Source: an optimization exercise on an open RTL-to-GDS flow (aim: small area and few clock cycles per item). Production flows keep margins and buffers that such runs may drop.
The RTL was checked by simulation tests, not by an equivalence proof against the original design.
Some runs may be left out. An edit can pass the tests and still lose a function that they never use.

--- flow/design.v: outline only ---
// module TwiddleDigits2: 16 lines
// module TwiddleDigits3: 20 lines
// module TwiddleDigits4: 28 lines
// module TwiddleDigits5: 44 lines
// module TwiddleDigits6: 76 lines
// module TwiddleDigits7: 140 lines
// module FA: 10 lines
// module HA: 9 lines
// module DelayBuffer: 24 lines
// module SdfStage0: 451 lines
// module SdfStage1: 625 lines
// module SdfStage2: 1222 lines
// module SdfStage3: 1371 lines
// module SdfStage4: 1506 lines
// module SdfStage5: 1509 lines
// module SdfStage6: 1509 lines
// module SdfStage7: 1509 lines
// module fft_256_top: 59 lines
module fft_256_top (
    input         clock,
    input         reset,
    input         input_en,
    input  [31:0] input_real,
    input  [31:0] input_imag,
    output        output_en,
    output [31:0] output_real,
    output [31:0] output_imag
);
  // ...
==> flow/run.sh <==
#!/bin/bash
# synth_recipe.tcl (not shown) runs the flow's synth.tcl, then flattens the netlist and writes it again
# the make line also repeats each setting of config.mk as NAME=value (left out here)
make -C /OpenROAD-flow-scripts/flow DESIGN_CONFIG=/design/flow/config.mk WORK_HOME=/design/flow/orfs CLKGATE_MAP_FILE= SYNTH_SCRIPT=/design/flow/synth_recipe.tcl finish
==> flow/config.mk <==
export PLATFORM = sky130hd
export DESIGN_NAME = fft_256_top
export DESIGN_NICKNAME = fft_256_top
export VERILOG_FILES = /design/flow/design.v
export SDC_FILE = /design/flow/constraint.sdc
export NUM_CORES = 8
export LEC_CHECK = 0
export CAP_MARGIN = 20
export CORE_MARGIN = 2
export CORE_UTILIZATION = 50
export CTS_BUF_LIST = sky130_fd_sc_hd__clkbuf_16
export CTS_CLUSTER_DIAMETER = 100
export CTS_CLUSTER_SIZE = 30
export SLEW_MARGIN = 20
export SYNTH_HIERARCHICAL = 1
export SYNTH_MEMORY_MAX_BITS = 131072
export SYNTH_MINIMUM_KEEP_SIZE = 0
==> flow/constraint.sdc <==
create_clock -name core_clock -period 14.0 [get_ports {clock}]
set_input_delay 2.8000 -clock core_clock [delete_from_list [all_inputs] [get_ports {clock}]]
set_output_delay 2.8000 -clock core_clock [all_outputs]
set_load 0.01 [all_outputs]
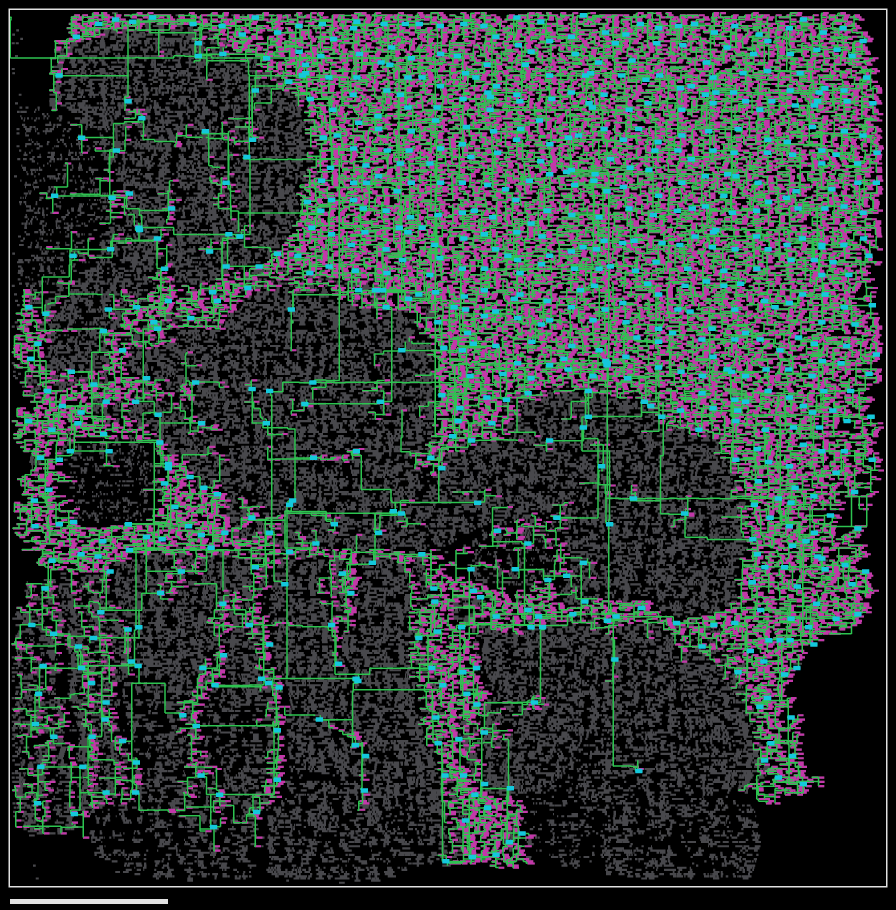
Fig. 1. Clock network drawn from the DEF (run 1).
The bar under the picture is 200 um long.
clock drivers: drawn in cyan, count 725. flip-flops: drawn in magenta, count 17069. clock wires: drawn in green, length 150 mm.
There are 726 routed clock nets.

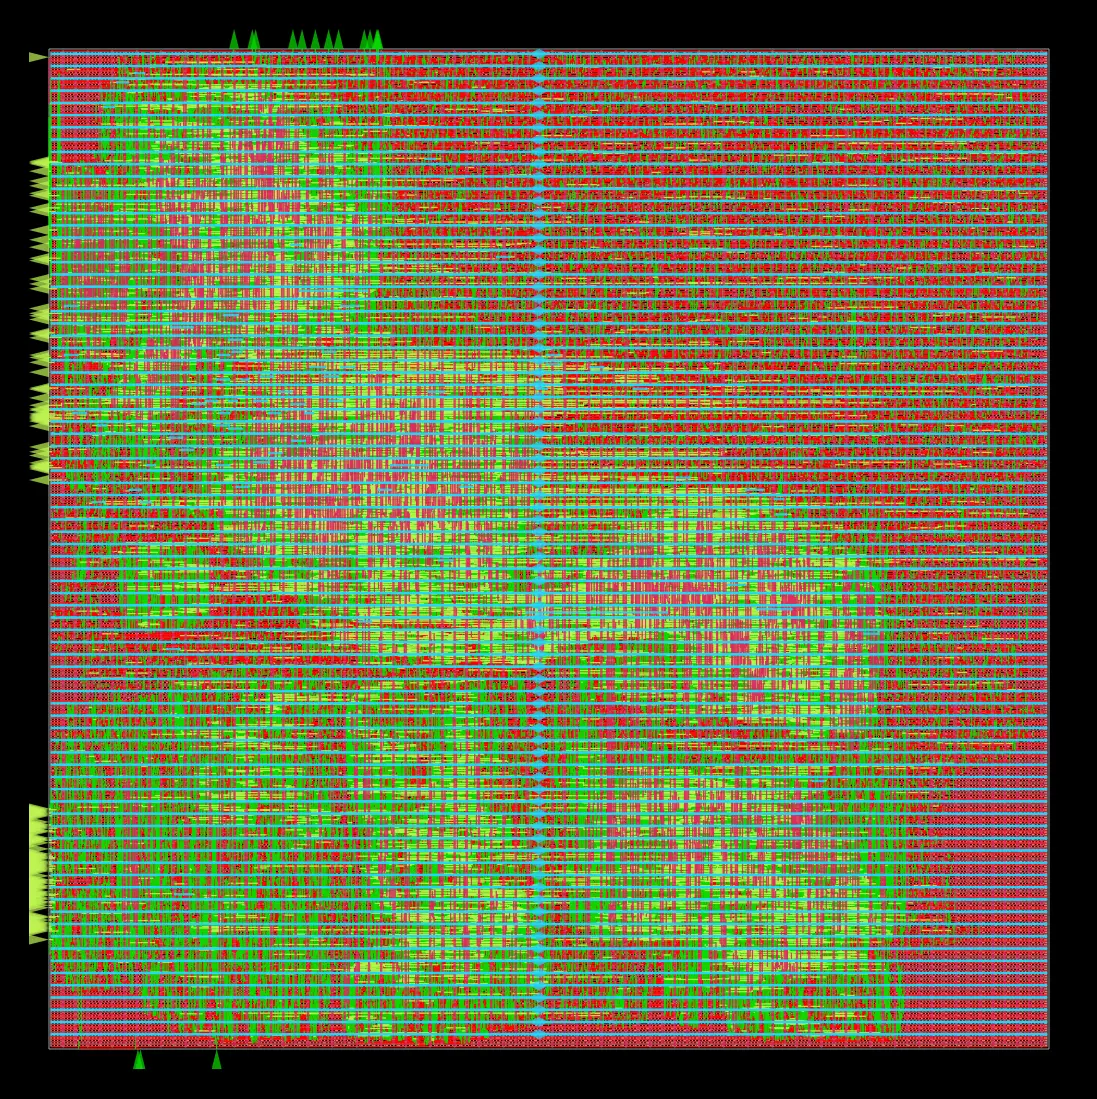
Fig. 2. Top view of the die (run 1).
Die Ht: 1110 um
final instance count without filler cells: 58010
row count: 406
total wire length: 1720000 um

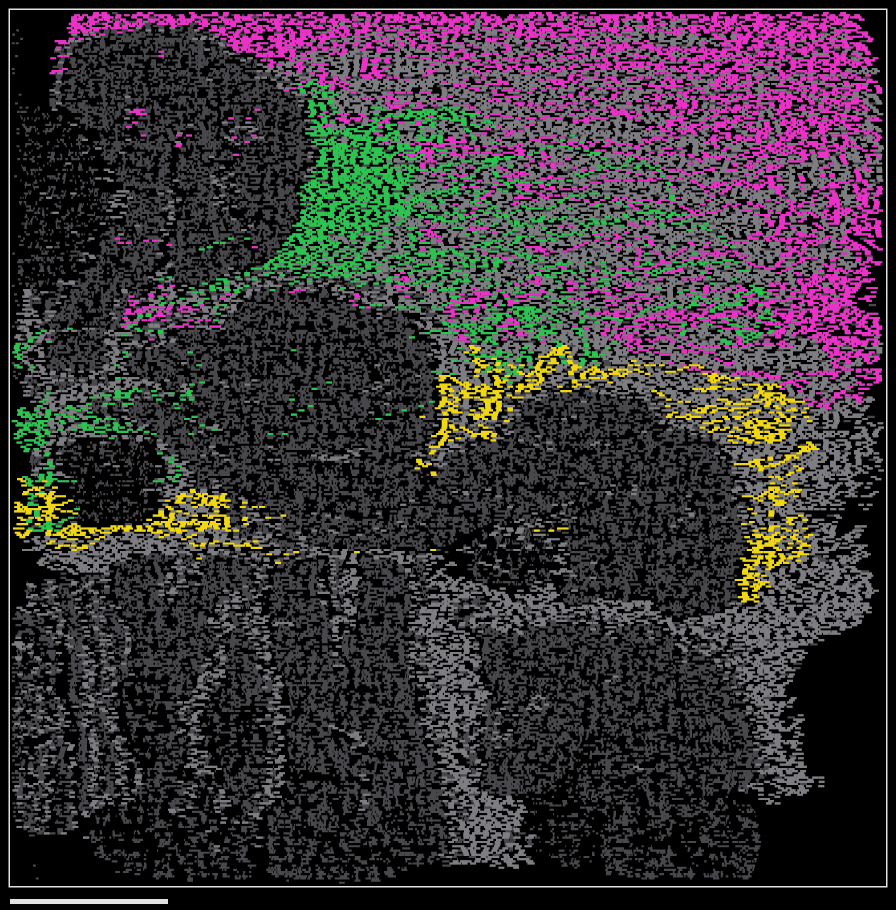
Fig. 3. Sequential cells coloured by netlist name (run 1).
The bar under the picture is 200 um long. Other sequential cells in the stronger grey, the rest of the logic in the fainter grey.
`stage7.db0.buf_im`: drawn in green, sequential cells 2016. `stage6.db0.buf_re`: drawn in yellow, sequential cells 992, where a band across the middle. `stage8.db0.buf_im`: drawn in magenta, sequential cells 4064.
Another 9997 sequential cells are not coloured.

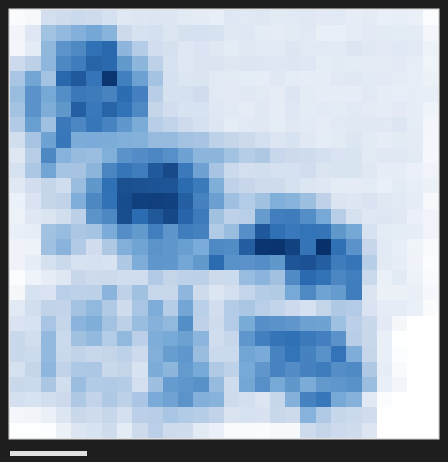
Fig. 4. Wire density map (run 1).
The bar under the picture is 200 um long. 28 x 28 tiles, from white (low) to dark blue (high), scaled to the fullest tile. Values are wire area over tile area, all layers added.
The emptiest ninth of the die: upper right. The fullest tile reaches 0.76. The mean over all tiles is 0.24. The densest ninth of the die: centre.

==> summary.txt, run 1 <==
Outcome
  • Status: complete, no violations

Worst setup path
  • FF-to-FF setup slack: 1.47 ns
  • Crit-path max cell delay: 0.74 ns
  • Critical path type: flip-flop to flip-flop
  • Worst endpoint required time: 15.08 ns
  • Crit-path most repeated cell: fa_1
  • Worst-path maximum fanout: 16
  • FF-to-FF path depth: 29
  • Worst setup EP type: flip-flop

Timing
  • Final Max Tran Viols: 0
  • Final Hold Viols: 0
  • Count of endpoints failing setup in the final report: 0
  • Worst clock skew: 0.153 ns
  • Sum Neg Setup Slack: 0 ns
  • Final worst-path cycle share: 0.895
  • Minimum clock period: 12.53 ns
  • Setup ws final: 1.47 ns
  • RSZ-0062 raised after global routing: no

Yosys
  • Top FF cell, synth: dfxtp_1
  • Ys async rst share: 0.00516
  • Syn Inst Count: 42820
  • Synthesis Warnings: 38
  • Number of flops mapped to enable cells by yosys: 0
  • Synthesis-stage register bit count: 17069
  • Syn_area_per_cell: 14.3 um2

Cells and area
  • Seq cells: 17069
  • Commonest non-fill, non-tap cell in the layout: dfxtp_1
  • Non-clk bufs: 1196
  • Area of the multi-input gates: 253000 um2
  • Layout area overhead: 6.43%
  • Clock network share of area: 0.0334
  • Ant. Diodes: 139
  • Final net count: 48847
  • Layout cells sized above 1: 0.0807
  • FF+latch area: 343000 um2
  • Buffering overhead: 0.0148
  • Clkbuf count: 730
  • Number of multi-input combinational cells: 21643

Place
  • Hpwl dp: 1130000 um
  • Port Buffers: 131
  • Final Wtd Congestion: 0.923

Drt
  • Via density: 5.65
  • Final ANT Viol Nets: 0
  • Vias post-DR: 327927
  • WL per Instance: 29.7 um

Die
  • # Taps: 16320
  • Total core area: 1220000 um2
  • Die width: 1110 um
  • Num ports: 132
  • Die ar.: 1230000 um2

Clock tree
  • H-tree levels: 6
  • Worst-path clk slew: 0.11 ns
  • CTS tree: done
  • # hold bufs at CTS: 0
  • Total CTS buffers: 725

Hold path
  • Hold crit path type: flip-flop to flip-flop
  • Min-Delay Path Depth: 0

Global route
  • First-pass GRT wire length: 2460000 um
  • Initial antenna violation count: 197
  • Total track usage: 0.275
Testbench counts for the RTL of run 1, summed over its fixed seeds: cycles 18,480, frames 64.
## run 1: logic make-up after synthesis
group / after synthesis / share of synthesized area
DFF: 17069 / 0.560
adders and majority gates: 7446 / 0.235
AOI/OAI and AO/OA: 6091 / 0.0734
xor gates and xnor gates: 4665 / 0.0668
buffers and inverters: 4108 / 0.0271
and+or+nand+nor: 2431 / 0.0187
muxes: 1010 / 0.0193
## run 1: cells in the mapped netlist, types with 88 or more instances
master	instances	area, um2
buf_2	389	1950
a22o_1	320	2800
nor2_1	225	845
ha_1	709	8870
dfrtp_1	88	2200
nand2_1	1267	4760
o22ai_1	92	576
clkbuf_1	2321	8710
o21ai_0	369	1850
nand2b_1	94	588
nor2b_1	136	851
a22oi_1	4595	34500
buf_1	531	1990
xnor2_1	4403	38600
mux2_2	869	9790
a21oi_1	236	1180
xor2_1	262	2290
fa_1	6718	134000
and2_1	387	2420
inv_1	684	2570
dfxtp_1	16981	340000
## run 1: per-layer routing
metal | global-route usage | wire length, um | up-vias | share of wire
met3 | 0.0985 | 203000 | 5029 | 0.12
met2 | 0.381 | 687000 | 18920 | 0.40
li1 | - | - | 135942 | -
met1 | 0.390 | 747000 | 167896 | 0.43
met5 | 0.00166 | 1160 | - | 0.00068
met4 | 0.114 | 84600 | 140 | 0.049
## run 1: worst max-delay path, delay by kind of cell, from the launching register on
family	cells	cell delay (ns)
buffers and inverters	1	0.29
and+or+nand+nor	2	0.27
xor gates and xnor gates	1	0.29
DFF	1	0.74
muxes	3	1.35
AOI/OAI and AO/OA	6	1.53
adders and majority gates	16	7.90
## run 1: metrics by stage
| step | hold WS [ns] | util | area, um2 | std cells |
|---|---|---|---|---|
| after floorplan | 0.310 | - | 611000 | 42820 |
| after global placement | 0.310 | 0.515 | 628000 | 56945 |
| after detailed placement | 0.312 | 0.515 | 628000 | 56945 |
| after CTS | 0.221 | 0.533 | 650000 | 57870 |
| after global routing | 0.237 | 0.533 | 650000 | 57876 |
| final | 0.251 | 0.533 | 651000 | 58010 |
==> run 2: too many edits to list; what changed since run 1 <==
flow/design.v: 10128 -> 10040 lines; modules unchanged: 6
  TwiddleDigits2: edited, 16 -> 16 lines
  TwiddleDigits3: edited, 20 -> 20 lines
  TwiddleDigits4: edited, 28 -> 28 lines
  TwiddleDigits5: edited, 44 -> 32 lines
  TwiddleDigits6: edited, 76 -> 48 lines
  TwiddleDigits7: edited, 140 -> 80 lines
  SdfStage2: edited, 1222 -> 1224 lines
  SdfStage3: edited, 1371 -> 1373 lines
  SdfStage4: edited, 1506 -> 1508 lines
  SdfStage5: edited, 1509 -> 1511 lines
  SdfStage6: edited, 1509 -> 1511 lines
  SdfStage7: edited, 1509 -> 1511 lines
==> module TwiddleDigits6 as of run 2 <==
module TwiddleDigits6 (
    input         en,
    input  [5:0] p,
    output [46:0] d
);
    wire       flip = p[5] & |p[4:0];
    wire [5:0] q = flip ? -p : p;
    reg  [46:0] r;
    always @(*) begin
        case (q)
            6'd0: r = 47'h6db6db2db6de;
            6'd1: r = 47'h6f5cea2db76b;
            6'd2: r = 47'h793b922dbb59;
            6'd3: r = 47'h7b24eb2ded72;
            6'd4: r = 47'h7ae6cb2ddac9;
            6'd5: r = 47'h75a7ae2f364a;
            6'd6: r = 47'h77676b2f6af2;
            6'd7: r = 47'h49275a2eb2d3;
            6'd8: r = 47'h49e6d22ed4da;
            6'd9: r = 47'h4ca4d1393d92;
            6'd10: r = 47'h4d3db539a759;
            6'd11: r = 47'h4dd59939dcc9;
            6'd12: r = 47'h4ea7533b6bb2;
            6'd13: r = 47'h593cda3aec9e;
            6'd14: r = 47'h59ecb2456799;
            6'd15: r = 47'h5b56b645e76e;
            6'd16: r = 47'h5522dd476ad9;
            6'd17: r = 47'h55a64a491792;
            6'd18: r = 47'h57269d49a596;
            6'd19: r = 47'h28a59a4b34de;
            6'd20: r = 47'h2922964ce673;
            6'd21: r = 47'h2994ed4d9c9d;
            6'd22: r = 47'h29e65d4f3491;
            6'd23: r = 47'h2b34b64eecf5;
            6'd24: r = 47'h2c9cde59a6f6;
            6'd25: r = 47'h2cbaf35b665e;
            6'd26: r = 47'h2d22d665264b;
            6'd27: r = 47'h2d376e65e68a;
            6'd28: r = 47'h2d92ed68a6eb;
            6'd29: r = 47'h2da456696ccb;
            6'd30: r = 47'h2db25d6b32b6;
            6'd31: r = 47'h2db64b6d14ce;
            6'd32: r = 47'h2db6db6db6db;
            default: r = 47'h6db6db6db6db;
        endcase
    end
    assign d = en ? (r ^ (flip ? 47'h924924 : 47'h0)) : 47'h6db6db6db6db;
endmodule
==> module TwiddleDigits4 as of run 2 <==
module TwiddleDigits4 (
    input             en,
    input      [3:0] p,
    output reg [43:0] d
);
    always @(*) begin
        case (p)
            4'd0: d = 44'hd6f7b2db6de;
            4'd1: d = 44'hebb6b2ddac9;
            4'd2: d = 44'h87b722ed4da;
            4'd3: d = 44'h9abb33b6bb2;
            4'd4: d = 44'hab57d476ad9;
            4'd5: d = 44'h435564ce673;
            4'd6: d = 44'h5267e59a6f6;
            4'd7: d = 44'h559cd68a6eb;
            4'd8: d = 44'h56f7b6db6db;
            4'd9: d = 44'h559cd7ae6cb;
            4'd10: d = 44'h5267ec9e6d2;
            4'd11: d = 44'h43556cea753;
            4'd12: d = 44'hab57dd522dd;
            4'd13: d = 44'h9abb3a92296;
            4'd14: d = 44'h87b72ac9cde;
            4'd15: d = 44'hebb6bad92ed;
            default: d = 44'hd6f7b6db6db;
        endcase
        if (!en) d = 44'hd6f7b6db6db;
    end
endmodule
==> module TwiddleDigits3 as of run 2 <==
module TwiddleDigits3 (
    input             en,
    input      [2:0] p,
    output reg [33:0] d
);
    always @(*) begin
        case (p)
            3'd0: d = 34'h3efb2db6e;
            3'd1: d = 34'h2bb22ed4a;
            3'd2: d = 34'h155d476a9;
            3'd3: d = 34'h1c6e59a76;
            3'd4: d = 34'h1efb6db6b;
            3'd5: d = 34'h1c6ec9e62;
            3'd6: d = 34'h155dd522d;
            3'd7: d = 34'h2bb2ac9ce;
            default: d = 34'h3efb6db6b;
        endcase
        if (!en) d = 34'h3efb6db6b;
    end
endmodule
==> module TwiddleDigits5 as of run 2 <==
module TwiddleDigits5 (
    input         en,
    input  [4:0] p,
    output [46:0] d
);
    wire       flip = p[4] & |p[3:0];
    wire [4:0] q = flip ? -p : p;
    reg  [46:0] r;
    always @(*) begin
        case (q)
            5'd0: r = 47'h6db6db2db6de;
            5'd1: r = 47'h793b922dbb59;
            5'd2: r = 47'h7ae6cb2ddac9;
            5'd3: r = 47'h77676b2f6af2;
            5'd4: r = 47'h49e6d22ed4da;
            5'd5: r = 47'h4d3db539a759;
            5'd6: r = 47'h4ea7533b6bb2;
            5'd7: r = 47'h59ecb2456799;
            5'd8: r = 47'h5522dd476ad9;
            5'd9: r = 47'h57269d49a596;
            5'd10: r = 47'h2922964ce673;
            5'd11: r = 47'h29e65d4f3491;
            5'd12: r = 47'h2c9cde59a6f6;
            5'd13: r = 47'h2d22d665264b;
            5'd14: r = 47'h2d92ed68a6eb;
            5'd15: r = 47'h2db25d6b32b6;
            5'd16: r = 47'h2db6db6db6db;
            default: r = 47'h6db6db6db6db;
        endcase
    end
    assign d = en ? (r ^ (flip ? 47'h924924 : 47'h0)) : 47'h6db6db6db6db;
endmodule
==> module TwiddleDigits7 as of run 2 <==
module TwiddleDigits7 (
    input         en,
    input  [6:0] p,
    output [46:0] d
);
    wire       flip = p[6] & |p[5:0];
    wire [6:0] q = flip ? -p : p;
    reg  [46:0] r;
    always @(*) begin
        case (q)
            7'd0: r = 47'h6db6db2db6de;
            7'd1: r = 47'h6f27732db6ed;
            7'd2: r = 47'h6f5cea2db76b;
            7'd3: r = 47'h6eea912dbdae;
            7'd4: r = 47'h793b922dbb59;
            7'd5: r = 47'h79b4922de6ca;
            7'd6: r = 47'h7b24eb2ded72;
            7'd7: r = 47'h7b565d2dd672;
            7'd8: r = 47'h7ae6cb2ddac9;
            7'd9: r = 47'h7537922f2756;
            7'd10: r = 47'h75a7ae2f364a;
            7'd11: r = 47'h75d7722f3b72;
            7'd12: r = 47'h77676b2f6af2;
            7'd13: r = 47'h76b7752ea2c9;
            7'd14: r = 47'h49275a2eb2d3;
            7'd15: r = 47'h49979e2ebbb3;
            7'd16: r = 47'h49e6d22ed4da;
            7'd17: r = 47'h4b36593926d3;
            7'd18: r = 47'h4ca4d1393d92;
            7'd19: r = 47'h4ceb93399492;
            7'd20: r = 47'h4d3db539a759;
            7'd21: r = 47'h4da7aa39bb5e;
            7'd22: r = 47'h4dd59939dcc9;
            7'd23: r = 47'h4f3ad13b3653;
            7'd24: r = 47'h4ea7533b6bb2;
            7'd25: r = 47'h4ed4b33ab251;
            7'd26: r = 47'h593cda3aec9e;
            7'd27: r = 47'h59a4da4527ab;
            7'd28: r = 47'h59ecb2456799;
            7'd29: r = 47'h5b345245a7b3;
            7'd30: r = 47'h5b56b645e76e;
            7'd31: r = 47'h5abcdd472d93;
            7'd32: r = 47'h5522dd476ad9;
            7'd33: r = 47'h5564b348b4d9;
            7'd34: r = 47'h55a64a491792;
            7'd35: r = 47'h55e693493d76;
            7'd36: r = 47'h57269d49a596;
            7'd37: r = 47'h57668b49ecde;
            7'd38: r = 47'h28a59a4b34de;
            7'd39: r = 47'h28bb754c9d93;
            7'd40: r = 47'h2922964ce673;
            7'd41: r = 47'h2937734d32f5;
            7'd42: r = 47'h2994ed4d9c9d;
            7'd43: r = 47'h29b25a4de68e;
            7'd44: r = 47'h29e65d4f3491;
            7'd45: r = 47'h29ddb64ea2b3;
            7'd46: r = 47'h2b34b64eecf5;
            7'd47: r = 47'h2b66f359375d;
            7'd48: r = 47'h2c9cde59a6f6;
            7'd49: r = 47'h2cb29359d69a;
            7'd50: r = 47'h2cbaf35b665e;
            7'd51: r = 47'h2ceaed64b651;
            7'd52: r = 47'h2d22d665264b;
            7'd53: r = 47'h2d3256659656;
            7'd54: r = 47'h2d376e65e68a;
            7'd55: r = 47'h2d66726736b6;
            7'd56: r = 47'h2d92ed68a6eb;
            7'd57: r = 47'h2d9756691759;
            7'd58: r = 47'h2da456696ccb;
            7'd59: r = 47'h2da6ee69bdb6;
            7'd60: r = 47'h2db25d6b32b6;
            7'd61: r = 47'h2db48a6ca3b5;
            7'd62: r = 47'h2db64b6d14ce;
            7'd63: r = 47'h2db6c96d6653;
            7'd64: r = 47'h2db6db6db6db;
            default: r = 47'h6db6db6db6db;
        endcase
    end
    assign d = en ? (r ^ (flip ? 47'h924924 : 47'h0)) : 47'h6db6db6db6db;
endmodule
==> module TwiddleDigits2 as of run 2 <==
module TwiddleDigits2 (
    input             en,
    input      [1:0] p,
    output reg [18:0] d
);
    always @(*) begin
        case (p)
            2'd0: d = 19'h7e6fe;
            2'd1: d = 19'h9a1;
            2'd2: d = 19'h3eefb;
            2'd3: d = 19'h1455;
            default: d = 19'h7eefb;
        endcase
        if (!en) d = 19'h7eefb;
    end
endmodule
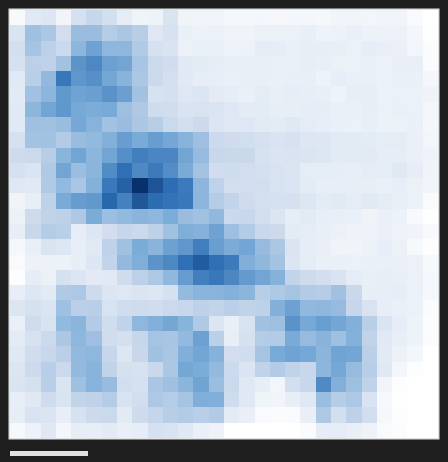
Fig. 5. Wire density map (run 2).
The bar under the picture is 200 um long. 28 x 28 tiles, from white (low) to dark blue (high), scaled to the fullest tile. Values are wire area over tile area, all layers added.
The mean over all tiles is 0.25. The densest ninth of the die: centre. 11% of the tiles are over half the peak.

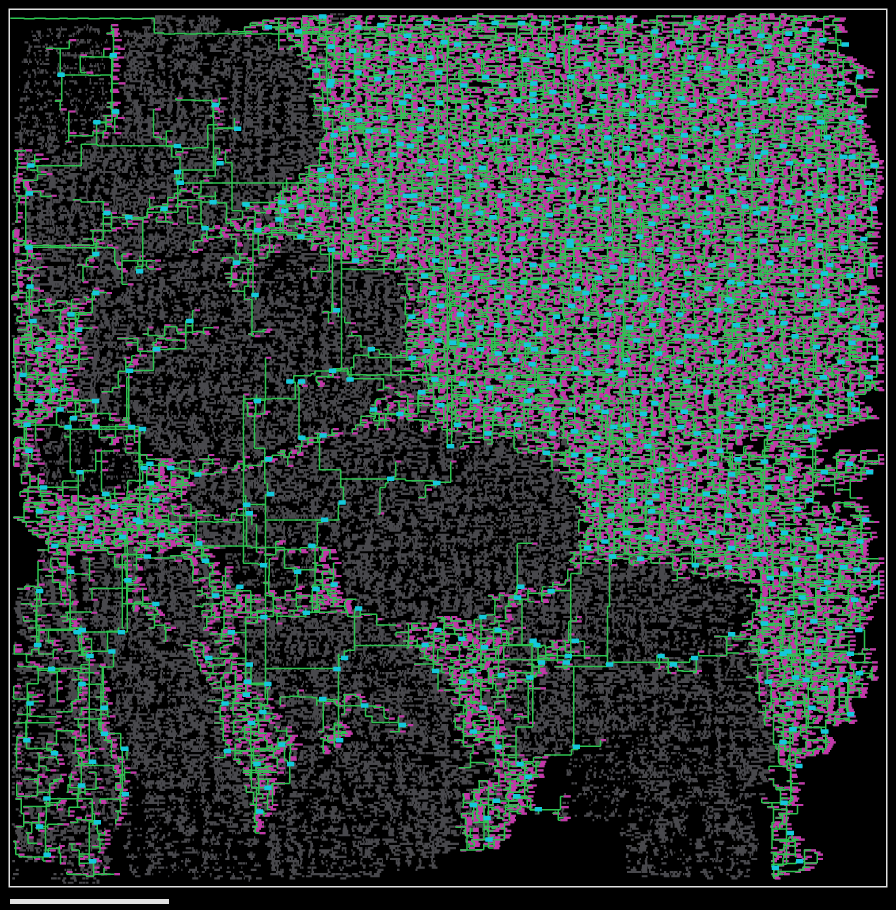
Fig. 6. Clock network drawn from the DEF (run 2).
The bar under the picture is 200 um long.
clock drivers: drawn in cyan, count 705. flip-flops: drawn in magenta, count 17069. clock wires: drawn in green, length 147 mm.
There are 706 routed clock nets.

==> run 2 against run 1 <==
Against the previous run: still clean; non-clock buffer count decreased by 14; die area decreased by 1.2%; clock skew decreased by 0.022 ns; critical path depth increased by 2.
==> summary.txt, run 2 <==
Outcome
  • Status: complete, no violations

Yosys
  • Ys async rst share: 0.00516
  • Post-Syn Nets: 50711
  • Cell taking the most area after synthesis: dfxtp_1
  • Post-synthesis sequential area ratio: 0.567
  • Top FF cell, synth: dfxtp_1
  • Mapped Area: 604000 um2
  • Library cells used by synthesis: 124
  • Post-synth top cells: dfxtp_1 (16981), fa_1 (6718), o22ai_1 (4550), xor2_1 (2670), clkbuf_1 (2126)
  • Synthesis Warnings: 38
  • Top-count cell post-synth: dfxtp_1
  • Syn_area_per_cell: 14.0 um2
  • Syn Inst Count: 43213
  • Synthesis-stage register bit count: 17069
  • Area contributors post-synth: dfxtp_1 (56%), fa_1 (22%), o22ai_1 (4.7%)
  • Number of flops mapped to enable cells by yosys: 0
  • Yosys top cell area share: 0.563

Clock tree
  • Clk Latency, worst-skew pair: 1.20 ns
  • CTS tree: done
  • H-tree levels: 6
  • Clock Path Buffers: 5
  • Clk root buf: clkbuf_16
  • Worst-path clk slew: 0.10 ns
  • CTS resizes: 0
  • Setup Fix Bufs, Post-CTS: 0
  • # hold bufs at CTS: 0
  • Clk sinks: 17069
  • Total CTS buffers: 705

Worst setup path
  • Worst endpoint required time: 15.00 ns
  • Startpoint Class: flip-flop
  • CP max stage cell: dfrtp_1
  • Worst setup EP type: flip-flop
  • Crit-path most repeated cell: fa_1
  • Worst-path maximum fanout: 31
  • FF-to-FF path depth: 31
  • Crit path DAT: 13.29 ns
  • Crit-path max cell delay: 0.73 ns
  • Critical path type: flip-flop to flip-flop
  • FF-to-FF setup slack: 1.71 ns

Timing
  • Setup ws final: 1.71 ns
  • Worst clock skew: 0.131 ns
  • Minimum clock period: 12.29 ns
  • Count of endpoints failing setup in the final report: 0
  • Final Hold Viols: 0
  • Final Max Tran Viols: 0
  • Final worst-path cycle share: 0.878
  • Highest clock rate: 81.4 MHz
  • Worst slew pin tran: 1.45 ns
  • Max-slew headroom: 0.0338
  • RSZ-0062 raised after global routing: no
  • Sum Neg Setup Slack: 0 ns

Place
  • Final Wtd Congestion: 0.957
  • Hpwl dp: 1170000 um
  • Post-place setup slack: 1.94 ns
  • Port Buffers: 131

Global route
  • Total track usage: 0.277
  • Largest net degree at the start of global routing: 151
  • First-pass GRT wire length: 2440000 um
  • Vias in the first global route: 343839
  • Global route overflow: 0
  • Initial antenna violation count: 181

Die
  • Die width: 1100 um
  • Die ar.: 1220000 um2
  • Starting Density: 0.501
  • Total core area: 1200000 um2
  • Die Ht: 1100 um

Cells and area
  • Most frequent cells in the layout: dfxtp_1 (16811), fa_1 (6718), o22ai_1 (4549)
  • Final net count: 49586
  • Commonest non-fill, non-tap cell in the layout: dfxtp_1
  • Layout cells sized above 1: 0.0706
  • Layout area overhead: 6.62%

Hold path
  • Hold crit path type: flip-flop to flip-flop
  • Min-Delay Path Depth: 0

Drt
  • Vias post-DR: 330736
  • Residual DRC: 0
  • First-pass DRT Iterations: 10
  • WL per Instance: 29.2 um
  • Final ANT Viol Nets: 0
  • Initial DRC count: 37206
  • Via density: 5.64
  • Total wire length: 1710000 um

Flow run
  • Maximum capacitance violations: 0
Testbench counts for the RTL of run 2, summed over its fixed seeds: cycles 18,480, frames 64.
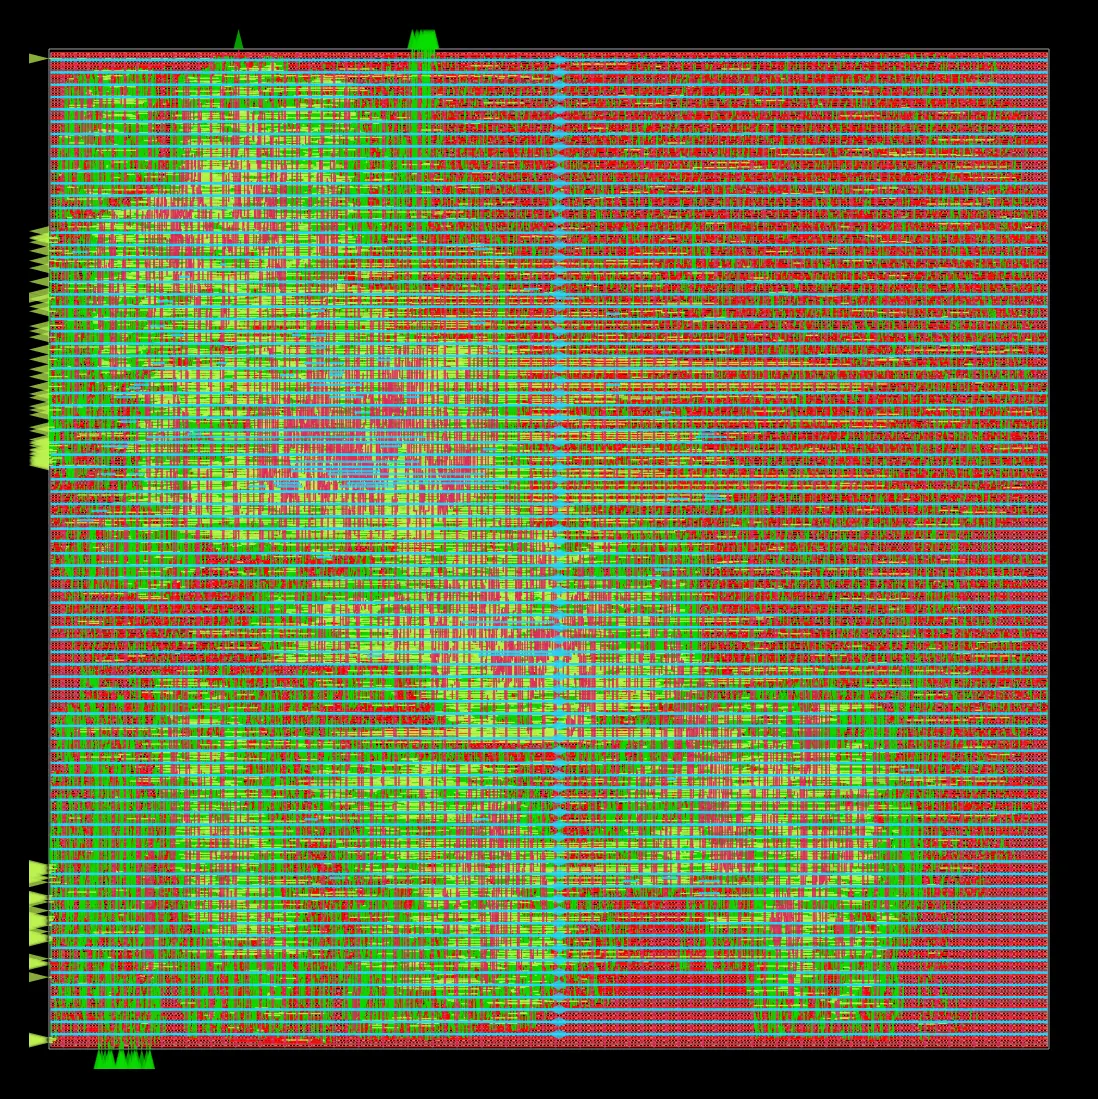
Fig. 7. Top view of the die (run 2).
final core occ: 0.535
final instance count without filler cells: 58645
num ports: 132
row count: 403

==> run 2: metal layers <==
layer | track usage | part of all wire | routed length (um) | up-vias
met1 | 0.385 | 0.43 | 732000 | 168022
met4 | 0.104 | 0.045 | 77900 | 143
li1 | - | - | - | 138146
met3 | 0.114 | 0.13 | 216000 | 4947
met2 | 0.385 | 0.40 | 685000 | 19478
met5 | 0.0159 | 0.0012 | 2120 | -
==> run 2: logic make-up after synthesis <==
logic type / after synthesis / share of synthesized area
and+or+nand+nor: 2989 / 0.0224
adders and majority gates: 7451 / 0.238
DFF: 17069 / 0.567
buffers and inverters: 4135 / 0.0272
xor gates and xnor gates: 4672 / 0.0678
AOI/OAI and AO/OA: 6261 / 0.0655
muxes: 636 / 0.0126
==> run 2: final cells by class <==
cell class                 count  area, um2
clock buffer                 715      17900
clock inverter               160       2720
fill                       99142     560000
antenna                      392        981
tap                        15997      20000
multi-input combinational  22009     246000
timing repair buffer        1182       9590
inverter                    1121       4220
sequential                 17069     343000
==> run 2: per-stage QoR <==
| stage | hold WS, ns | std cells | cell area, um2 |
|---|---|---|---|
| 2_1_floorplan | 0.310 | 43213 | 604000 |
| 3_3_place_gp | 0.309 | 57375 | 622000 |
| 3_5_place_dp | 0.312 | 57376 | 622000 |
| 4_1_cts | 0.201 | 58251 | 643000 |
| 5_1_grt | 0.218 | 58328 | 643000 |
| 6_report | 0.241 | 58645 | 644000 |
==> run 2: worst max-delay path: cells and delay by family (launching register included) <==
family                   cells  cell delay, ns
multiplexers                 4            1.57
adder cells (fa/ha/maj)     15            7.08
flip-flops                   1            0.73
AO/OA/AOI/OAI                3            0.81
buffers and inverters        6            1.18
AND/OR/NAND/NOR              3            0.73
Fig. 8: run 2, sequential cells coloured by netlist name
The bar under the picture is 200 um long. Other sequential cells in the stronger grey, the rest of the logic in the fainter grey.
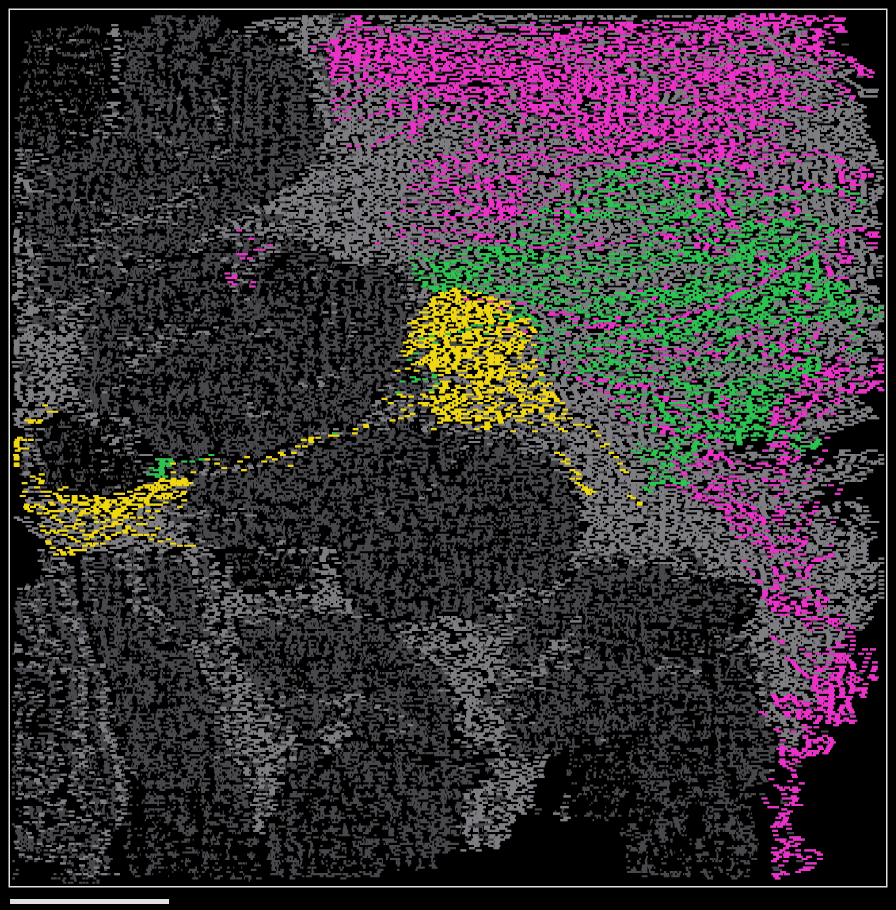

==> run 3: too many edits to list; what changed since run 2 <==
flow/design.v: 10040 -> 9932 lines; modules unchanged: 10
  SdfStage0: edited, 451 -> 447 lines
  SdfStage1: edited, 625 -> 617 lines
  SdfStage2: edited, 1224 -> 1208 lines
  SdfStage3: edited, 1373 -> 1357 lines
  SdfStage4: edited, 1508 -> 1492 lines
  SdfStage5: edited, 1511 -> 1495 lines
  SdfStage6: edited, 1511 -> 1495 lines
  SdfStage7: edited, 1511 -> 1495 lines
==> flow/flow/run.sh (new file) <==
#!/bin/bash
# Layout flow: the standard layout (standard.sh), with clock tree synthesis
# run without dummy loads. Every tool's output goes to a log file in this folder.
set -euo pipefail
export CTS_ARGS="-sink_clustering_enable -repair_clock_nets -sink_clustering_size 30 -sink_clustering_max_diameter 100 -buf_list sky130_fd_sc_hd__clkbuf_16 -dont_use_dummy_load"
bash standard.sh > flow_standard.log 2>&1
==> flow/standard.sh (new file) <==
#!/bin/bash
# synth_recipe.tcl (not shown) runs the flow's synth.tcl, then flattens the netlist and writes it again
# the make line also repeats each setting of config.mk as NAME=value (left out here)
make -C /OpenROAD-flow-scripts/flow DESIGN_CONFIG=/design/flow/config.mk WORK_HOME=/design/flow/orfs CLKGATE_MAP_FILE= SYNTH_SCRIPT=/design/flow/synth_recipe.tcl "${@:-finish}"
removed: flow/run.sh
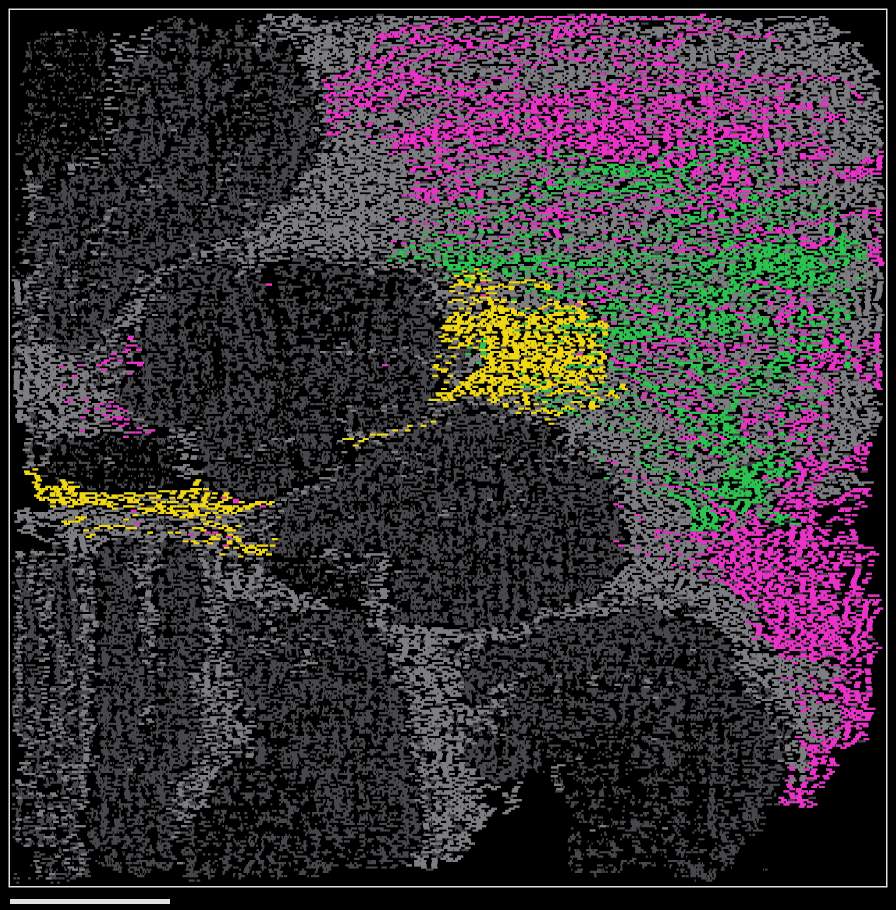
Fig. 9. Sequential cells coloured by netlist name (run 3).
The bar under the picture is 200 um long. Other sequential cells in the stronger grey, the rest of the logic in the fainter grey.
`stage7.db0.buf_im`: drawn in green, sequential cells 2016. `stage6.db0.buf_re`: drawn in yellow, sequential cells 992. `stage8.db0.buf_im`: drawn in magenta, sequential cells 4064.
Another 9997 sequential cells are not coloured.

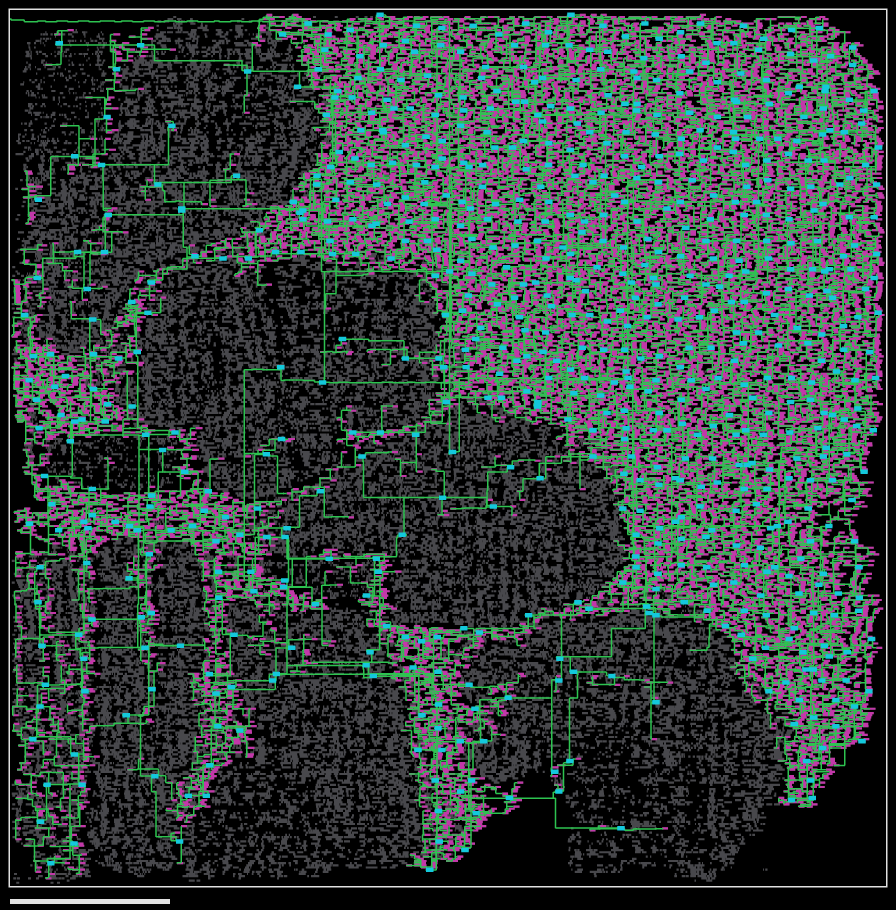
Fig. 10. Clock network drawn from the DEF (run 3).
The bar under the picture is 200 um long.
clock drivers: drawn in cyan, count 702. clock wires: drawn in green, length 146 mm. flip-flops: drawn in magenta, count 17069.
Position of the flops: widely spread. There are 703 routed clock nets.

==> run 3 against run 2 <==
Against the previous run: still clean; global-route usage grew 0.081 points; final cell count shrank 1.1%; critical path depth grew 4; via count shrank 1.3%; wire length shrank 1.2%; sequential share of layout area grew 0.94 points; synthesized area shrank 1.4%; flip-flop and latch count is the same; die area shrank 1.3%; critical path type unchanged.
==> summary.txt, run 3 <==
Clock tree
  • Clk root buf: clkbuf_16
  • CTS tree: done
  • Total CTS buffers: 702
  • Clock Path Buffers: 5
  • Clk Latency, worst-skew pair: 1.19 ns
  • Setup Fix Bufs, Post-CTS: 0

Yosys
  • Post-synth top cells: dfxtp_1 (16981), fa_1 (6308), o22ai_1 (4516), xor2_1 (2772), xnor2_1 (2302)
  • Top-count cell post-synth: dfxtp_1
  • Ys async rst share: 0.00516
  • Mapped Area: 596000 um2
  • Post-Syn Nets: 50140
  • Synthesis Warnings: 38
  • Yosys top cell area share: 0.571
  • Area contributors post-synth: dfxtp_1 (57%), fa_1 (21%), o22ai_1 (4.7%)

Drt
  • First-pass DRT Iterations: 9
  • Final ANT Viol Nets: 0
  • Residual DRC: 0
  • Initial DRC count: 35548

Timing
  • Highest clock rate: 80.6 MHz
  • Sum Neg Setup Slack: 0 ns
  • Final worst-path cycle share: 0.886
  • Final Hold Viols: 0
  • Max-slew headroom: 0.0759
  • RSZ-0062 raised after global routing: no
  • Worst clock skew: 0.181 ns

Die
  • Die width: 1100 um
  • Row count: 400

Flow run
  • Maximum capacitance violations: 0

Place
  • Final Wtd Congestion: 0.963

Worst setup path
  • Startpoint Class: flip-flop
  • Worst setup EP type: flip-flop
  • Crit-path max cell delay: 0.59 ns
  • FF-to-FF setup slack: 1.59 ns
  • Worst-path maximum fanout: 20

Cells and area
  • Most frequent cells in the layout: dfxtp_1 (16808), fa_1 (6308), o22ai_1 (4515)

Outcome
  • Status: complete, no violations

Hold path
  • Min-Delay Path Depth: 0

Global route
  • Initial antenna violation count: 185
  • Global route overflow: 0
Testbench counts for the RTL of run 3, summed over its fixed seeds: cycles 18,480, frames 64.
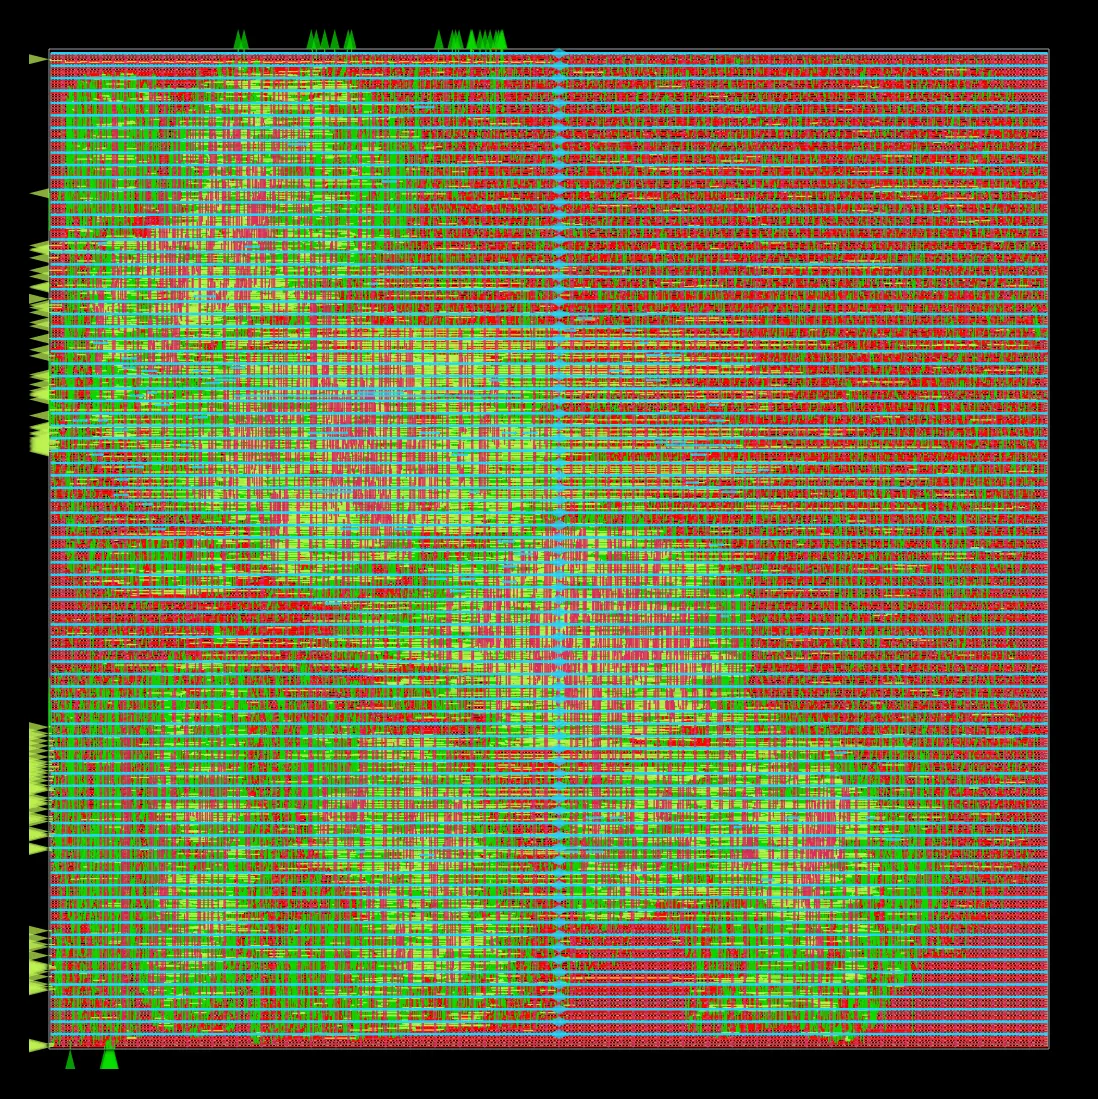
Fig. 11. Top view of the die (run 3).
Die ar.: 1200000 um2
Die Ht: 1100 um
final instance count without filler cells: 58009
total wire length: 1690000 um

## run 3: cell types whose count changed after synthesis, sizes merged, moves of 42 or more
cell	change
nand2	+69
clkbuf	+105
fa	-410
buf	-134
nor2	+63
mux2	-410
mux2i	-54
a21oi	+43
nand3	+104
nand4	+42
inv	-146
xor2	+102
xnor2	+304
nor2b	+43
## run 3: area by class of cell
type,count,area (um2)
inverters,973,3660
fillers,98482,555000
diodes,168,420
flip-flops and latches,17069,343000
clock buffers,702,17600
well taps,15879,19900
multi-input cells,22025,239000
repair buffers,1193,9620
## run 3: cells by family (layout without fill, tap and decap cells)
logic type                 after synthesis  after routing  synth area share
other                                    0            168                 0
adders and majority gates             7040           7040             0.227
buffers and inverters                 3958           2868            0.0255
AOI/OAI and AO/OA                     6269           6269            0.0670
DFF                                  17069          17069             0.574
and+or+nand+nor                       3466           3466            0.0277
xor gates and xnor gates              5078           5078            0.0748
muxes                                  172            172           0.00332
## run 3: critical path: cells and delay by family (launching register included)
family | cells | cell delay, ns
AND/OR/NAND/NOR | 9 | 2.02
XOR/XNOR | 2 | 0.34
buffers and inverters | 2 | 0.52
flip-flops | 1 | 0.51
AO/OA/AOI/OAI | 8 | 2.44
adder cells (fa/ha/maj) | 14 | 6.50
## run 3: stage by stage
stage	hold slack [ns]	utilization	instance area [um2]	std cells
4_1_cts	0.160	0.532	632000	57836
5_1_grt	0.166	0.532	632000	57852
3_3_place_gp	0.309	0.518	614000	57134
2_1_floorplan	0.310	-	596000	43052
6_report	0.206	0.533	633000	58009
3_5_place_dp	0.312	0.518	614000	57134
## run 3: layer usage
| layer | vias up | part of all wire | GRT usage |
|---|---|---|---|
| met5 | - | 0.00091 | 0.0000396 |
| met4 | 166 | 0.048 | 0.110 |
| met3 | 4735 | 0.12 | 0.111 |
| met2 | 18479 | 0.39 | 0.383 |
| met1 | 165547 | 0.43 | 0.391 |
| li1 | 137436 | - | - |
Fig. 12: run 3, wire density map
The bar under the picture is 200 um long. 27 x 27 tiles, from white (low) to dark blue (high), scaled to the fullest tile. Values are wire area over tile area, all layers added.
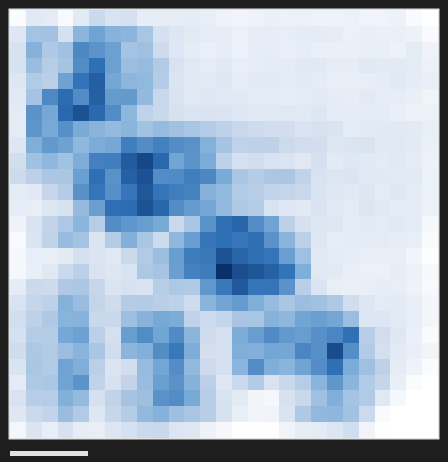

==> run 3 -> run 4 <==
==> flow/run.sh (new file) <==
#!/bin/bash
# synth_recipe.tcl (not shown) runs the flow's synth.tcl, then flattens the netlist and writes it again
# the make line also repeats each setting of config.mk as NAME=value (left out here)
make -C /OpenROAD-flow-scripts/flow DESIGN_CONFIG=/design/flow/config.mk WORK_HOME=/design/flow/orfs CLKGATE_MAP_FILE= SYNTH_SCRIPT=/design/flow/synth_recipe.tcl finish
removed: flow/flow/run.sh
removed: flow/standard.sh
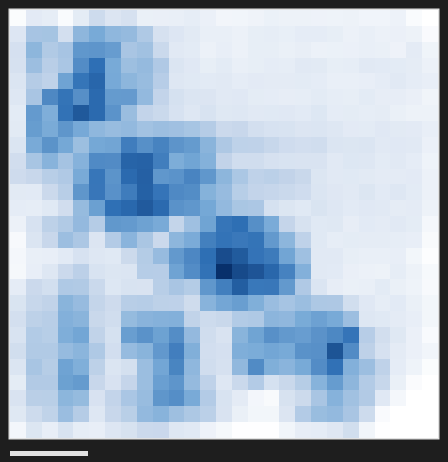
Fig. 13. Wire density map (run 4).
The bar under the picture is 200 um long. 27 x 27 tiles, from white (low) to dark blue (high), scaled to the fullest tile. Values are wire area over tile area, all layers added.
The emptiest ninth of the die: upper right. The mean over all tiles is 0.24. 2.1% of the tiles are nearly empty. The densest ninth of the die: centre.

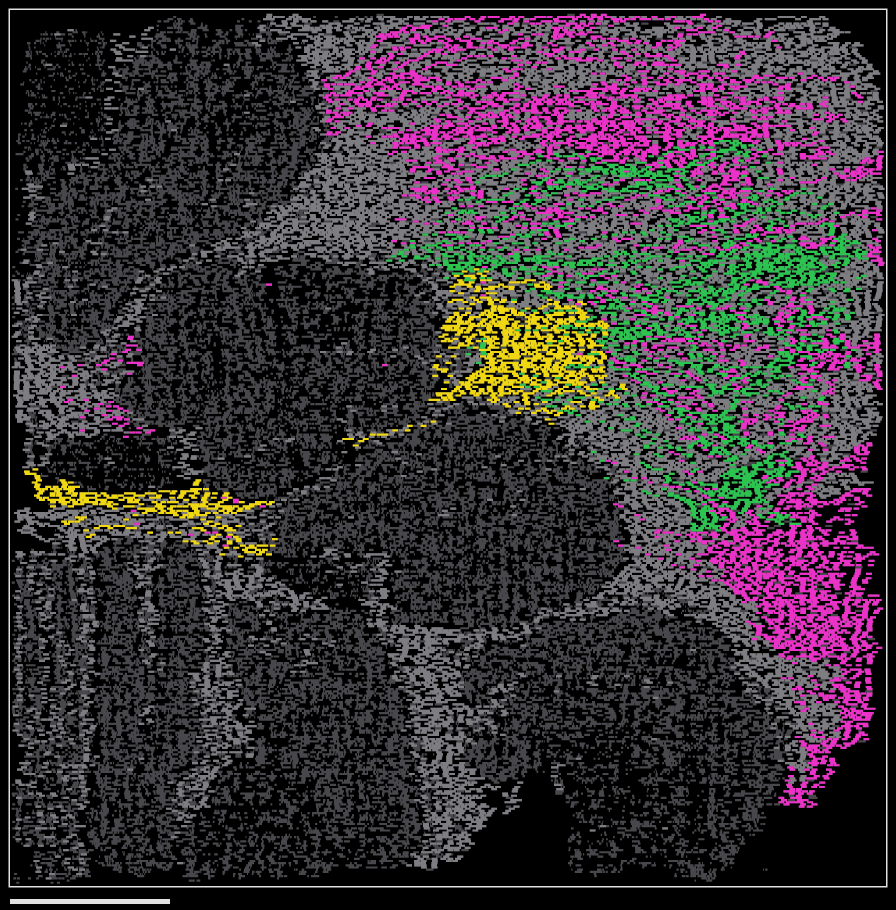
Fig. 14. Sequential cells coloured by netlist name (run 4).
The bar under the picture is 200 um long. Other sequential cells in the stronger grey, the rest of the logic in the fainter grey.
`stage8.db0.buf_im`: drawn in magenta, sequential cells 4064. `stage6.db0.buf_re`: drawn in yellow, sequential cells 992. `stage7.db0.buf_im`: drawn in green, sequential cells 2016.

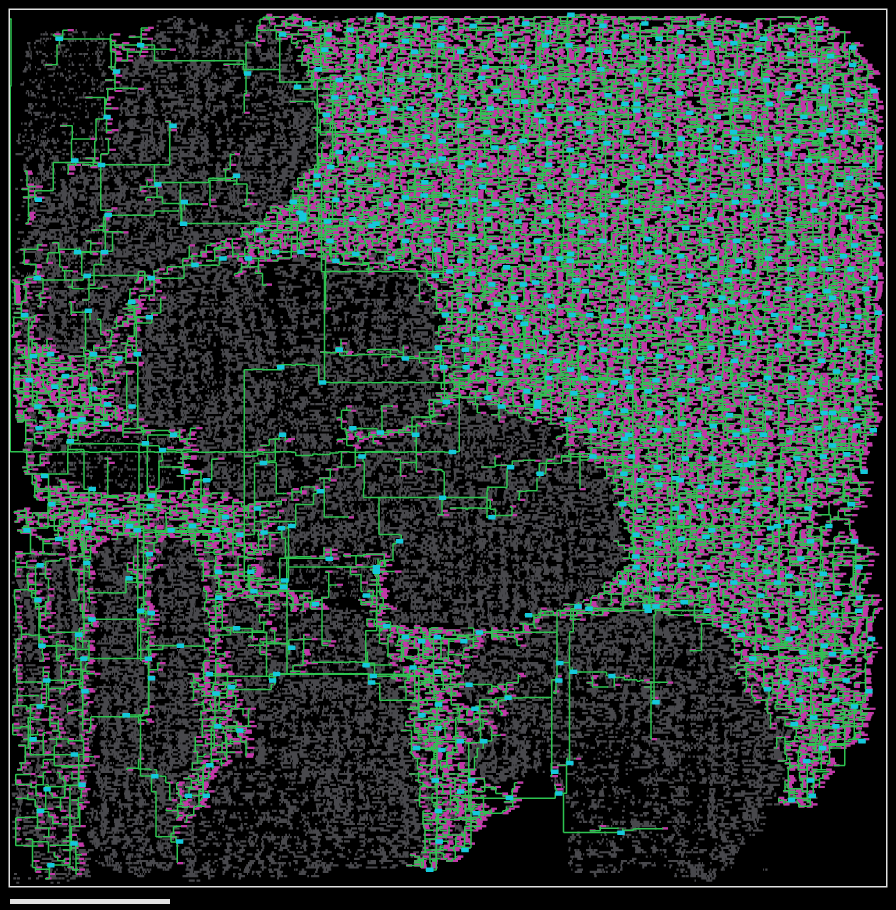
Fig. 15. Clock network drawn from the DEF (run 4).
The bar under the picture is 200 um long.
clock drivers: drawn in cyan, count 702. clock wires: drawn in green, length 147 mm. flip-flops: drawn in magenta, count 17069.
Position of the flops: widely spread. There are 703 routed clock nets.

==> run 4 against run 3 <==
Against the previous run: still clean on timing, DRC and antenna; clock skew down 0.047 ns; wire length hardly changed; first-iteration DRC count shrank 1.2%; worst hold slack improved by 0.054 ns; die area did not move; global-route usage is essentially flat; fmax hardly changed; via count is 0.18% higher; critical endpoint unchanged; highest routed layer unchanged.
==> summary.txt, run 4 <==
Global route
  • Vias in the first global route: 339469
  • Initial antenna violation count: 193
  • Total track usage: 0.278
  • Global route overflow: 0
  • First-pass GRT wire length: 2420000 um
  • Largest net degree at the start of global routing: 160

Yosys
  • Post-synth top cells: dfxtp_1 (16981), fa_1 (6308), o22ai_1 (4516), xor2_1 (2772), xnor2_1 (2302)
  • Post-Syn Nets: 50140
  • Area contributors post-synth: dfxtp_1 (57%), fa_1 (21%), o22ai_1 (4.7%)
  • Mapped Area: 596000 um2
  • Synthesis Warnings: 38
  • Post-synthesis sequential area ratio: 0.574
  • Cell taking the most area after synthesis: dfxtp_1
  • Synthesis-stage register bit count: 17069
  • Number of flops mapped to enable cells by yosys: 0
  • Ys async rst share: 0.00516
  • Library cells used by synthesis: 137
  • Syn_area_per_cell: 13.8 um2

Worst setup path
  • CP max stage cell: o21a_4
  • Critical path type: flip-flop to flip-flop
  • Crit-path max cell delay: 0.59 ns
  • Crit path DAT: 13.50 ns
  • FF-to-FF setup slack: 1.59 ns
  • FF-to-FF path depth: 34
  • Worst endpoint required time: 15.09 ns
  • Crit-path most repeated cell: fa_1

Clock tree
  • Clk root buf: clkbuf_16
  • H-tree levels: 6
  • CTS tree: done
  • CTS resizes: 0
  • Clock Path Buffers: 5
  • Clk sinks: 17069
  • Worst-path clk slew: 0.11 ns
  • Clk Latency, worst-skew pair: 1.22 ns

Timing
  • Count of endpoints failing setup in the final report: 0
  • Final Max Tran Viols: 0
  • Worst clock skew: 0.134 ns
  • Final Hold Viols: 0
  • Worst slew pin tran: 1.35 ns
  • Setup ws final: 1.59 ns
  • Hold slack: 0.261 ns
  • Highest clock rate: 80.6 MHz

Drt
  • First-pass DRT Iterations: 7
  • Final ANT Viol Nets: 0
  • WL per Instance: 29.1 um
  • Total wire length: 1690000 um
  • Residual DRC: 0
  • Initial DRC count: 35139
  • Vias post-DR: 326948

Flow run
  • Maximum capacitance violations: 0

Place
  • Placed instance area: 614000 um2
  • Port Buffers: 131
  • Hpwl dp: 1160000 um
  • Final Wtd Congestion: 0.963
  • Post-place setup slack: 1.72 ns

Cells and area
  • Design Area, Final: 635000 um2
  • Most frequent cells in the layout: dfxtp_1 (16807), fa_1 (6308), o22ai_1 (4515)
  • Commonest non-fill, non-tap cell in the layout: dfxtp_1
  • Final net count: 49048
  • Fillers: 98196
  • Layout cells sized above 1: 0.0628

Die
  • Starting Density: 0.502
  • Row count: 400
  • Num ports: 132
  • Die ar.: 1200000 um2
  • Total core area: 1190000 um2
  • Die Ht: 1100 um

Outcome
  • Status: complete, no violations

Hold path
  • Hold crit path type: flip-flop to flip-flop
[run 4: changes by cell type in the layout (fill, tap and decap cells not counted), sizes merged]
cell	before	now
bufinv	0	3
clkinvlp	0	1
clkbuf	702	708
clkinv	66	146
buf	1062	1058
inv	907	983
diode	168	139
[run 4: through the flow]
stage,cells
final,58142
after global routing,58016
after CTS,58002
after detailed placement,57134
after global placement,57134
after floorplan,43052
[run 4: cell families (layout without fill, tap and decap cells)]
logic type                 after synthesis  count (layout)  share of synthesized area
AOI/OAI and AO/OA                     6269            6269                     0.0670
xor gates and xnor gates              5078            5078                     0.0748
adders and majority gates             7040            7040                      0.227
buffers and inverters                 3958            3030                     0.0255
DFF                                  17069           17069                      0.574
muxes                                  172             172                    0.00332
other                                    0             139                          0
and+or+nand+nor                       3466            3466                     0.0277
[run 4: layout make-up]
type / instances / area, um2 / area share
diodes: 139 / 348 / 0.000547
clock buffers: 708 / 17700 / 0.0279
clock inverters: 160 / 2860 / 0.00451
inverters: 973 / 3660 / 0.00575
multi-input cells: 22025 / 239000 / 0.376
flip-flops and latches: 17069 / 343000 / 0.539
well taps: 15879 / 19900 / 0.0313
repair buffers: 1189 / 9550 / 0.0150
[run 4: critical path: cells and delay by family, from the launching register on]
| family | cells | cell delay, ns |
|---|---|---|
| buf+inv | 1 | 0.23 |
| flops | 1 | 0.53 |
| xor+xnor | 2 | 0.39 |
| simple gates | 10 | 2.20 |
| compound gates | 6 | 1.94 |
| fa+ha+maj | 15 | 7.00 |
[run 4: layer usage]
metal | vias up | global-route usage | wire length, um
li1 | 137530 | - | -
met1 | 166092 | 0.392 | 738000
met2 | 18520 | 0.383 | 670000
met3 | 4656 | 0.109 | 205000
met4 | 150 | 0.110 | 79700
met5 | - | 0.000593 | 1180
Fig. 16: run 4, top view of the die
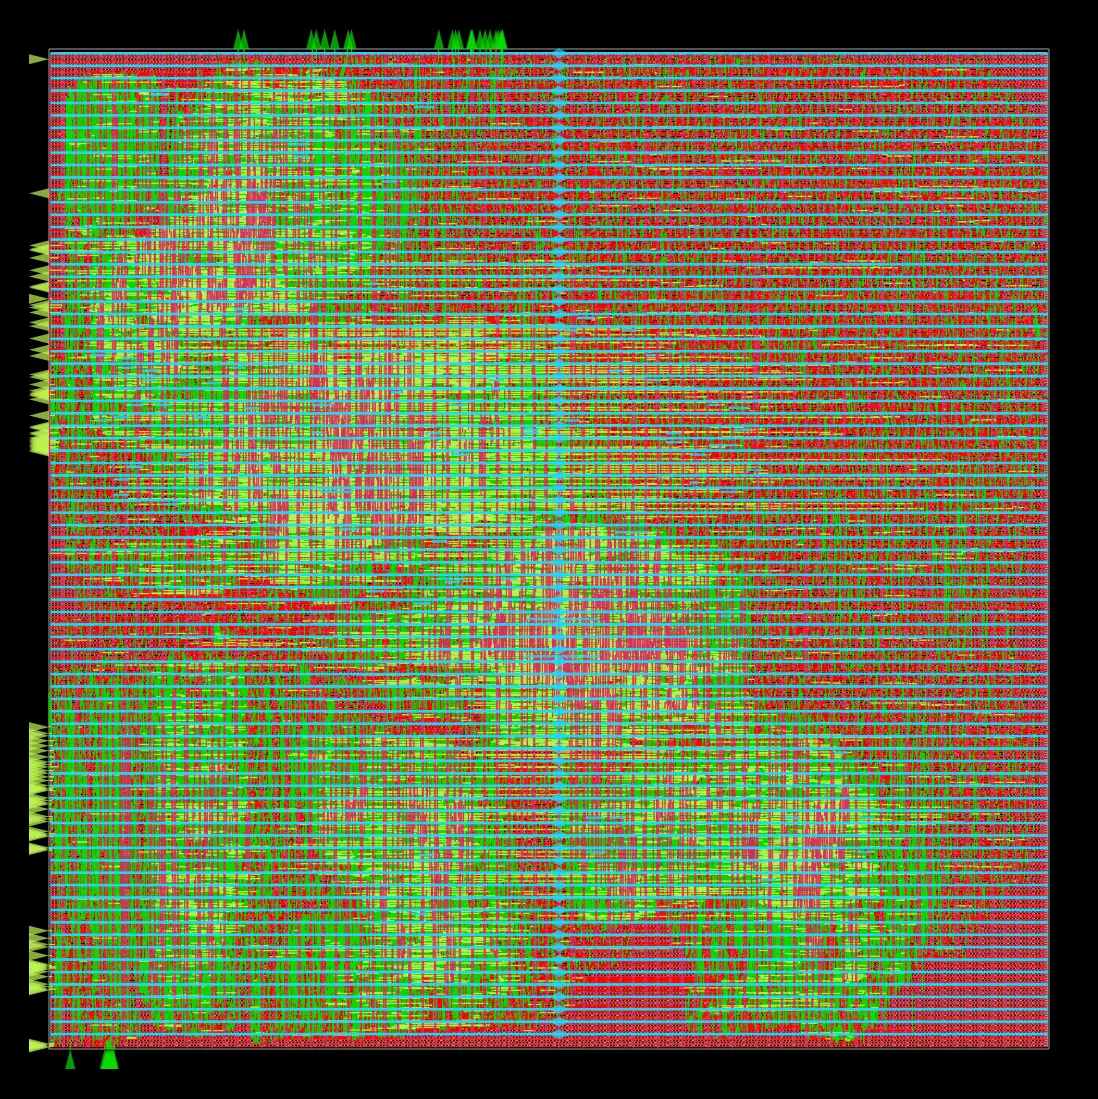

==> run 4 -> run 5 <==
--- a/flow/design.v
+++ b/flow/design.v
@@ -278,4 +278,6 @@
     reg [0:0] cnt;
-    reg [0:0] flush_count;
+    reg       fl;
     reg       start_out;
+    wire      run = input_en | (1'b0);
+    wire [0:0] cnt_next = run ? cnt + 1'b1 : 1'd0;
     always @(posedge clock or posedge reset) begin
@@ -283,10 +285,6 @@
             cnt <= 0;
-            flush_count <= 0;
-        end else if (input_en) begin
-            cnt <= cnt + 1'b1;
-            flush_count <= 1;
+            fl <= 1'b0;
         end else begin
-            cnt <= 0;
-            if (flush_count != 0)
-                flush_count <= flush_count - 1'b1;
+            cnt <= cnt_next;
+            fl <= input_en | (1'b0);
         end
@@ -300,3 +298,3 @@
             start_out <= 1'b1;
-        end else if (!input_en && flush_count != 0) begin
+        end else if (!input_en && fl) begin
             output_en <= 1'b1;
@@ -725,4 +723,6 @@
     reg [1:0] cnt;
-    reg [1:0] flush_count;
+    reg       fl;
     reg       start_out;
+    wire      run = input_en | (fl & ~&cnt[0:0]);
+    wire [1:0] cnt_next = run ? cnt + 1'b1 : 2'd0;
     always @(posedge clock or posedge reset) begin
@@ -730,10 +730,6 @@
             cnt <= 0;
-            flush_count <= 0;
-        end else if (input_en) begin
-            cnt <= cnt + 1'b1;
-            flush_count <= 2;
+            fl <= 1'b0;
         end else begin
-            cnt <= 0;
-            if (flush_count != 0)
-                flush_count <= flush_count - 1'b1;
+            cnt <= cnt_next;
+            fl <= input_en | (fl & ~&cnt[0:0]);
         end
@@ -747,3 +743,3 @@
             start_out <= 1'b1;
-        end else if (!input_en && flush_count != 0) begin
+        end else if (!input_en && fl) begin
             output_en <= 1'b1;
@@ -1342,4 +1338,6 @@
     reg [2:0] cnt;
-    reg [2:0] flush_count;
+    reg       fl;
     reg       start_out;
+    wire      run = input_en | (fl & ~&cnt[1:0]);
+    wire [2:0] cnt_next = run ? cnt + 1'b1 : 3'd0;
     always @(posedge clock or posedge reset) begin
@@ -1347,10 +1345,6 @@
             cnt <= 0;
-            flush_count <= 0;
-        end else if (input_en) begin
-            cnt <= cnt + 1'b1;
-            flush_count <= 4;
+            fl <= 1'b0;
         end else begin
-            cnt <= 0;
-            if (flush_count != 0)
-                flush_count <= flush_count - 1'b1;
+            cnt <= cnt_next;
+            fl <= input_en | (fl & ~&cnt[1:0]);
         end
@@ -1364,3 +1358,3 @@
             start_out <= 1'b1;
-        end else if (!input_en && flush_count != 0) begin
+        end else if (!input_en && fl) begin
             output_en <= 1'b1;
@@ -2550,4 +2544,6 @@
     reg [3:0] cnt;
-    reg [3:0] flush_count;
+    reg       fl;
     reg       start_out;
+    wire      run = input_en | (fl & ~&cnt[2:0]);
+    wire [3:0] cnt_next = run ? cnt + 1'b1 : 4'd0;
     always @(posedge clock or posedge reset) begin
@@ -2555,10 +2551,6 @@
             cnt <= 0;
-            flush_count <= 0;
-        end else if (input_en) begin
-            cnt <= cnt + 1'b1;
-            flush_count <= 8;
+            fl <= 1'b0;
         end else begin
-            cnt <= 0;
-            if (flush_count != 0)
-                flush_count <= flush_count - 1'b1;
+            cnt <= cnt_next;
+            fl <= input_en | (fl & ~&cnt[2:0]);
         end
@@ -2572,3 +2564,3 @@
             start_out <= 1'b1;
-        end else if (!input_en && flush_count != 0) begin
+        end else if (!input_en && fl) begin
             output_en <= 1'b1;
@@ -3907,4 +3899,6 @@
     reg [4:0] cnt;
-    reg [4:0] flush_count;
+    reg       fl;
     reg       start_out;
+    wire      run = input_en | (fl & ~&cnt[3:0]);
+    wire [4:0] cnt_next = run ? cnt + 1'b1 : 5'd0;
     always @(posedge clock or posedge reset) begin
@@ -3912,10 +3906,6 @@
             cnt <= 0;
-            flush_count <= 0;
-        end else if (input_en) begin
-            cnt <= cnt + 1'b1;
-            flush_count <= 16;
+            fl <= 1'b0;
         end else begin
-            cnt <= 0;
-            if (flush_count != 0)
-                flush_count <= flush_count - 1'b1;
+            cnt <= cnt_next;
+            fl <= input_en | (fl & ~&cnt[3:0]);
         end
@@ -3929,3 +3919,3 @@
             start_out <= 1'b1;
-        end else if (!input_en && flush_count != 0) begin
+        end else if (!input_en && fl) begin
             output_en <= 1'b1;
@@ -5399,4 +5389,6 @@
     reg [5:0] cnt;
-    reg [5:0] flush_count;
+    reg       fl;
     reg       start_out;
+    wire      run = input_en | (fl & ~&cnt[4:0]);
+    wire [5:0] cnt_next = run ? cnt + 1'b1 : 6'd0;
     always @(posedge clock or posedge reset) begin
@@ -5404,10 +5396,6 @@
             cnt <= 0;
-            flush_count <= 0;
-        end else if (input_en) begin
-            cnt <= cnt + 1'b1;
-            flush_count <= 32;
+            fl <= 1'b0;
         end else begin
-            cnt <= 0;
-            if (flush_count != 0)
-                flush_count <= flush_count - 1'b1;
+            cnt <= cnt_next;
+            fl <= input_en | (fl & ~&cnt[4:0]);
         end
@@ -5421,3 +5409,3 @@
             start_out <= 1'b1;
-        end else if (!input_en && flush_count != 0) begin
+        end else if (!input_en && fl) begin
             output_en <= 1'b1;
@@ -5434,3 +5422,2 @@
     reg         bfd;
-    wire [5:0] cnt_next = input_en ? cnt + 1'b1 : 6'd0;
     wire [46:0] dg_next;
@@ -6894,4 +6881,6 @@
     reg [6:0] cnt;
-    reg [6:0] flush_count;
+    reg       fl;
     reg       start_out;
+    wire      run = input_en | (fl & ~&cnt[5:0]);
+    wire [6:0] cnt_next = run ? cnt + 1'b1 : 7'd0;
     always @(posedge clock or posedge reset) begin
@@ -6899,10 +6888,6 @@
             cnt <= 0;
-            flush_count <= 0;
-        end else if (input_en) begin
-            cnt <= cnt + 1'b1;
-            flush_count <= 64;
+            fl <= 1'b0;
         end else begin
-            cnt <= 0;
-            if (flush_count != 0)
-                flush_count <= flush_count - 1'b1;
+            cnt <= cnt_next;
+            fl <= input_en | (fl & ~&cnt[5:0]);
         end
@@ -6916,3 +6901,3 @@
             start_out <= 1'b1;
-        end else if (!input_en && flush_count != 0) begin
+        end else if (!input_en && fl) begin
             output_en <= 1'b1;
@@ -6929,3 +6914,2 @@
     reg         bfd;
-    wire [6:0] cnt_next = input_en ? cnt + 1'b1 : 7'd0;
     wire [46:0] dg_next;
@@ -8389,4 +8373,6 @@
     reg [7:0] cnt;
-    reg [7:0] flush_count;
+    reg       fl;
     reg       start_out;
+    wire      run = input_en | (fl & ~&cnt[6:0]);
+    wire [7:0] cnt_next = run ? cnt + 1'b1 : 8'd0;
     always @(posedge clock or posedge reset) begin
@@ -8394,10 +8380,6 @@
             cnt <= 0;
-            flush_count <= 0;
-        end else if (input_en) begin
-            cnt <= cnt + 1'b1;
-            flush_count <= 128;
+            fl <= 1'b0;
         end else begin
-            cnt <= 0;
-            if (flush_count != 0)
-                flush_count <= flush_count - 1'b1;
+            cnt <= cnt_next;
+            fl <= input_en | (fl & ~&cnt[6:0]);
         end
@@ -8411,3 +8393,3 @@
             start_out <= 1'b1;
-        end else if (!input_en && flush_count != 0) begin
+        end else if (!input_en && fl) begin
             output_en <= 1'b1;
@@ -8424,3 +8406,2 @@
     reg         bfd;
-    wire [7:0] cnt_next = input_en ? cnt + 1'b1 : 8'd0;
     wire [46:0] dg_next;
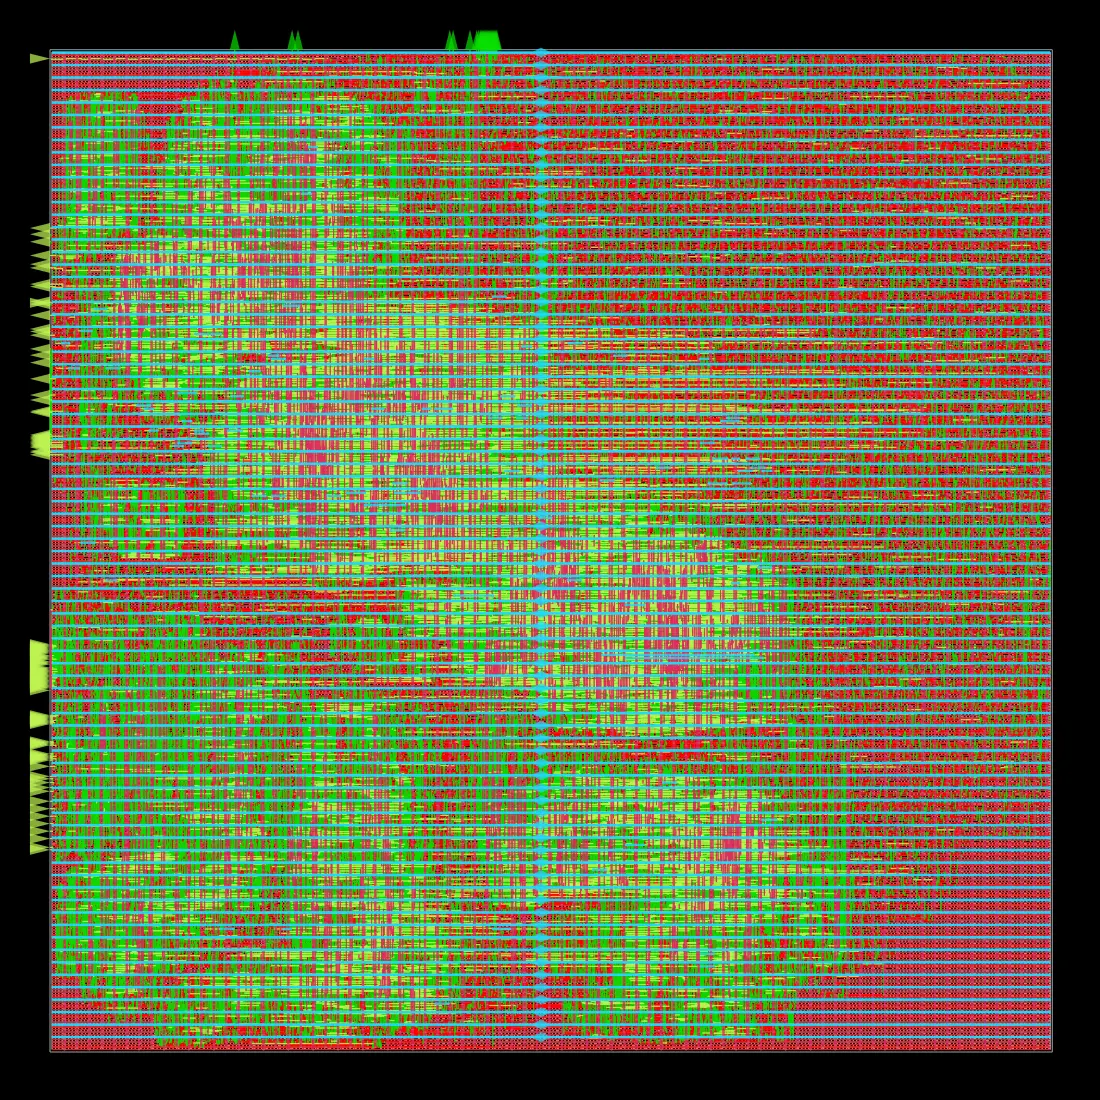
Fig. 17. Top view of the die (run 5).
die width: 1090 um
final core occ: 0.535
Design Area, Final: 634000 um2
Die Ht: 1090 um

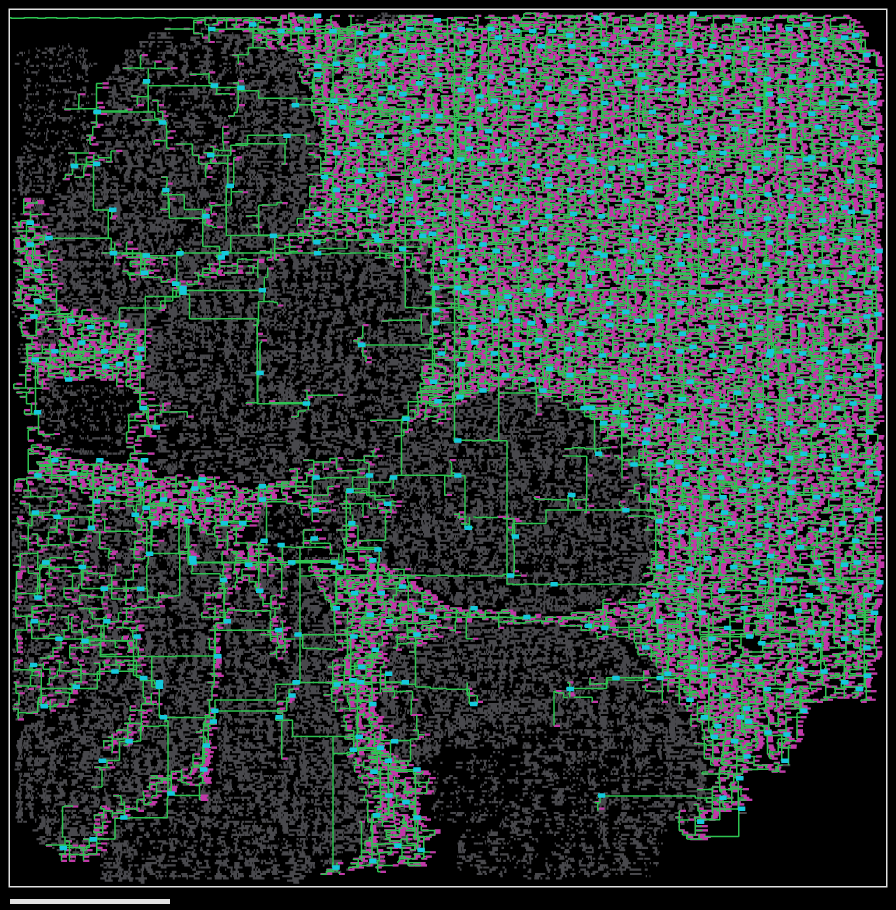
Fig. 18. Clock network drawn from the DEF (run 5).
The bar under the picture is 200 um long.
clock wires: drawn in green, length 146 mm. flip-flops: drawn in magenta, count 17041. clock drivers: drawn in cyan, count 702.
Position of the flops: widely spread.

==> run 5 against run 4 <==
Against the previous run: largest cell class unchanged; clock skew is 0.029 ns higher; worst hold slack worse by 0.042 ns; global-route usage is 0.22 points lower; synthesized cell count is 0.31% lower; die area is 0.28% lower; sequential share of layout area hardly changed; critical path type unchanged.
==> summary.txt, run 5 <==
Worst setup path
  • Crit path DAT: 13.58 ns
  • FF-to-FF setup slack: 1.50 ns
  • Critical path buffers and inverters: 2
  • Worst endpoint required time: 15.09 ns
  • Crit path max-delay family: adder cells
  • Worst-path maximum fanout: 25
  • Startpoint Class: flip-flop
  • FF-to-FF path depth: 32
  • Crit-path max cell delay: 0.73 ns
  • Crit-path most repeated cell: fa_1
  • Critical path type: flip-flop to flip-flop
  • Levels on crit path: 32
  • Worst setup EP type: flip-flop
  • CP max stage cell: dfrtp_1

Drt
  • Total wire length: 1680000 um
  • Final ANT Viol Nets: 0
  • Via density: 5.63
  • WL per Instance: 29.0 um
  • First-pass DRT Iterations: 8
  • Initial DRC count: 35699
  • Residual DRC: 0
  • Vias post-DR: 325966

Cells and area
  • Most frequent cells in the layout: dfxtp_1 (16803), fa_1 (6308), o22ai_1 (4522)
  • Commonest non-fill, non-tap cell in the layout: dfxtp_1
  • Final instance count without filler cells: 57932
  • Layout cells sized above 1: 0.0623
  • Layout area overhead: 6.70%
  • Final net count: 48888

Timing
  • Worst clock skew: 0.163 ns
  • Final Max Tran Viols: 0
  • Final Hold Viols: 0
  • Hold slack: 0.219 ns
  • Final worst-path cycle share: 0.893
  • Highest clock rate: 80.0 MHz
  • Max-slew headroom: 0.0221
  • Sum Neg Setup Slack: 0 ns
  • RSZ-0062 raised after global routing: no
  • Minimum clock period: 12.50 ns
  • Worst slew pin tran: 1.47 ns
  • Count of endpoints failing setup in the final report: 0

Die
  • Total core area: 1190000 um2
  • Die ar.: 1200000 um2
  • Num ports: 132
  • Row count: 400
  • Starting Density: 0.501

Yosys
  • Yosys top cell area share: 0.572
  • Area contributors post-synth: dfxtp_1 (57%), fa_1 (21%), o22ai_1 (4.8%)
  • Number of flops mapped to enable cells by yosys: 0
  • Syn_area_per_cell: 13.8 um2
  • Synthesis Warnings: 38
  • Synthesis-stage register bit count: 17041
  • Cell taking the most area after synthesis: dfxtp_1
  • Ys async rst share: 0.00352
  • Top-count cell post-synth: dfxtp_1
  • Post-synth top cells: dfxtp_1 (16981), fa_1 (6308), o22ai_1 (4523), xor2_1 (2794), xnor2_1 (2262)
  • Mapped Area: 594000 um2
  • Post-Syn Nets: 49995
  • Top FF cell, synth: dfxtp_1
  • Syn Inst Count: 42918
  • Library cells used by synthesis: 134
  • Post-synthesis sequential area ratio: 0.575

Global route
  • First-pass GRT wire length: 2400000 um
  • Global route overflow: 0
  • Total track usage: 0.275
  • Vias in the first global route: 337905
  • Largest net degree at the start of global routing: 144
  • Initial antenna violation count: 205

Clock tree
  • Clk root buf: clkbuf_16
  • Clk Latency, worst-skew pair: 1.26 ns
  • Setup Fix Bufs, Post-CTS: 0
  • Clock Path Buffers: 5
  • Worst-path clk slew: 0.11 ns
  • CTS tree: done
  • H-tree levels: 6
  • Clk sinks: 17041
  • # hold bufs at CTS: 0
  • Total CTS buffers: 702
  • CTS resizes: 0

Outcome
  • Status: complete, no violations

Place
  • Hpwl dp: 1150000 um
  • Dpl cells: 56783
  • Port Buffers: 131
  • Final Wtd Congestion: 0.960

Hold path
  • Min-Delay Path Depth: 0
  • Hold crit path type: flip-flop to flip-flop

Flow run
  • Maximum capacitance violations: 0
Testbench counts for the RTL of run 5, summed over its fixed seeds: cycles 18,480, frames 64.
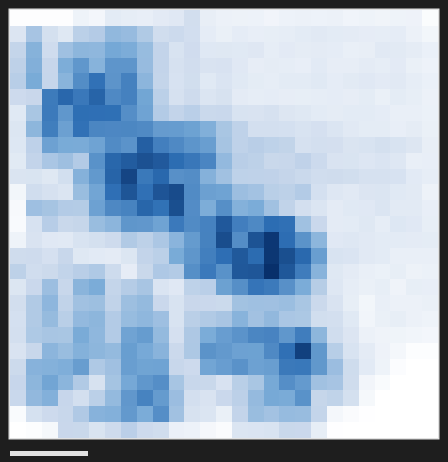
Fig. 19. Wire density map (run 5).
The bar under the picture is 200 um long. 27 x 27 tiles, from white (low) to dark blue (high), scaled to the fullest tile. Values are wire area over tile area, all layers added.
22% of the tiles are over half the peak. The mean over all tiles is 0.24. 4.1% of the tiles are nearly empty. The fullest tile reaches 0.79. The densest ninth of the die: centre. The emptiest ninth of the die: upper right.

==> run 5: changes by cell type after synthesis, moves of 12 or more <==
cell	change
buf_2	+59
xor2_1	+22
xnor2_1	-40
clkbuf_1	-63
nand4_1	+12
and2_1	-18
nand2_1	+20
nand2b_1	-37
dfrtp_1	-28
==> run 5: per-stage QoR <==
step	utilization	cell area (um2)	worst slack, ns
CTS	0.534	633000	1.64
floorplan	-	594000	2.96
global route	0.534	633000	1.16
finish	0.535	634000	1.50
global placement	0.517	612000	1.55
detailed placement	0.517	612000	1.66
==> run 5: worst reg2reg max path: cells and delay by family, from the launching register on <==
family | cells | cell delay (ns)
buffers and inverters | 2 | 1.14
adder cells (fa/ha/maj) | 15 | 7.25
XOR/XNOR | 2 | 0.48
flip-flops | 1 | 0.73
AND/OR/NAND/NOR | 7 | 1.29
AO/OA/AOI/OAI | 6 | 1.59
==> run 5: cells by family after synthesis <==
logic type / share of synthesized area
flops: 0.575
fa+ha+maj: 0.228
compound gates: 0.0667
xor+xnor: 0.0747
buf+inv: 0.0257
simple gates: 0.0270
mux: 0.00324
==> run 5: cell type report <==
| cell class | instances | area [um2] |
|---|---|---|
| Fill cell | 98149 | 551000 |
| Sequential cell | 17041 | 342000 |
| Inverter | 972 | 3660 |
| Antenna cell | 275 | 688 |
| Multi-Input combinational cell | 21918 | 238000 |
| Clock buffer | 707 | 17700 |
| Tap cell | 15678 | 19600 |
| Clock inverter | 165 | 3020 |
| Timing Repair Buffer | 1176 | 9480 |
==> run 5: routing by layer <==
metal  GRT usage  share of wire
met5     0.00190        0.00083
met4       0.109          0.047
met3       0.114           0.12
met2       0.378           0.40
met1       0.387           0.43
Fig. 20: run 5, sequential cells coloured by netlist name
The bar under the picture is 200 um long. Other sequential cells in the stronger grey, the rest of the logic in the fainter grey.
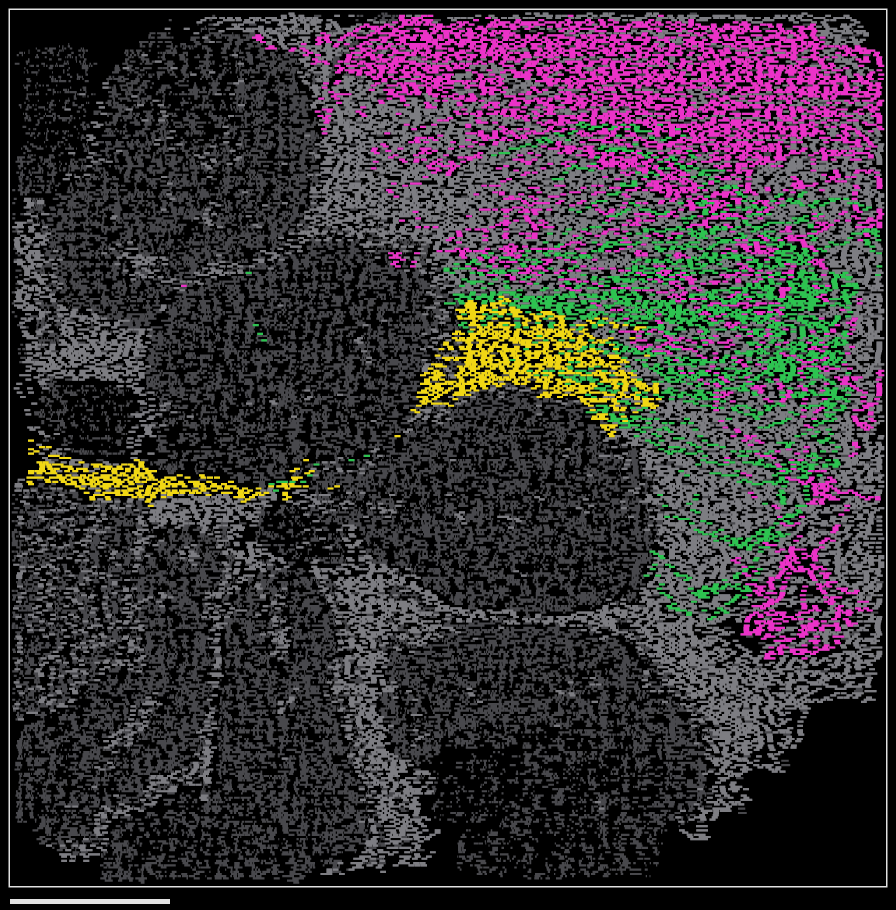

==> run 5 -> run 6 <==
==> flow/flow/run.sh (new file) <==
#!/bin/bash
# Layout flow: the standard layout (standard.sh), with clock tree synthesis
# run without dummy loads. Every tool's output goes to a log file in this folder.
set -euo pipefail
export CTS_ARGS="-sink_clustering_enable -repair_clock_nets -sink_clustering_size 30 -sink_clustering_max_diameter 100 -buf_list sky130_fd_sc_hd__clkbuf_16 -dont_use_dummy_load"
bash standard.sh > flow_standard.log 2>&1
==> flow/standard.sh (new file) <==
#!/bin/bash
# synth_recipe.tcl (not shown) runs the flow's synth.tcl, then flattens the netlist and writes it again
# the make line also repeats each setting of config.mk as NAME=value (left out here)
make -C /OpenROAD-flow-scripts/flow DESIGN_CONFIG=/design/flow/config.mk WORK_HOME=/design/flow/orfs CLKGATE_MAP_FILE= SYNTH_SCRIPT=/design/flow/synth_recipe.tcl "${@:-finish}"
removed: flow/run.sh
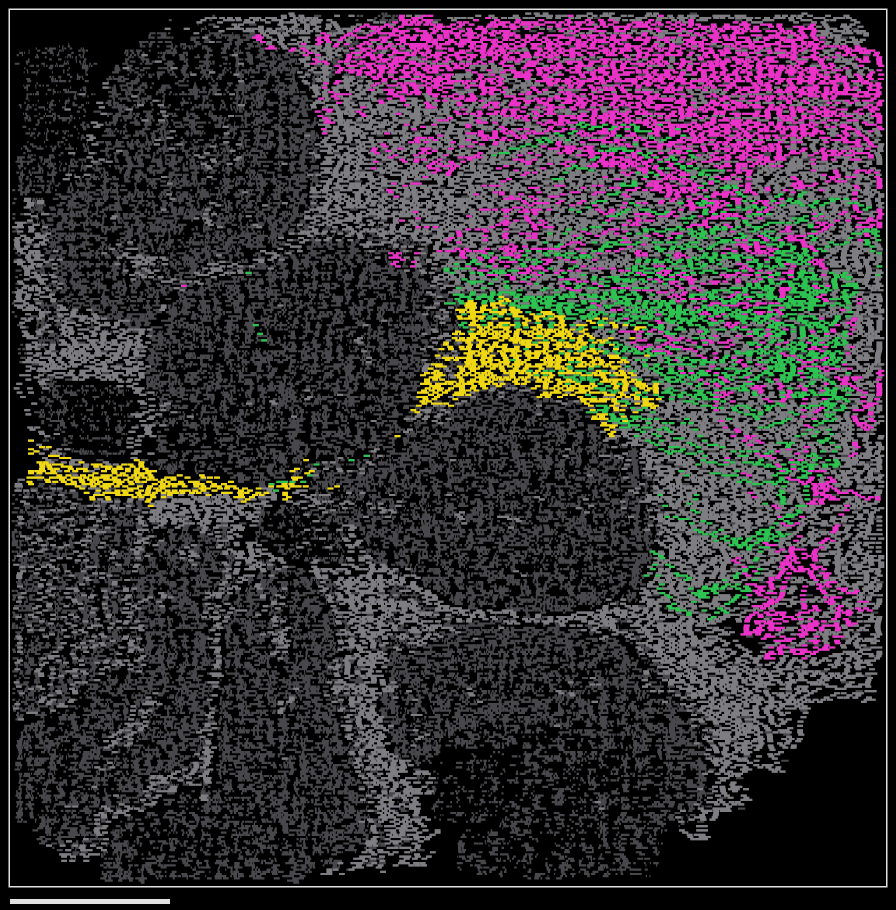
Fig. 21. Sequential cells coloured by netlist name (run 6).
The bar under the picture is 200 um long. Other sequential cells in the stronger grey, the rest of the logic in the fainter grey.
`stage6.db0.buf_re`: drawn in yellow, sequential cells 992. `stage8.db0.buf_im`: drawn in magenta, sequential cells 4064. `stage7.db0.buf_im`: drawn in green, sequential cells 2016.
Another 9969 sequential cells are not coloured.

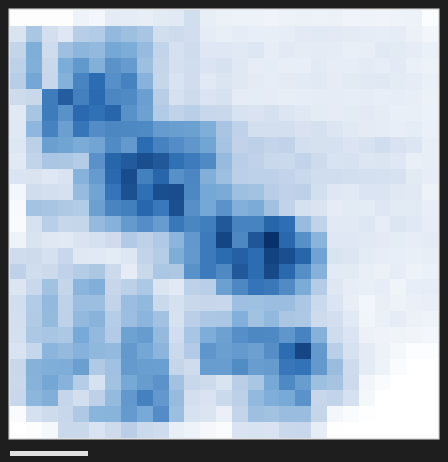
Fig. 22. Wire density map (run 6).
The bar under the picture is 200 um long. 27 x 27 tiles, from white (low) to dark blue (high), scaled to the fullest tile. Values are wire area over tile area, all layers added.
4.1% of the tiles are nearly empty. The mean over all tiles is 0.24. The emptiest ninth of the die: upper right. The densest ninth of the die: centre. 22% of the tiles are over half the peak. The fullest tile reaches 0.79.

==> run 6 against run 5 <==
Against the previous run: final cell count down 0.24%; global-route usage barely moved; largest cell class unchanged; critical endpoint unchanged; still clean on timing, DRC and antenna; design area shrank 0.48%; wire length is essentially flat; synthesized cell count did not move.
==> summary.txt, run 6 <==
Timing
  • Minimum clock period: 12.51 ns
  • Final Hold Viols: 0
  • Sum Neg Setup Slack: 0 ns
  • Final Max Tran Viols: 0
  • Worst slew pin tran: 1.42 ns
  • Worst clock skew: 0.186 ns
  • Count of endpoints failing setup in the final report: 0
  • RSZ-0062 raised after global routing: no
  • Max-slew headroom: 0.0531
  • Final worst-path cycle share: 0.893
  • Highest clock rate: 79.9 MHz
  • Setup ws final: 1.49 ns

Worst setup path
  • Worst setup EP type: flip-flop
  • Startpoint Class: flip-flop
  • Crit-path max cell delay: 0.72 ns
  • Critical path type: flip-flop to flip-flop
  • Crit-path most repeated cell: fa_1
  • Worst-path maximum fanout: 25
  • FF-to-FF path depth: 32
  • CP max stage cell: dfrtp_1
  • Crit path DAT: 13.59 ns
  • FF-to-FF setup slack: 1.49 ns
  • Worst endpoint required time: 15.08 ns

Yosys
  • Top-count cell post-synth: dfxtp_1
  • Number of flops mapped to enable cells by yosys: 0
  • Area contributors post-synth: dfxtp_1 (57%), fa_1 (21%), o22ai_1 (4.8%)
  • Ys async rst share: 0.00352
  • Syn Inst Count: 42918
  • Mapped Area: 594000 um2
  • Syn_area_per_cell: 13.8 um2
  • Synthesis Warnings: 38
  • Library cells used by synthesis: 134
  • Cell taking the most area after synthesis: dfxtp_1
  • Top FF cell, synth: dfxtp_1
  • Synthesis-stage register bit count: 17041
  • Post-Syn Nets: 49995
  • Post-synthesis sequential area ratio: 0.575
  • Yosys top cell area share: 0.572
  • Post-synth top cells: dfxtp_1 (16981), fa_1 (6308), o22ai_1 (4523), xor2_1 (2794), xnor2_1 (2262)

Hold path
  • Hold crit path type: flip-flop to flip-flop
  • Min-Delay Path Depth: 0

Cells and area
  • Fillers: 98406
  • Final net count: 48888
  • Most frequent cells in the layout: dfxtp_1 (16805), fa_1 (6308), o22ai_1 (4522)
  • Commonest non-fill, non-tap cell in the layout: dfxtp_1
  • Layout cells sized above 1: 0.0588
  • Layout area overhead: 6.18%

Place
  • Post-place setup slack: 1.66 ns
  • Port Buffers: 131
  • Dpl cells: 56783
  • Placed instance area: 612000 um2
  • Hpwl dp: 1150000 um
  • Final Wtd Congestion: 0.960

Clock tree
  • H-tree levels: 6
  • Clk root buf: clkbuf_16
  • # hold bufs at CTS: 0
  • CTS resizes: 0
  • Worst-path clk slew: 0.10 ns
  • Total CTS buffers: 702
  • CTS tree: done
  • Clk sinks: 17041
  • Clk Latency, worst-skew pair: 1.25 ns
  • Clock Path Buffers: 5
  • Setup Fix Bufs, Post-CTS: 0

Drt
  • Final ANT Viol Nets: 0
  • Via density: 5.63
  • Vias post-DR: 325361
  • First-pass DRT Iterations: 9
  • WL per Instance: 29.0 um
  • Residual DRC: 0
  • Total wire length: 1680000 um
  • Initial DRC count: 35805

Die
  • Num ports: 132
  • Row count: 400
  • Die Ht: 1090 um
  • Starting Density: 0.501
  • Total core area: 1190000 um2
  • Die width: 1090 um

Global route
  • First-pass GRT wire length: 2400000 um
  • Total track usage: 0.275
  • Largest net degree at the start of global routing: 144
  • Initial antenna violation count: 197
  • Vias in the first global route: 337071
  • Global route overflow: 0

Flow run
  • Maximum capacitance violations: 0

Outcome
  • Status: complete, no violations
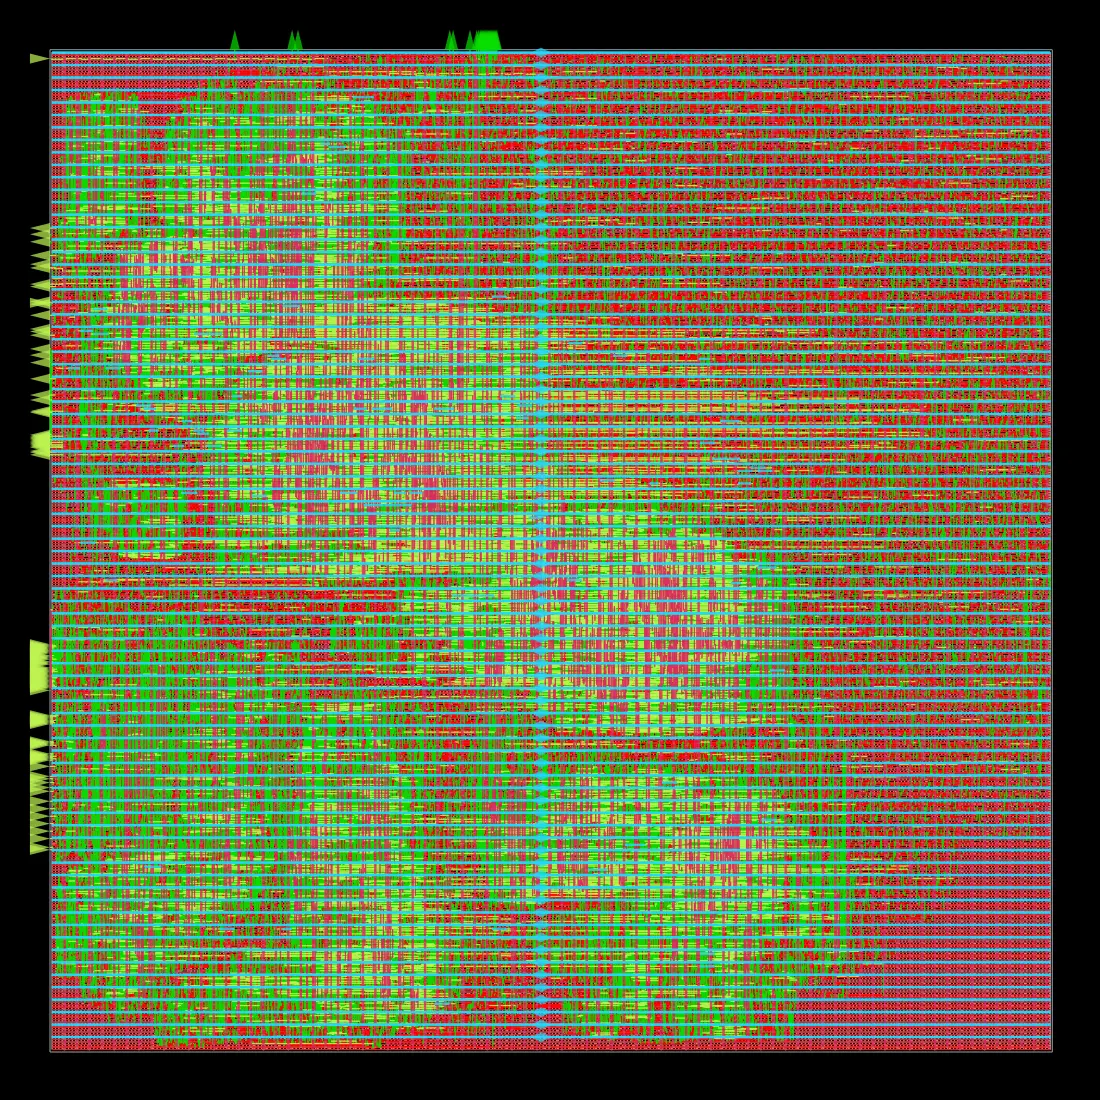
Fig. 23. Top view of the die (run 6).
final instance count without filler cells: 57794
final core occ: 0.532
Die ar.: 1200000 um2
Design Area, Final: 631000 um2

-- run 6: cell counts after synthesis --
Identical to the previous run, type by type.
-- run 6: worst max-delay path: cells and delay by family, from the launching register on --
family          cells  cell delay, ns
compound gates      6            1.56
xor+xnor            2            0.48
fa+ha+maj          15            7.25
buf+inv             2            1.12
flops               1            0.72
simple gates        7            1.28
-- run 6: final cells by class --
class	instances	area (um2)	share of cell area
sequential	17041	342000	0.542
multi-input combinational	21918	238000	0.377
tap	15678	19600	0.0311
clock buffer	702	17600	0.0279
timing repair buffer	1176	9480	0.0150
inverter	972	3660	0.00580
antenna	307	768	0.00122
-- run 6: cells by family (layout without fill, tap and decap cells) --
group,count (synthesis),count (layout),share of synthesized area
and+or+nand+nor,3417,3417,0.0270
DFF,17041,17041,0.575
muxes,167,167,0.00324
adders and majority gates,7029,7029,0.228
AOI/OAI and AO/OA,6245,6245,0.0667
other,0,307,0
xor gates and xnor gates,5060,5060,0.0747
buffers and inverters,3959,2850,0.0257
-- run 6: per-stage QoR --
stage | hold slack (ns)
3_3_place_gp | 0.310
4_1_cts | 0.144
2_1_floorplan | 0.310
5_1_grt | 0.159
3_5_place_dp | 0.312
6_report | 0.185
-- run 6: layer usage --
metal	up-vias	GRT usage	routed length (um)
li1	137077	-	-
met3	4616	0.112	209000
met4	144	0.108	78300
met5	-	0	1000
met1	164925	0.388	725000
met2	18599	0.378	663000
Fig. 24: run 6, clock network drawn from the DEF
The bar under the picture is 200 um long.
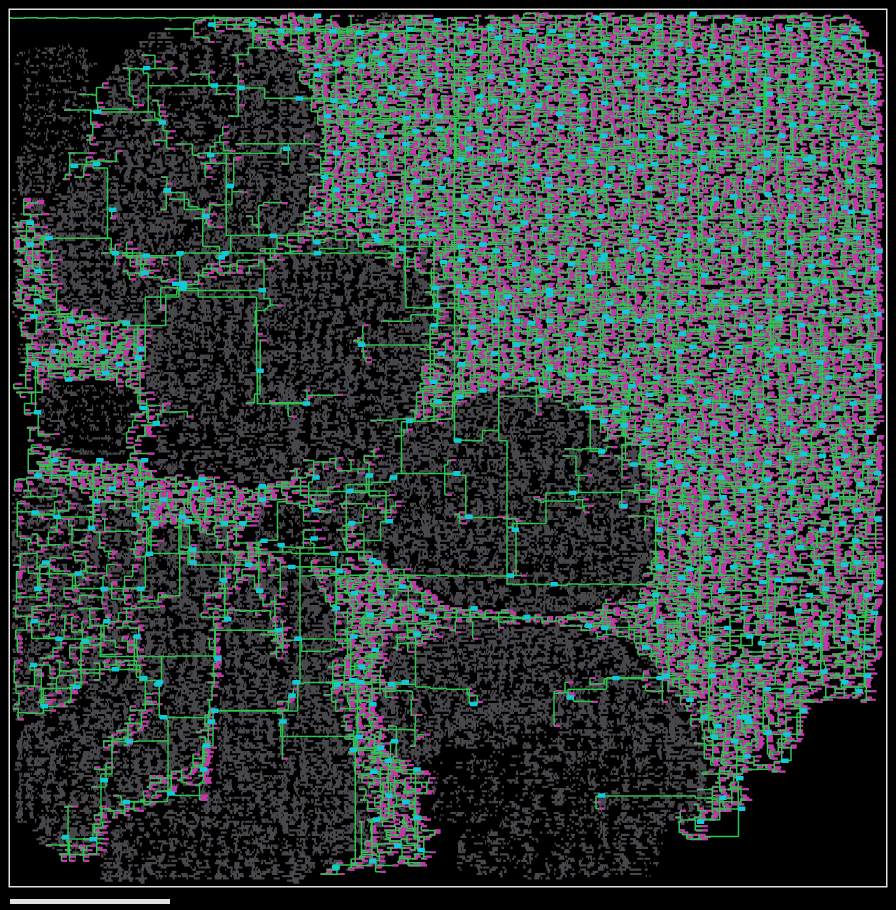

## Run 7: large edit since run 6, in outline
flow/design.v: 9913 -> 10183 lines; modules unchanged: 16
  SdfStage2: edited, 1206 -> 1492 lines
  removed: TwiddleDigits2
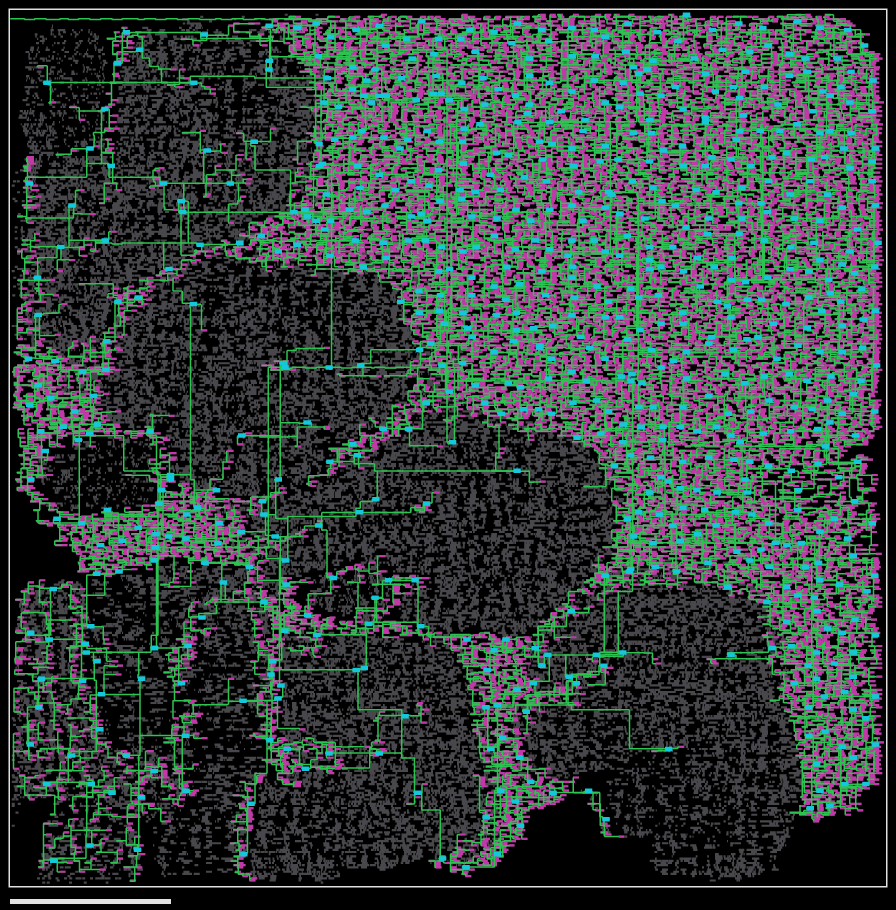
Fig. 25. Clock network drawn from the DEF (run 7).
The bar under the picture is 200 um long.
clock wires: drawn in green, length 147 mm. flip-flops: drawn in magenta, count 17041. clock drivers: drawn in cyan, count 703.
There are 704 routed clock nets. Position of the flops: widely spread.

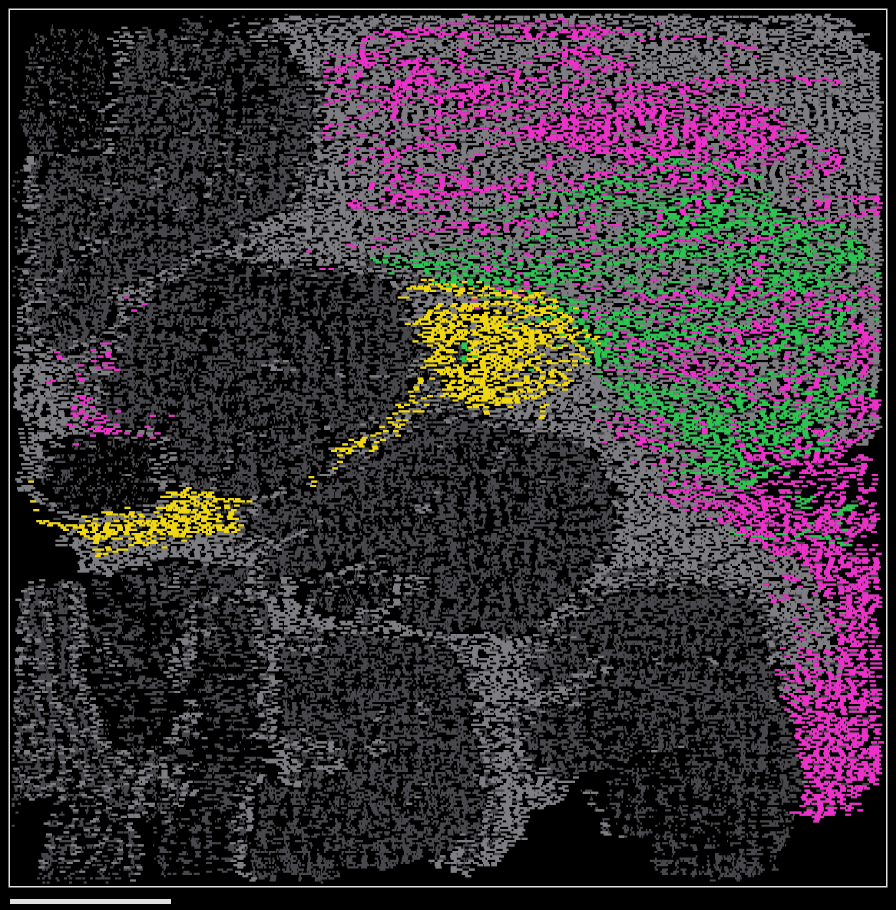
Fig. 26. Sequential cells coloured by netlist name (run 7).
The bar under the picture is 200 um long. Other sequential cells in the stronger grey, the rest of the logic in the fainter grey.
`stage7.db0.buf_im`: drawn in green, sequential cells 2016. `stage8.db0.buf_im`: drawn in magenta, sequential cells 4064. `stage6.db0.buf_re`: drawn in yellow, sequential cells 992.
Another 9969 sequential cells are not coloured.

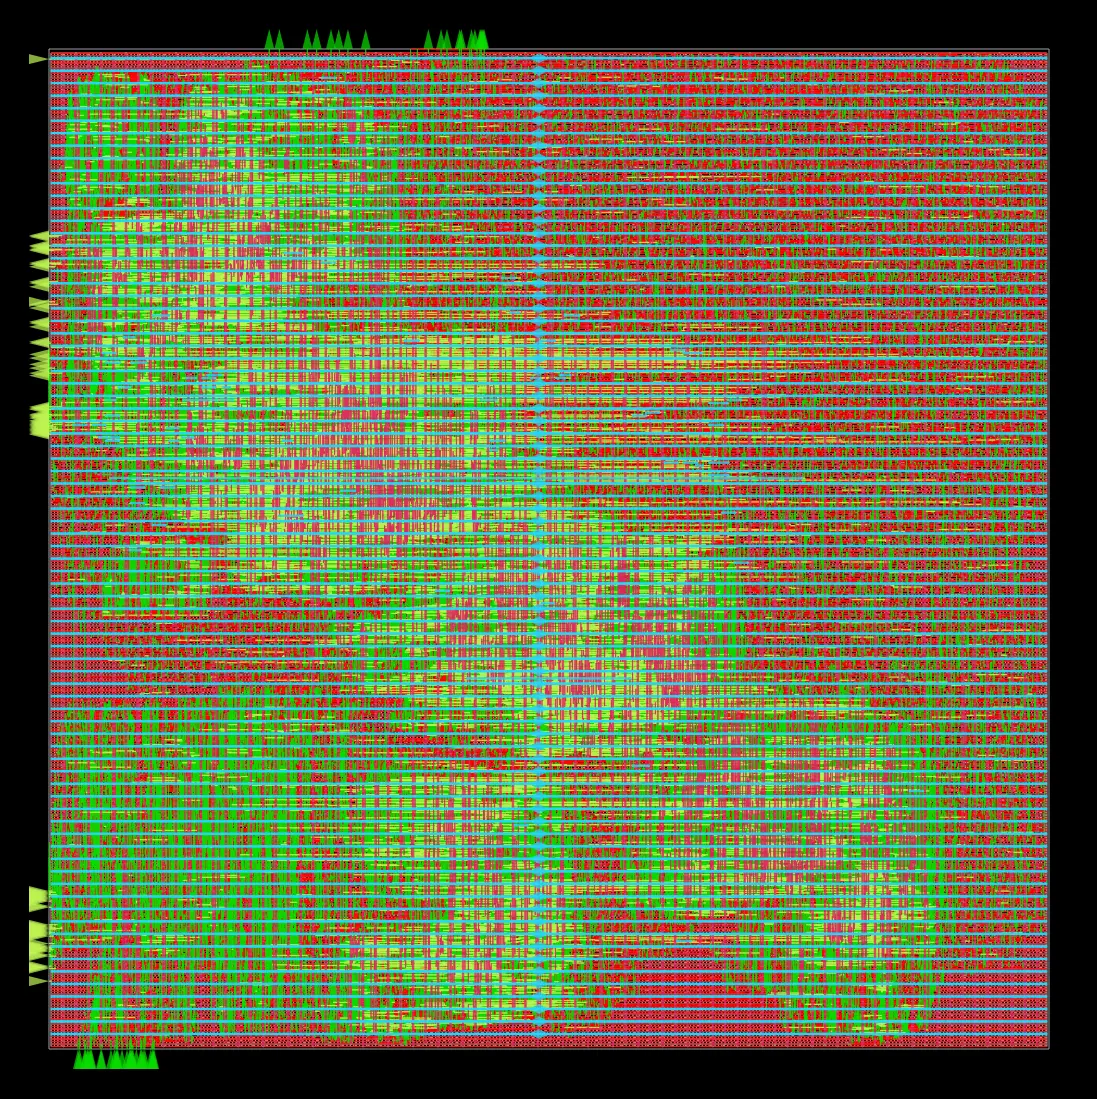
Fig. 27. Top view of the die (run 7).
Die Ht: 1090 um
Design Area, Final: 623000 um2
row count: 397

==> run 7 against run 6 <==
Against the previous run: count of clock-buffer cells in the layout is 1 higher; fmax is 0.61% lower; the layout now fails its checks (antenna rules); highest routed layer unchanged; first-iteration DRC count is 8.0% lower; die area is 1.2% lower.
==> summary.txt, run 7 <==
Outcome
  • Status: finished with violations
  • Layout Check Fails: antenna rules

Worst setup path
  • Worst endpoint required time: 14.98 ns
  • FF-to-FF path depth: 33
  • Worst setup EP type: flip-flop
  • Crit-path max cell delay: 0.69 ns
  • Startpoint Class: flip-flop
  • FF-to-FF setup slack: 1.42 ns
  • Worst-path maximum fanout: 24
  • Crit-path most repeated cell: fa_1
  • Crit path DAT: 13.56 ns
  • Critical path type: flip-flop to flip-flop
  • CP max stage cell: dfrtp_1

Timing
  • Worst slew pin tran: 1.28 ns
  • Count of endpoints failing setup in the final report: 0
  • Final worst-path cycle share: 0.899
  • Highest clock rate: 79.5 MHz
  • Max-slew headroom: 0.144
  • Hold slack: 0.203 ns
  • Sum Neg Setup Slack: 0 ns
  • Final Hold Viols: 0
  • Final Max Tran Viols: 0
  • RSZ-0062 raised after global routing: no
  • Worst clock skew: 0.170 ns
  • Minimum clock period: 12.58 ns
  • Setup ws final: 1.42 ns

Global route
  • Total track usage: 0.276
  • Largest net degree at the start of global routing: 118
  • Global route overflow: 0
  • Vias in the first global route: 330968
  • Initial antenna violation count: 167
  • First-pass GRT wire length: 2370000 um

Yosys
  • Syn Inst Count: 41982
  • Area contributors post-synth: dfxtp_1 (58%), fa_1 (21%), o22ai_1 (4.6%)
  • Mapped Area: 587000 um2
  • Post-synthesis sequential area ratio: 0.582
  • Synthesis-stage register bit count: 17041
  • Yosys top cell area share: 0.580
  • Top-count cell post-synth: dfxtp_1
  • Top FF cell, synth: dfxtp_1
  • Ys async rst share: 0.00352
  • Library cells used by synthesis: 132
  • Cell taking the most area after synthesis: dfxtp_1
  • Synthesis Warnings: 37
  • Post-synth top cells: dfxtp_1 (16981), fa_1 (6160), o22ai_1 (4339), xor2_1 (2740), xnor2_1 (2189)
  • Number of flops mapped to enable cells by yosys: 0
  • Post-Syn Nets: 48932
  • Syn_area_per_cell: 14.0 um2

Clock tree
  • CTS tree: done
  • Clock Path Buffers: 5
  • Clk Latency, worst-skew pair: 1.20 ns
  • Total CTS buffers: 703
  • # hold bufs at CTS: 0
  • Clk root buf: clkbuf_16
  • Clk sinks: 17041
  • H-tree levels: 6
  • Worst-path clk slew: 0.10 ns
  • Setup Fix Bufs, Post-CTS: 0
  • CTS resizes: 0

Place
  • Placed instance area: 605000 um2
  • Post-place setup slack: 1.37 ns
  • Hpwl dp: 1140000 um
  • Dpl cells: 55877
  • Port Buffers: 131
  • Final Wtd Congestion: 0.954

Drt
  • First-pass DRT Iterations: 9
  • Total wire length: 1660000 um
  • Residual DRC: 0
  • WL per Instance: 29.2 um
  • Initial DRC count: 32948
  • Final ANT Viol Nets: 1
  • Vias post-DR: 317362
  • Via density: 5.59

Cells and area
  • Final instance count without filler cells: 56804
  • Fillers: 96307
  • Commonest non-fill, non-tap cell in the layout: dfxtp_1
  • Layout cells sized above 1: 0.0604
  • Final core occ: 0.533
  • FF+latch area: 342000 um2
  • Area of the multi-input gates: 231000 um2
  • Layout area overhead: 6.29%
  • Most frequent cells in the layout: dfxtp_1 (16809), fa_1 (6159), o22ai_1 (4338)
  • Final net count: 47973

Die
  • Starting Density: 0.502
  • Num ports: 132
  • Die width: 1090 um
  • Die ar.: 1180000 um2
  • Total core area: 1170000 um2

Hold path
  • Hold crit path type: flip-flop to flip-flop
  • Min-Delay Path Depth: 0

Flow run
  • Maximum capacitance violations: 0
Testbench counts for the RTL of run 7, summed over its fixed seeds: cycles 18,480, frames 64.
run 7: cell types whose count changed after synthesis, moves of 73 or more:
cell      change
nand2_1      +79
inv_1       +132
o22ai_1     -184
xnor2_1      -73
fa_1        -148
clkbuf_1    -115
nand2b_1    -227
nor2_1      -256
run 7: logic make-up (layout without fill, tap and decap cells):
family / count (synthesis) / after routing / synth area share
AOI/OAI and AO/OA: 5999 / 5999 / 0.0649
xor gates and xnor gates: 4933 / 4933 / 0.0737
adders and majority gates: 6905 / 6905 / 0.226
buffers and inverters: 3900 / 2939 / 0.0256
DFF: 17041 / 17041 / 0.582
muxes: 199 / 199 / 0.00390
other: 0 / 222 / 0
and+or+nand+nor: 3005 / 3005 / 0.0237
run 7: cell type report:
class | count | share of cell area
sequential | 17041 | 0.548
multi-input combinational | 21041 | 0.370
tap | 15561 | 0.0312
clock buffer | 703 | 0.0282
timing repair buffer | 1166 | 0.0150
inverter | 1070 | 0.00645
antenna | 222 | 0.000891
run 7: layer usage:
metal / vias to the layer above / share of wire / GRT usage
li1: 134073 / - / -
met1: 160757 / 0.43 / 0.385
met2: 17787 / 0.40 / 0.380
met3: 4613 / 0.13 / 0.115
met4: 132 / 0.047 / 0.109
met5: - / 0.0011 / 0.00252
run 7: worst max-delay path: cells and delay by family (launching register included):
kind | cells | cell delay (ns)
AOI/OAI and AO/OA | 7 | 1.59
xor gates and xnor gates | 1 | 0.13
adders and majority gates | 14 | 6.60
buffers and inverters | 3 | 0.99
DFF | 1 | 0.69
muxes | 1 | 0.54
and+or+nand+nor | 7 | 1.81

-- re-timing with driven ports --
How much do the figures lean on ideal ports? The routed layouts below were timed once more, with nothing changed but the port constraints. Step 1: set_driving_cell puts a clkbuf_16 on clock and a buf_2 on each other input, an assumption about the parent block. Step 2, shift: input delay + t, output delay - t, t = (earliest + latest rising clock arrival at the registers) / 2. This alone moves slack from input paths to output paths. Slacks: ideal / step 1 / step 2; pairs: ideal / step 1.
run | shift t [ns] | setup slack, ns | latest minus earliest clock arrival (ns) | pins driven straight from the clock port
run 1 | 1.322 | 1.471 / 1.471 / 1.471 | 0.174 / 0.174 | 1
run 2 | 1.306 | 1.712 / 1.712 / 1.712 | 0.140 / 0.139 | 1
run 3 | 1.273 | 1.592 / 1.592 / 1.592 | 0.183 / 0.182 | 1
run 4 | 1.318 | 1.593 / 1.593 / 1.593 | 0.136 / 0.136 | 1
run 5 | 1.332 | 1.505 / 1.505 / 1.505 | 0.189 / 0.189 | 1
run 6 | 1.307 | 1.492 / 1.492 / 1.492 | 0.232 / 0.232 | 1
run 7 | 1.269 | 1.415 / 1.415 / 1.415 | 0.184 / 0.183 | 1
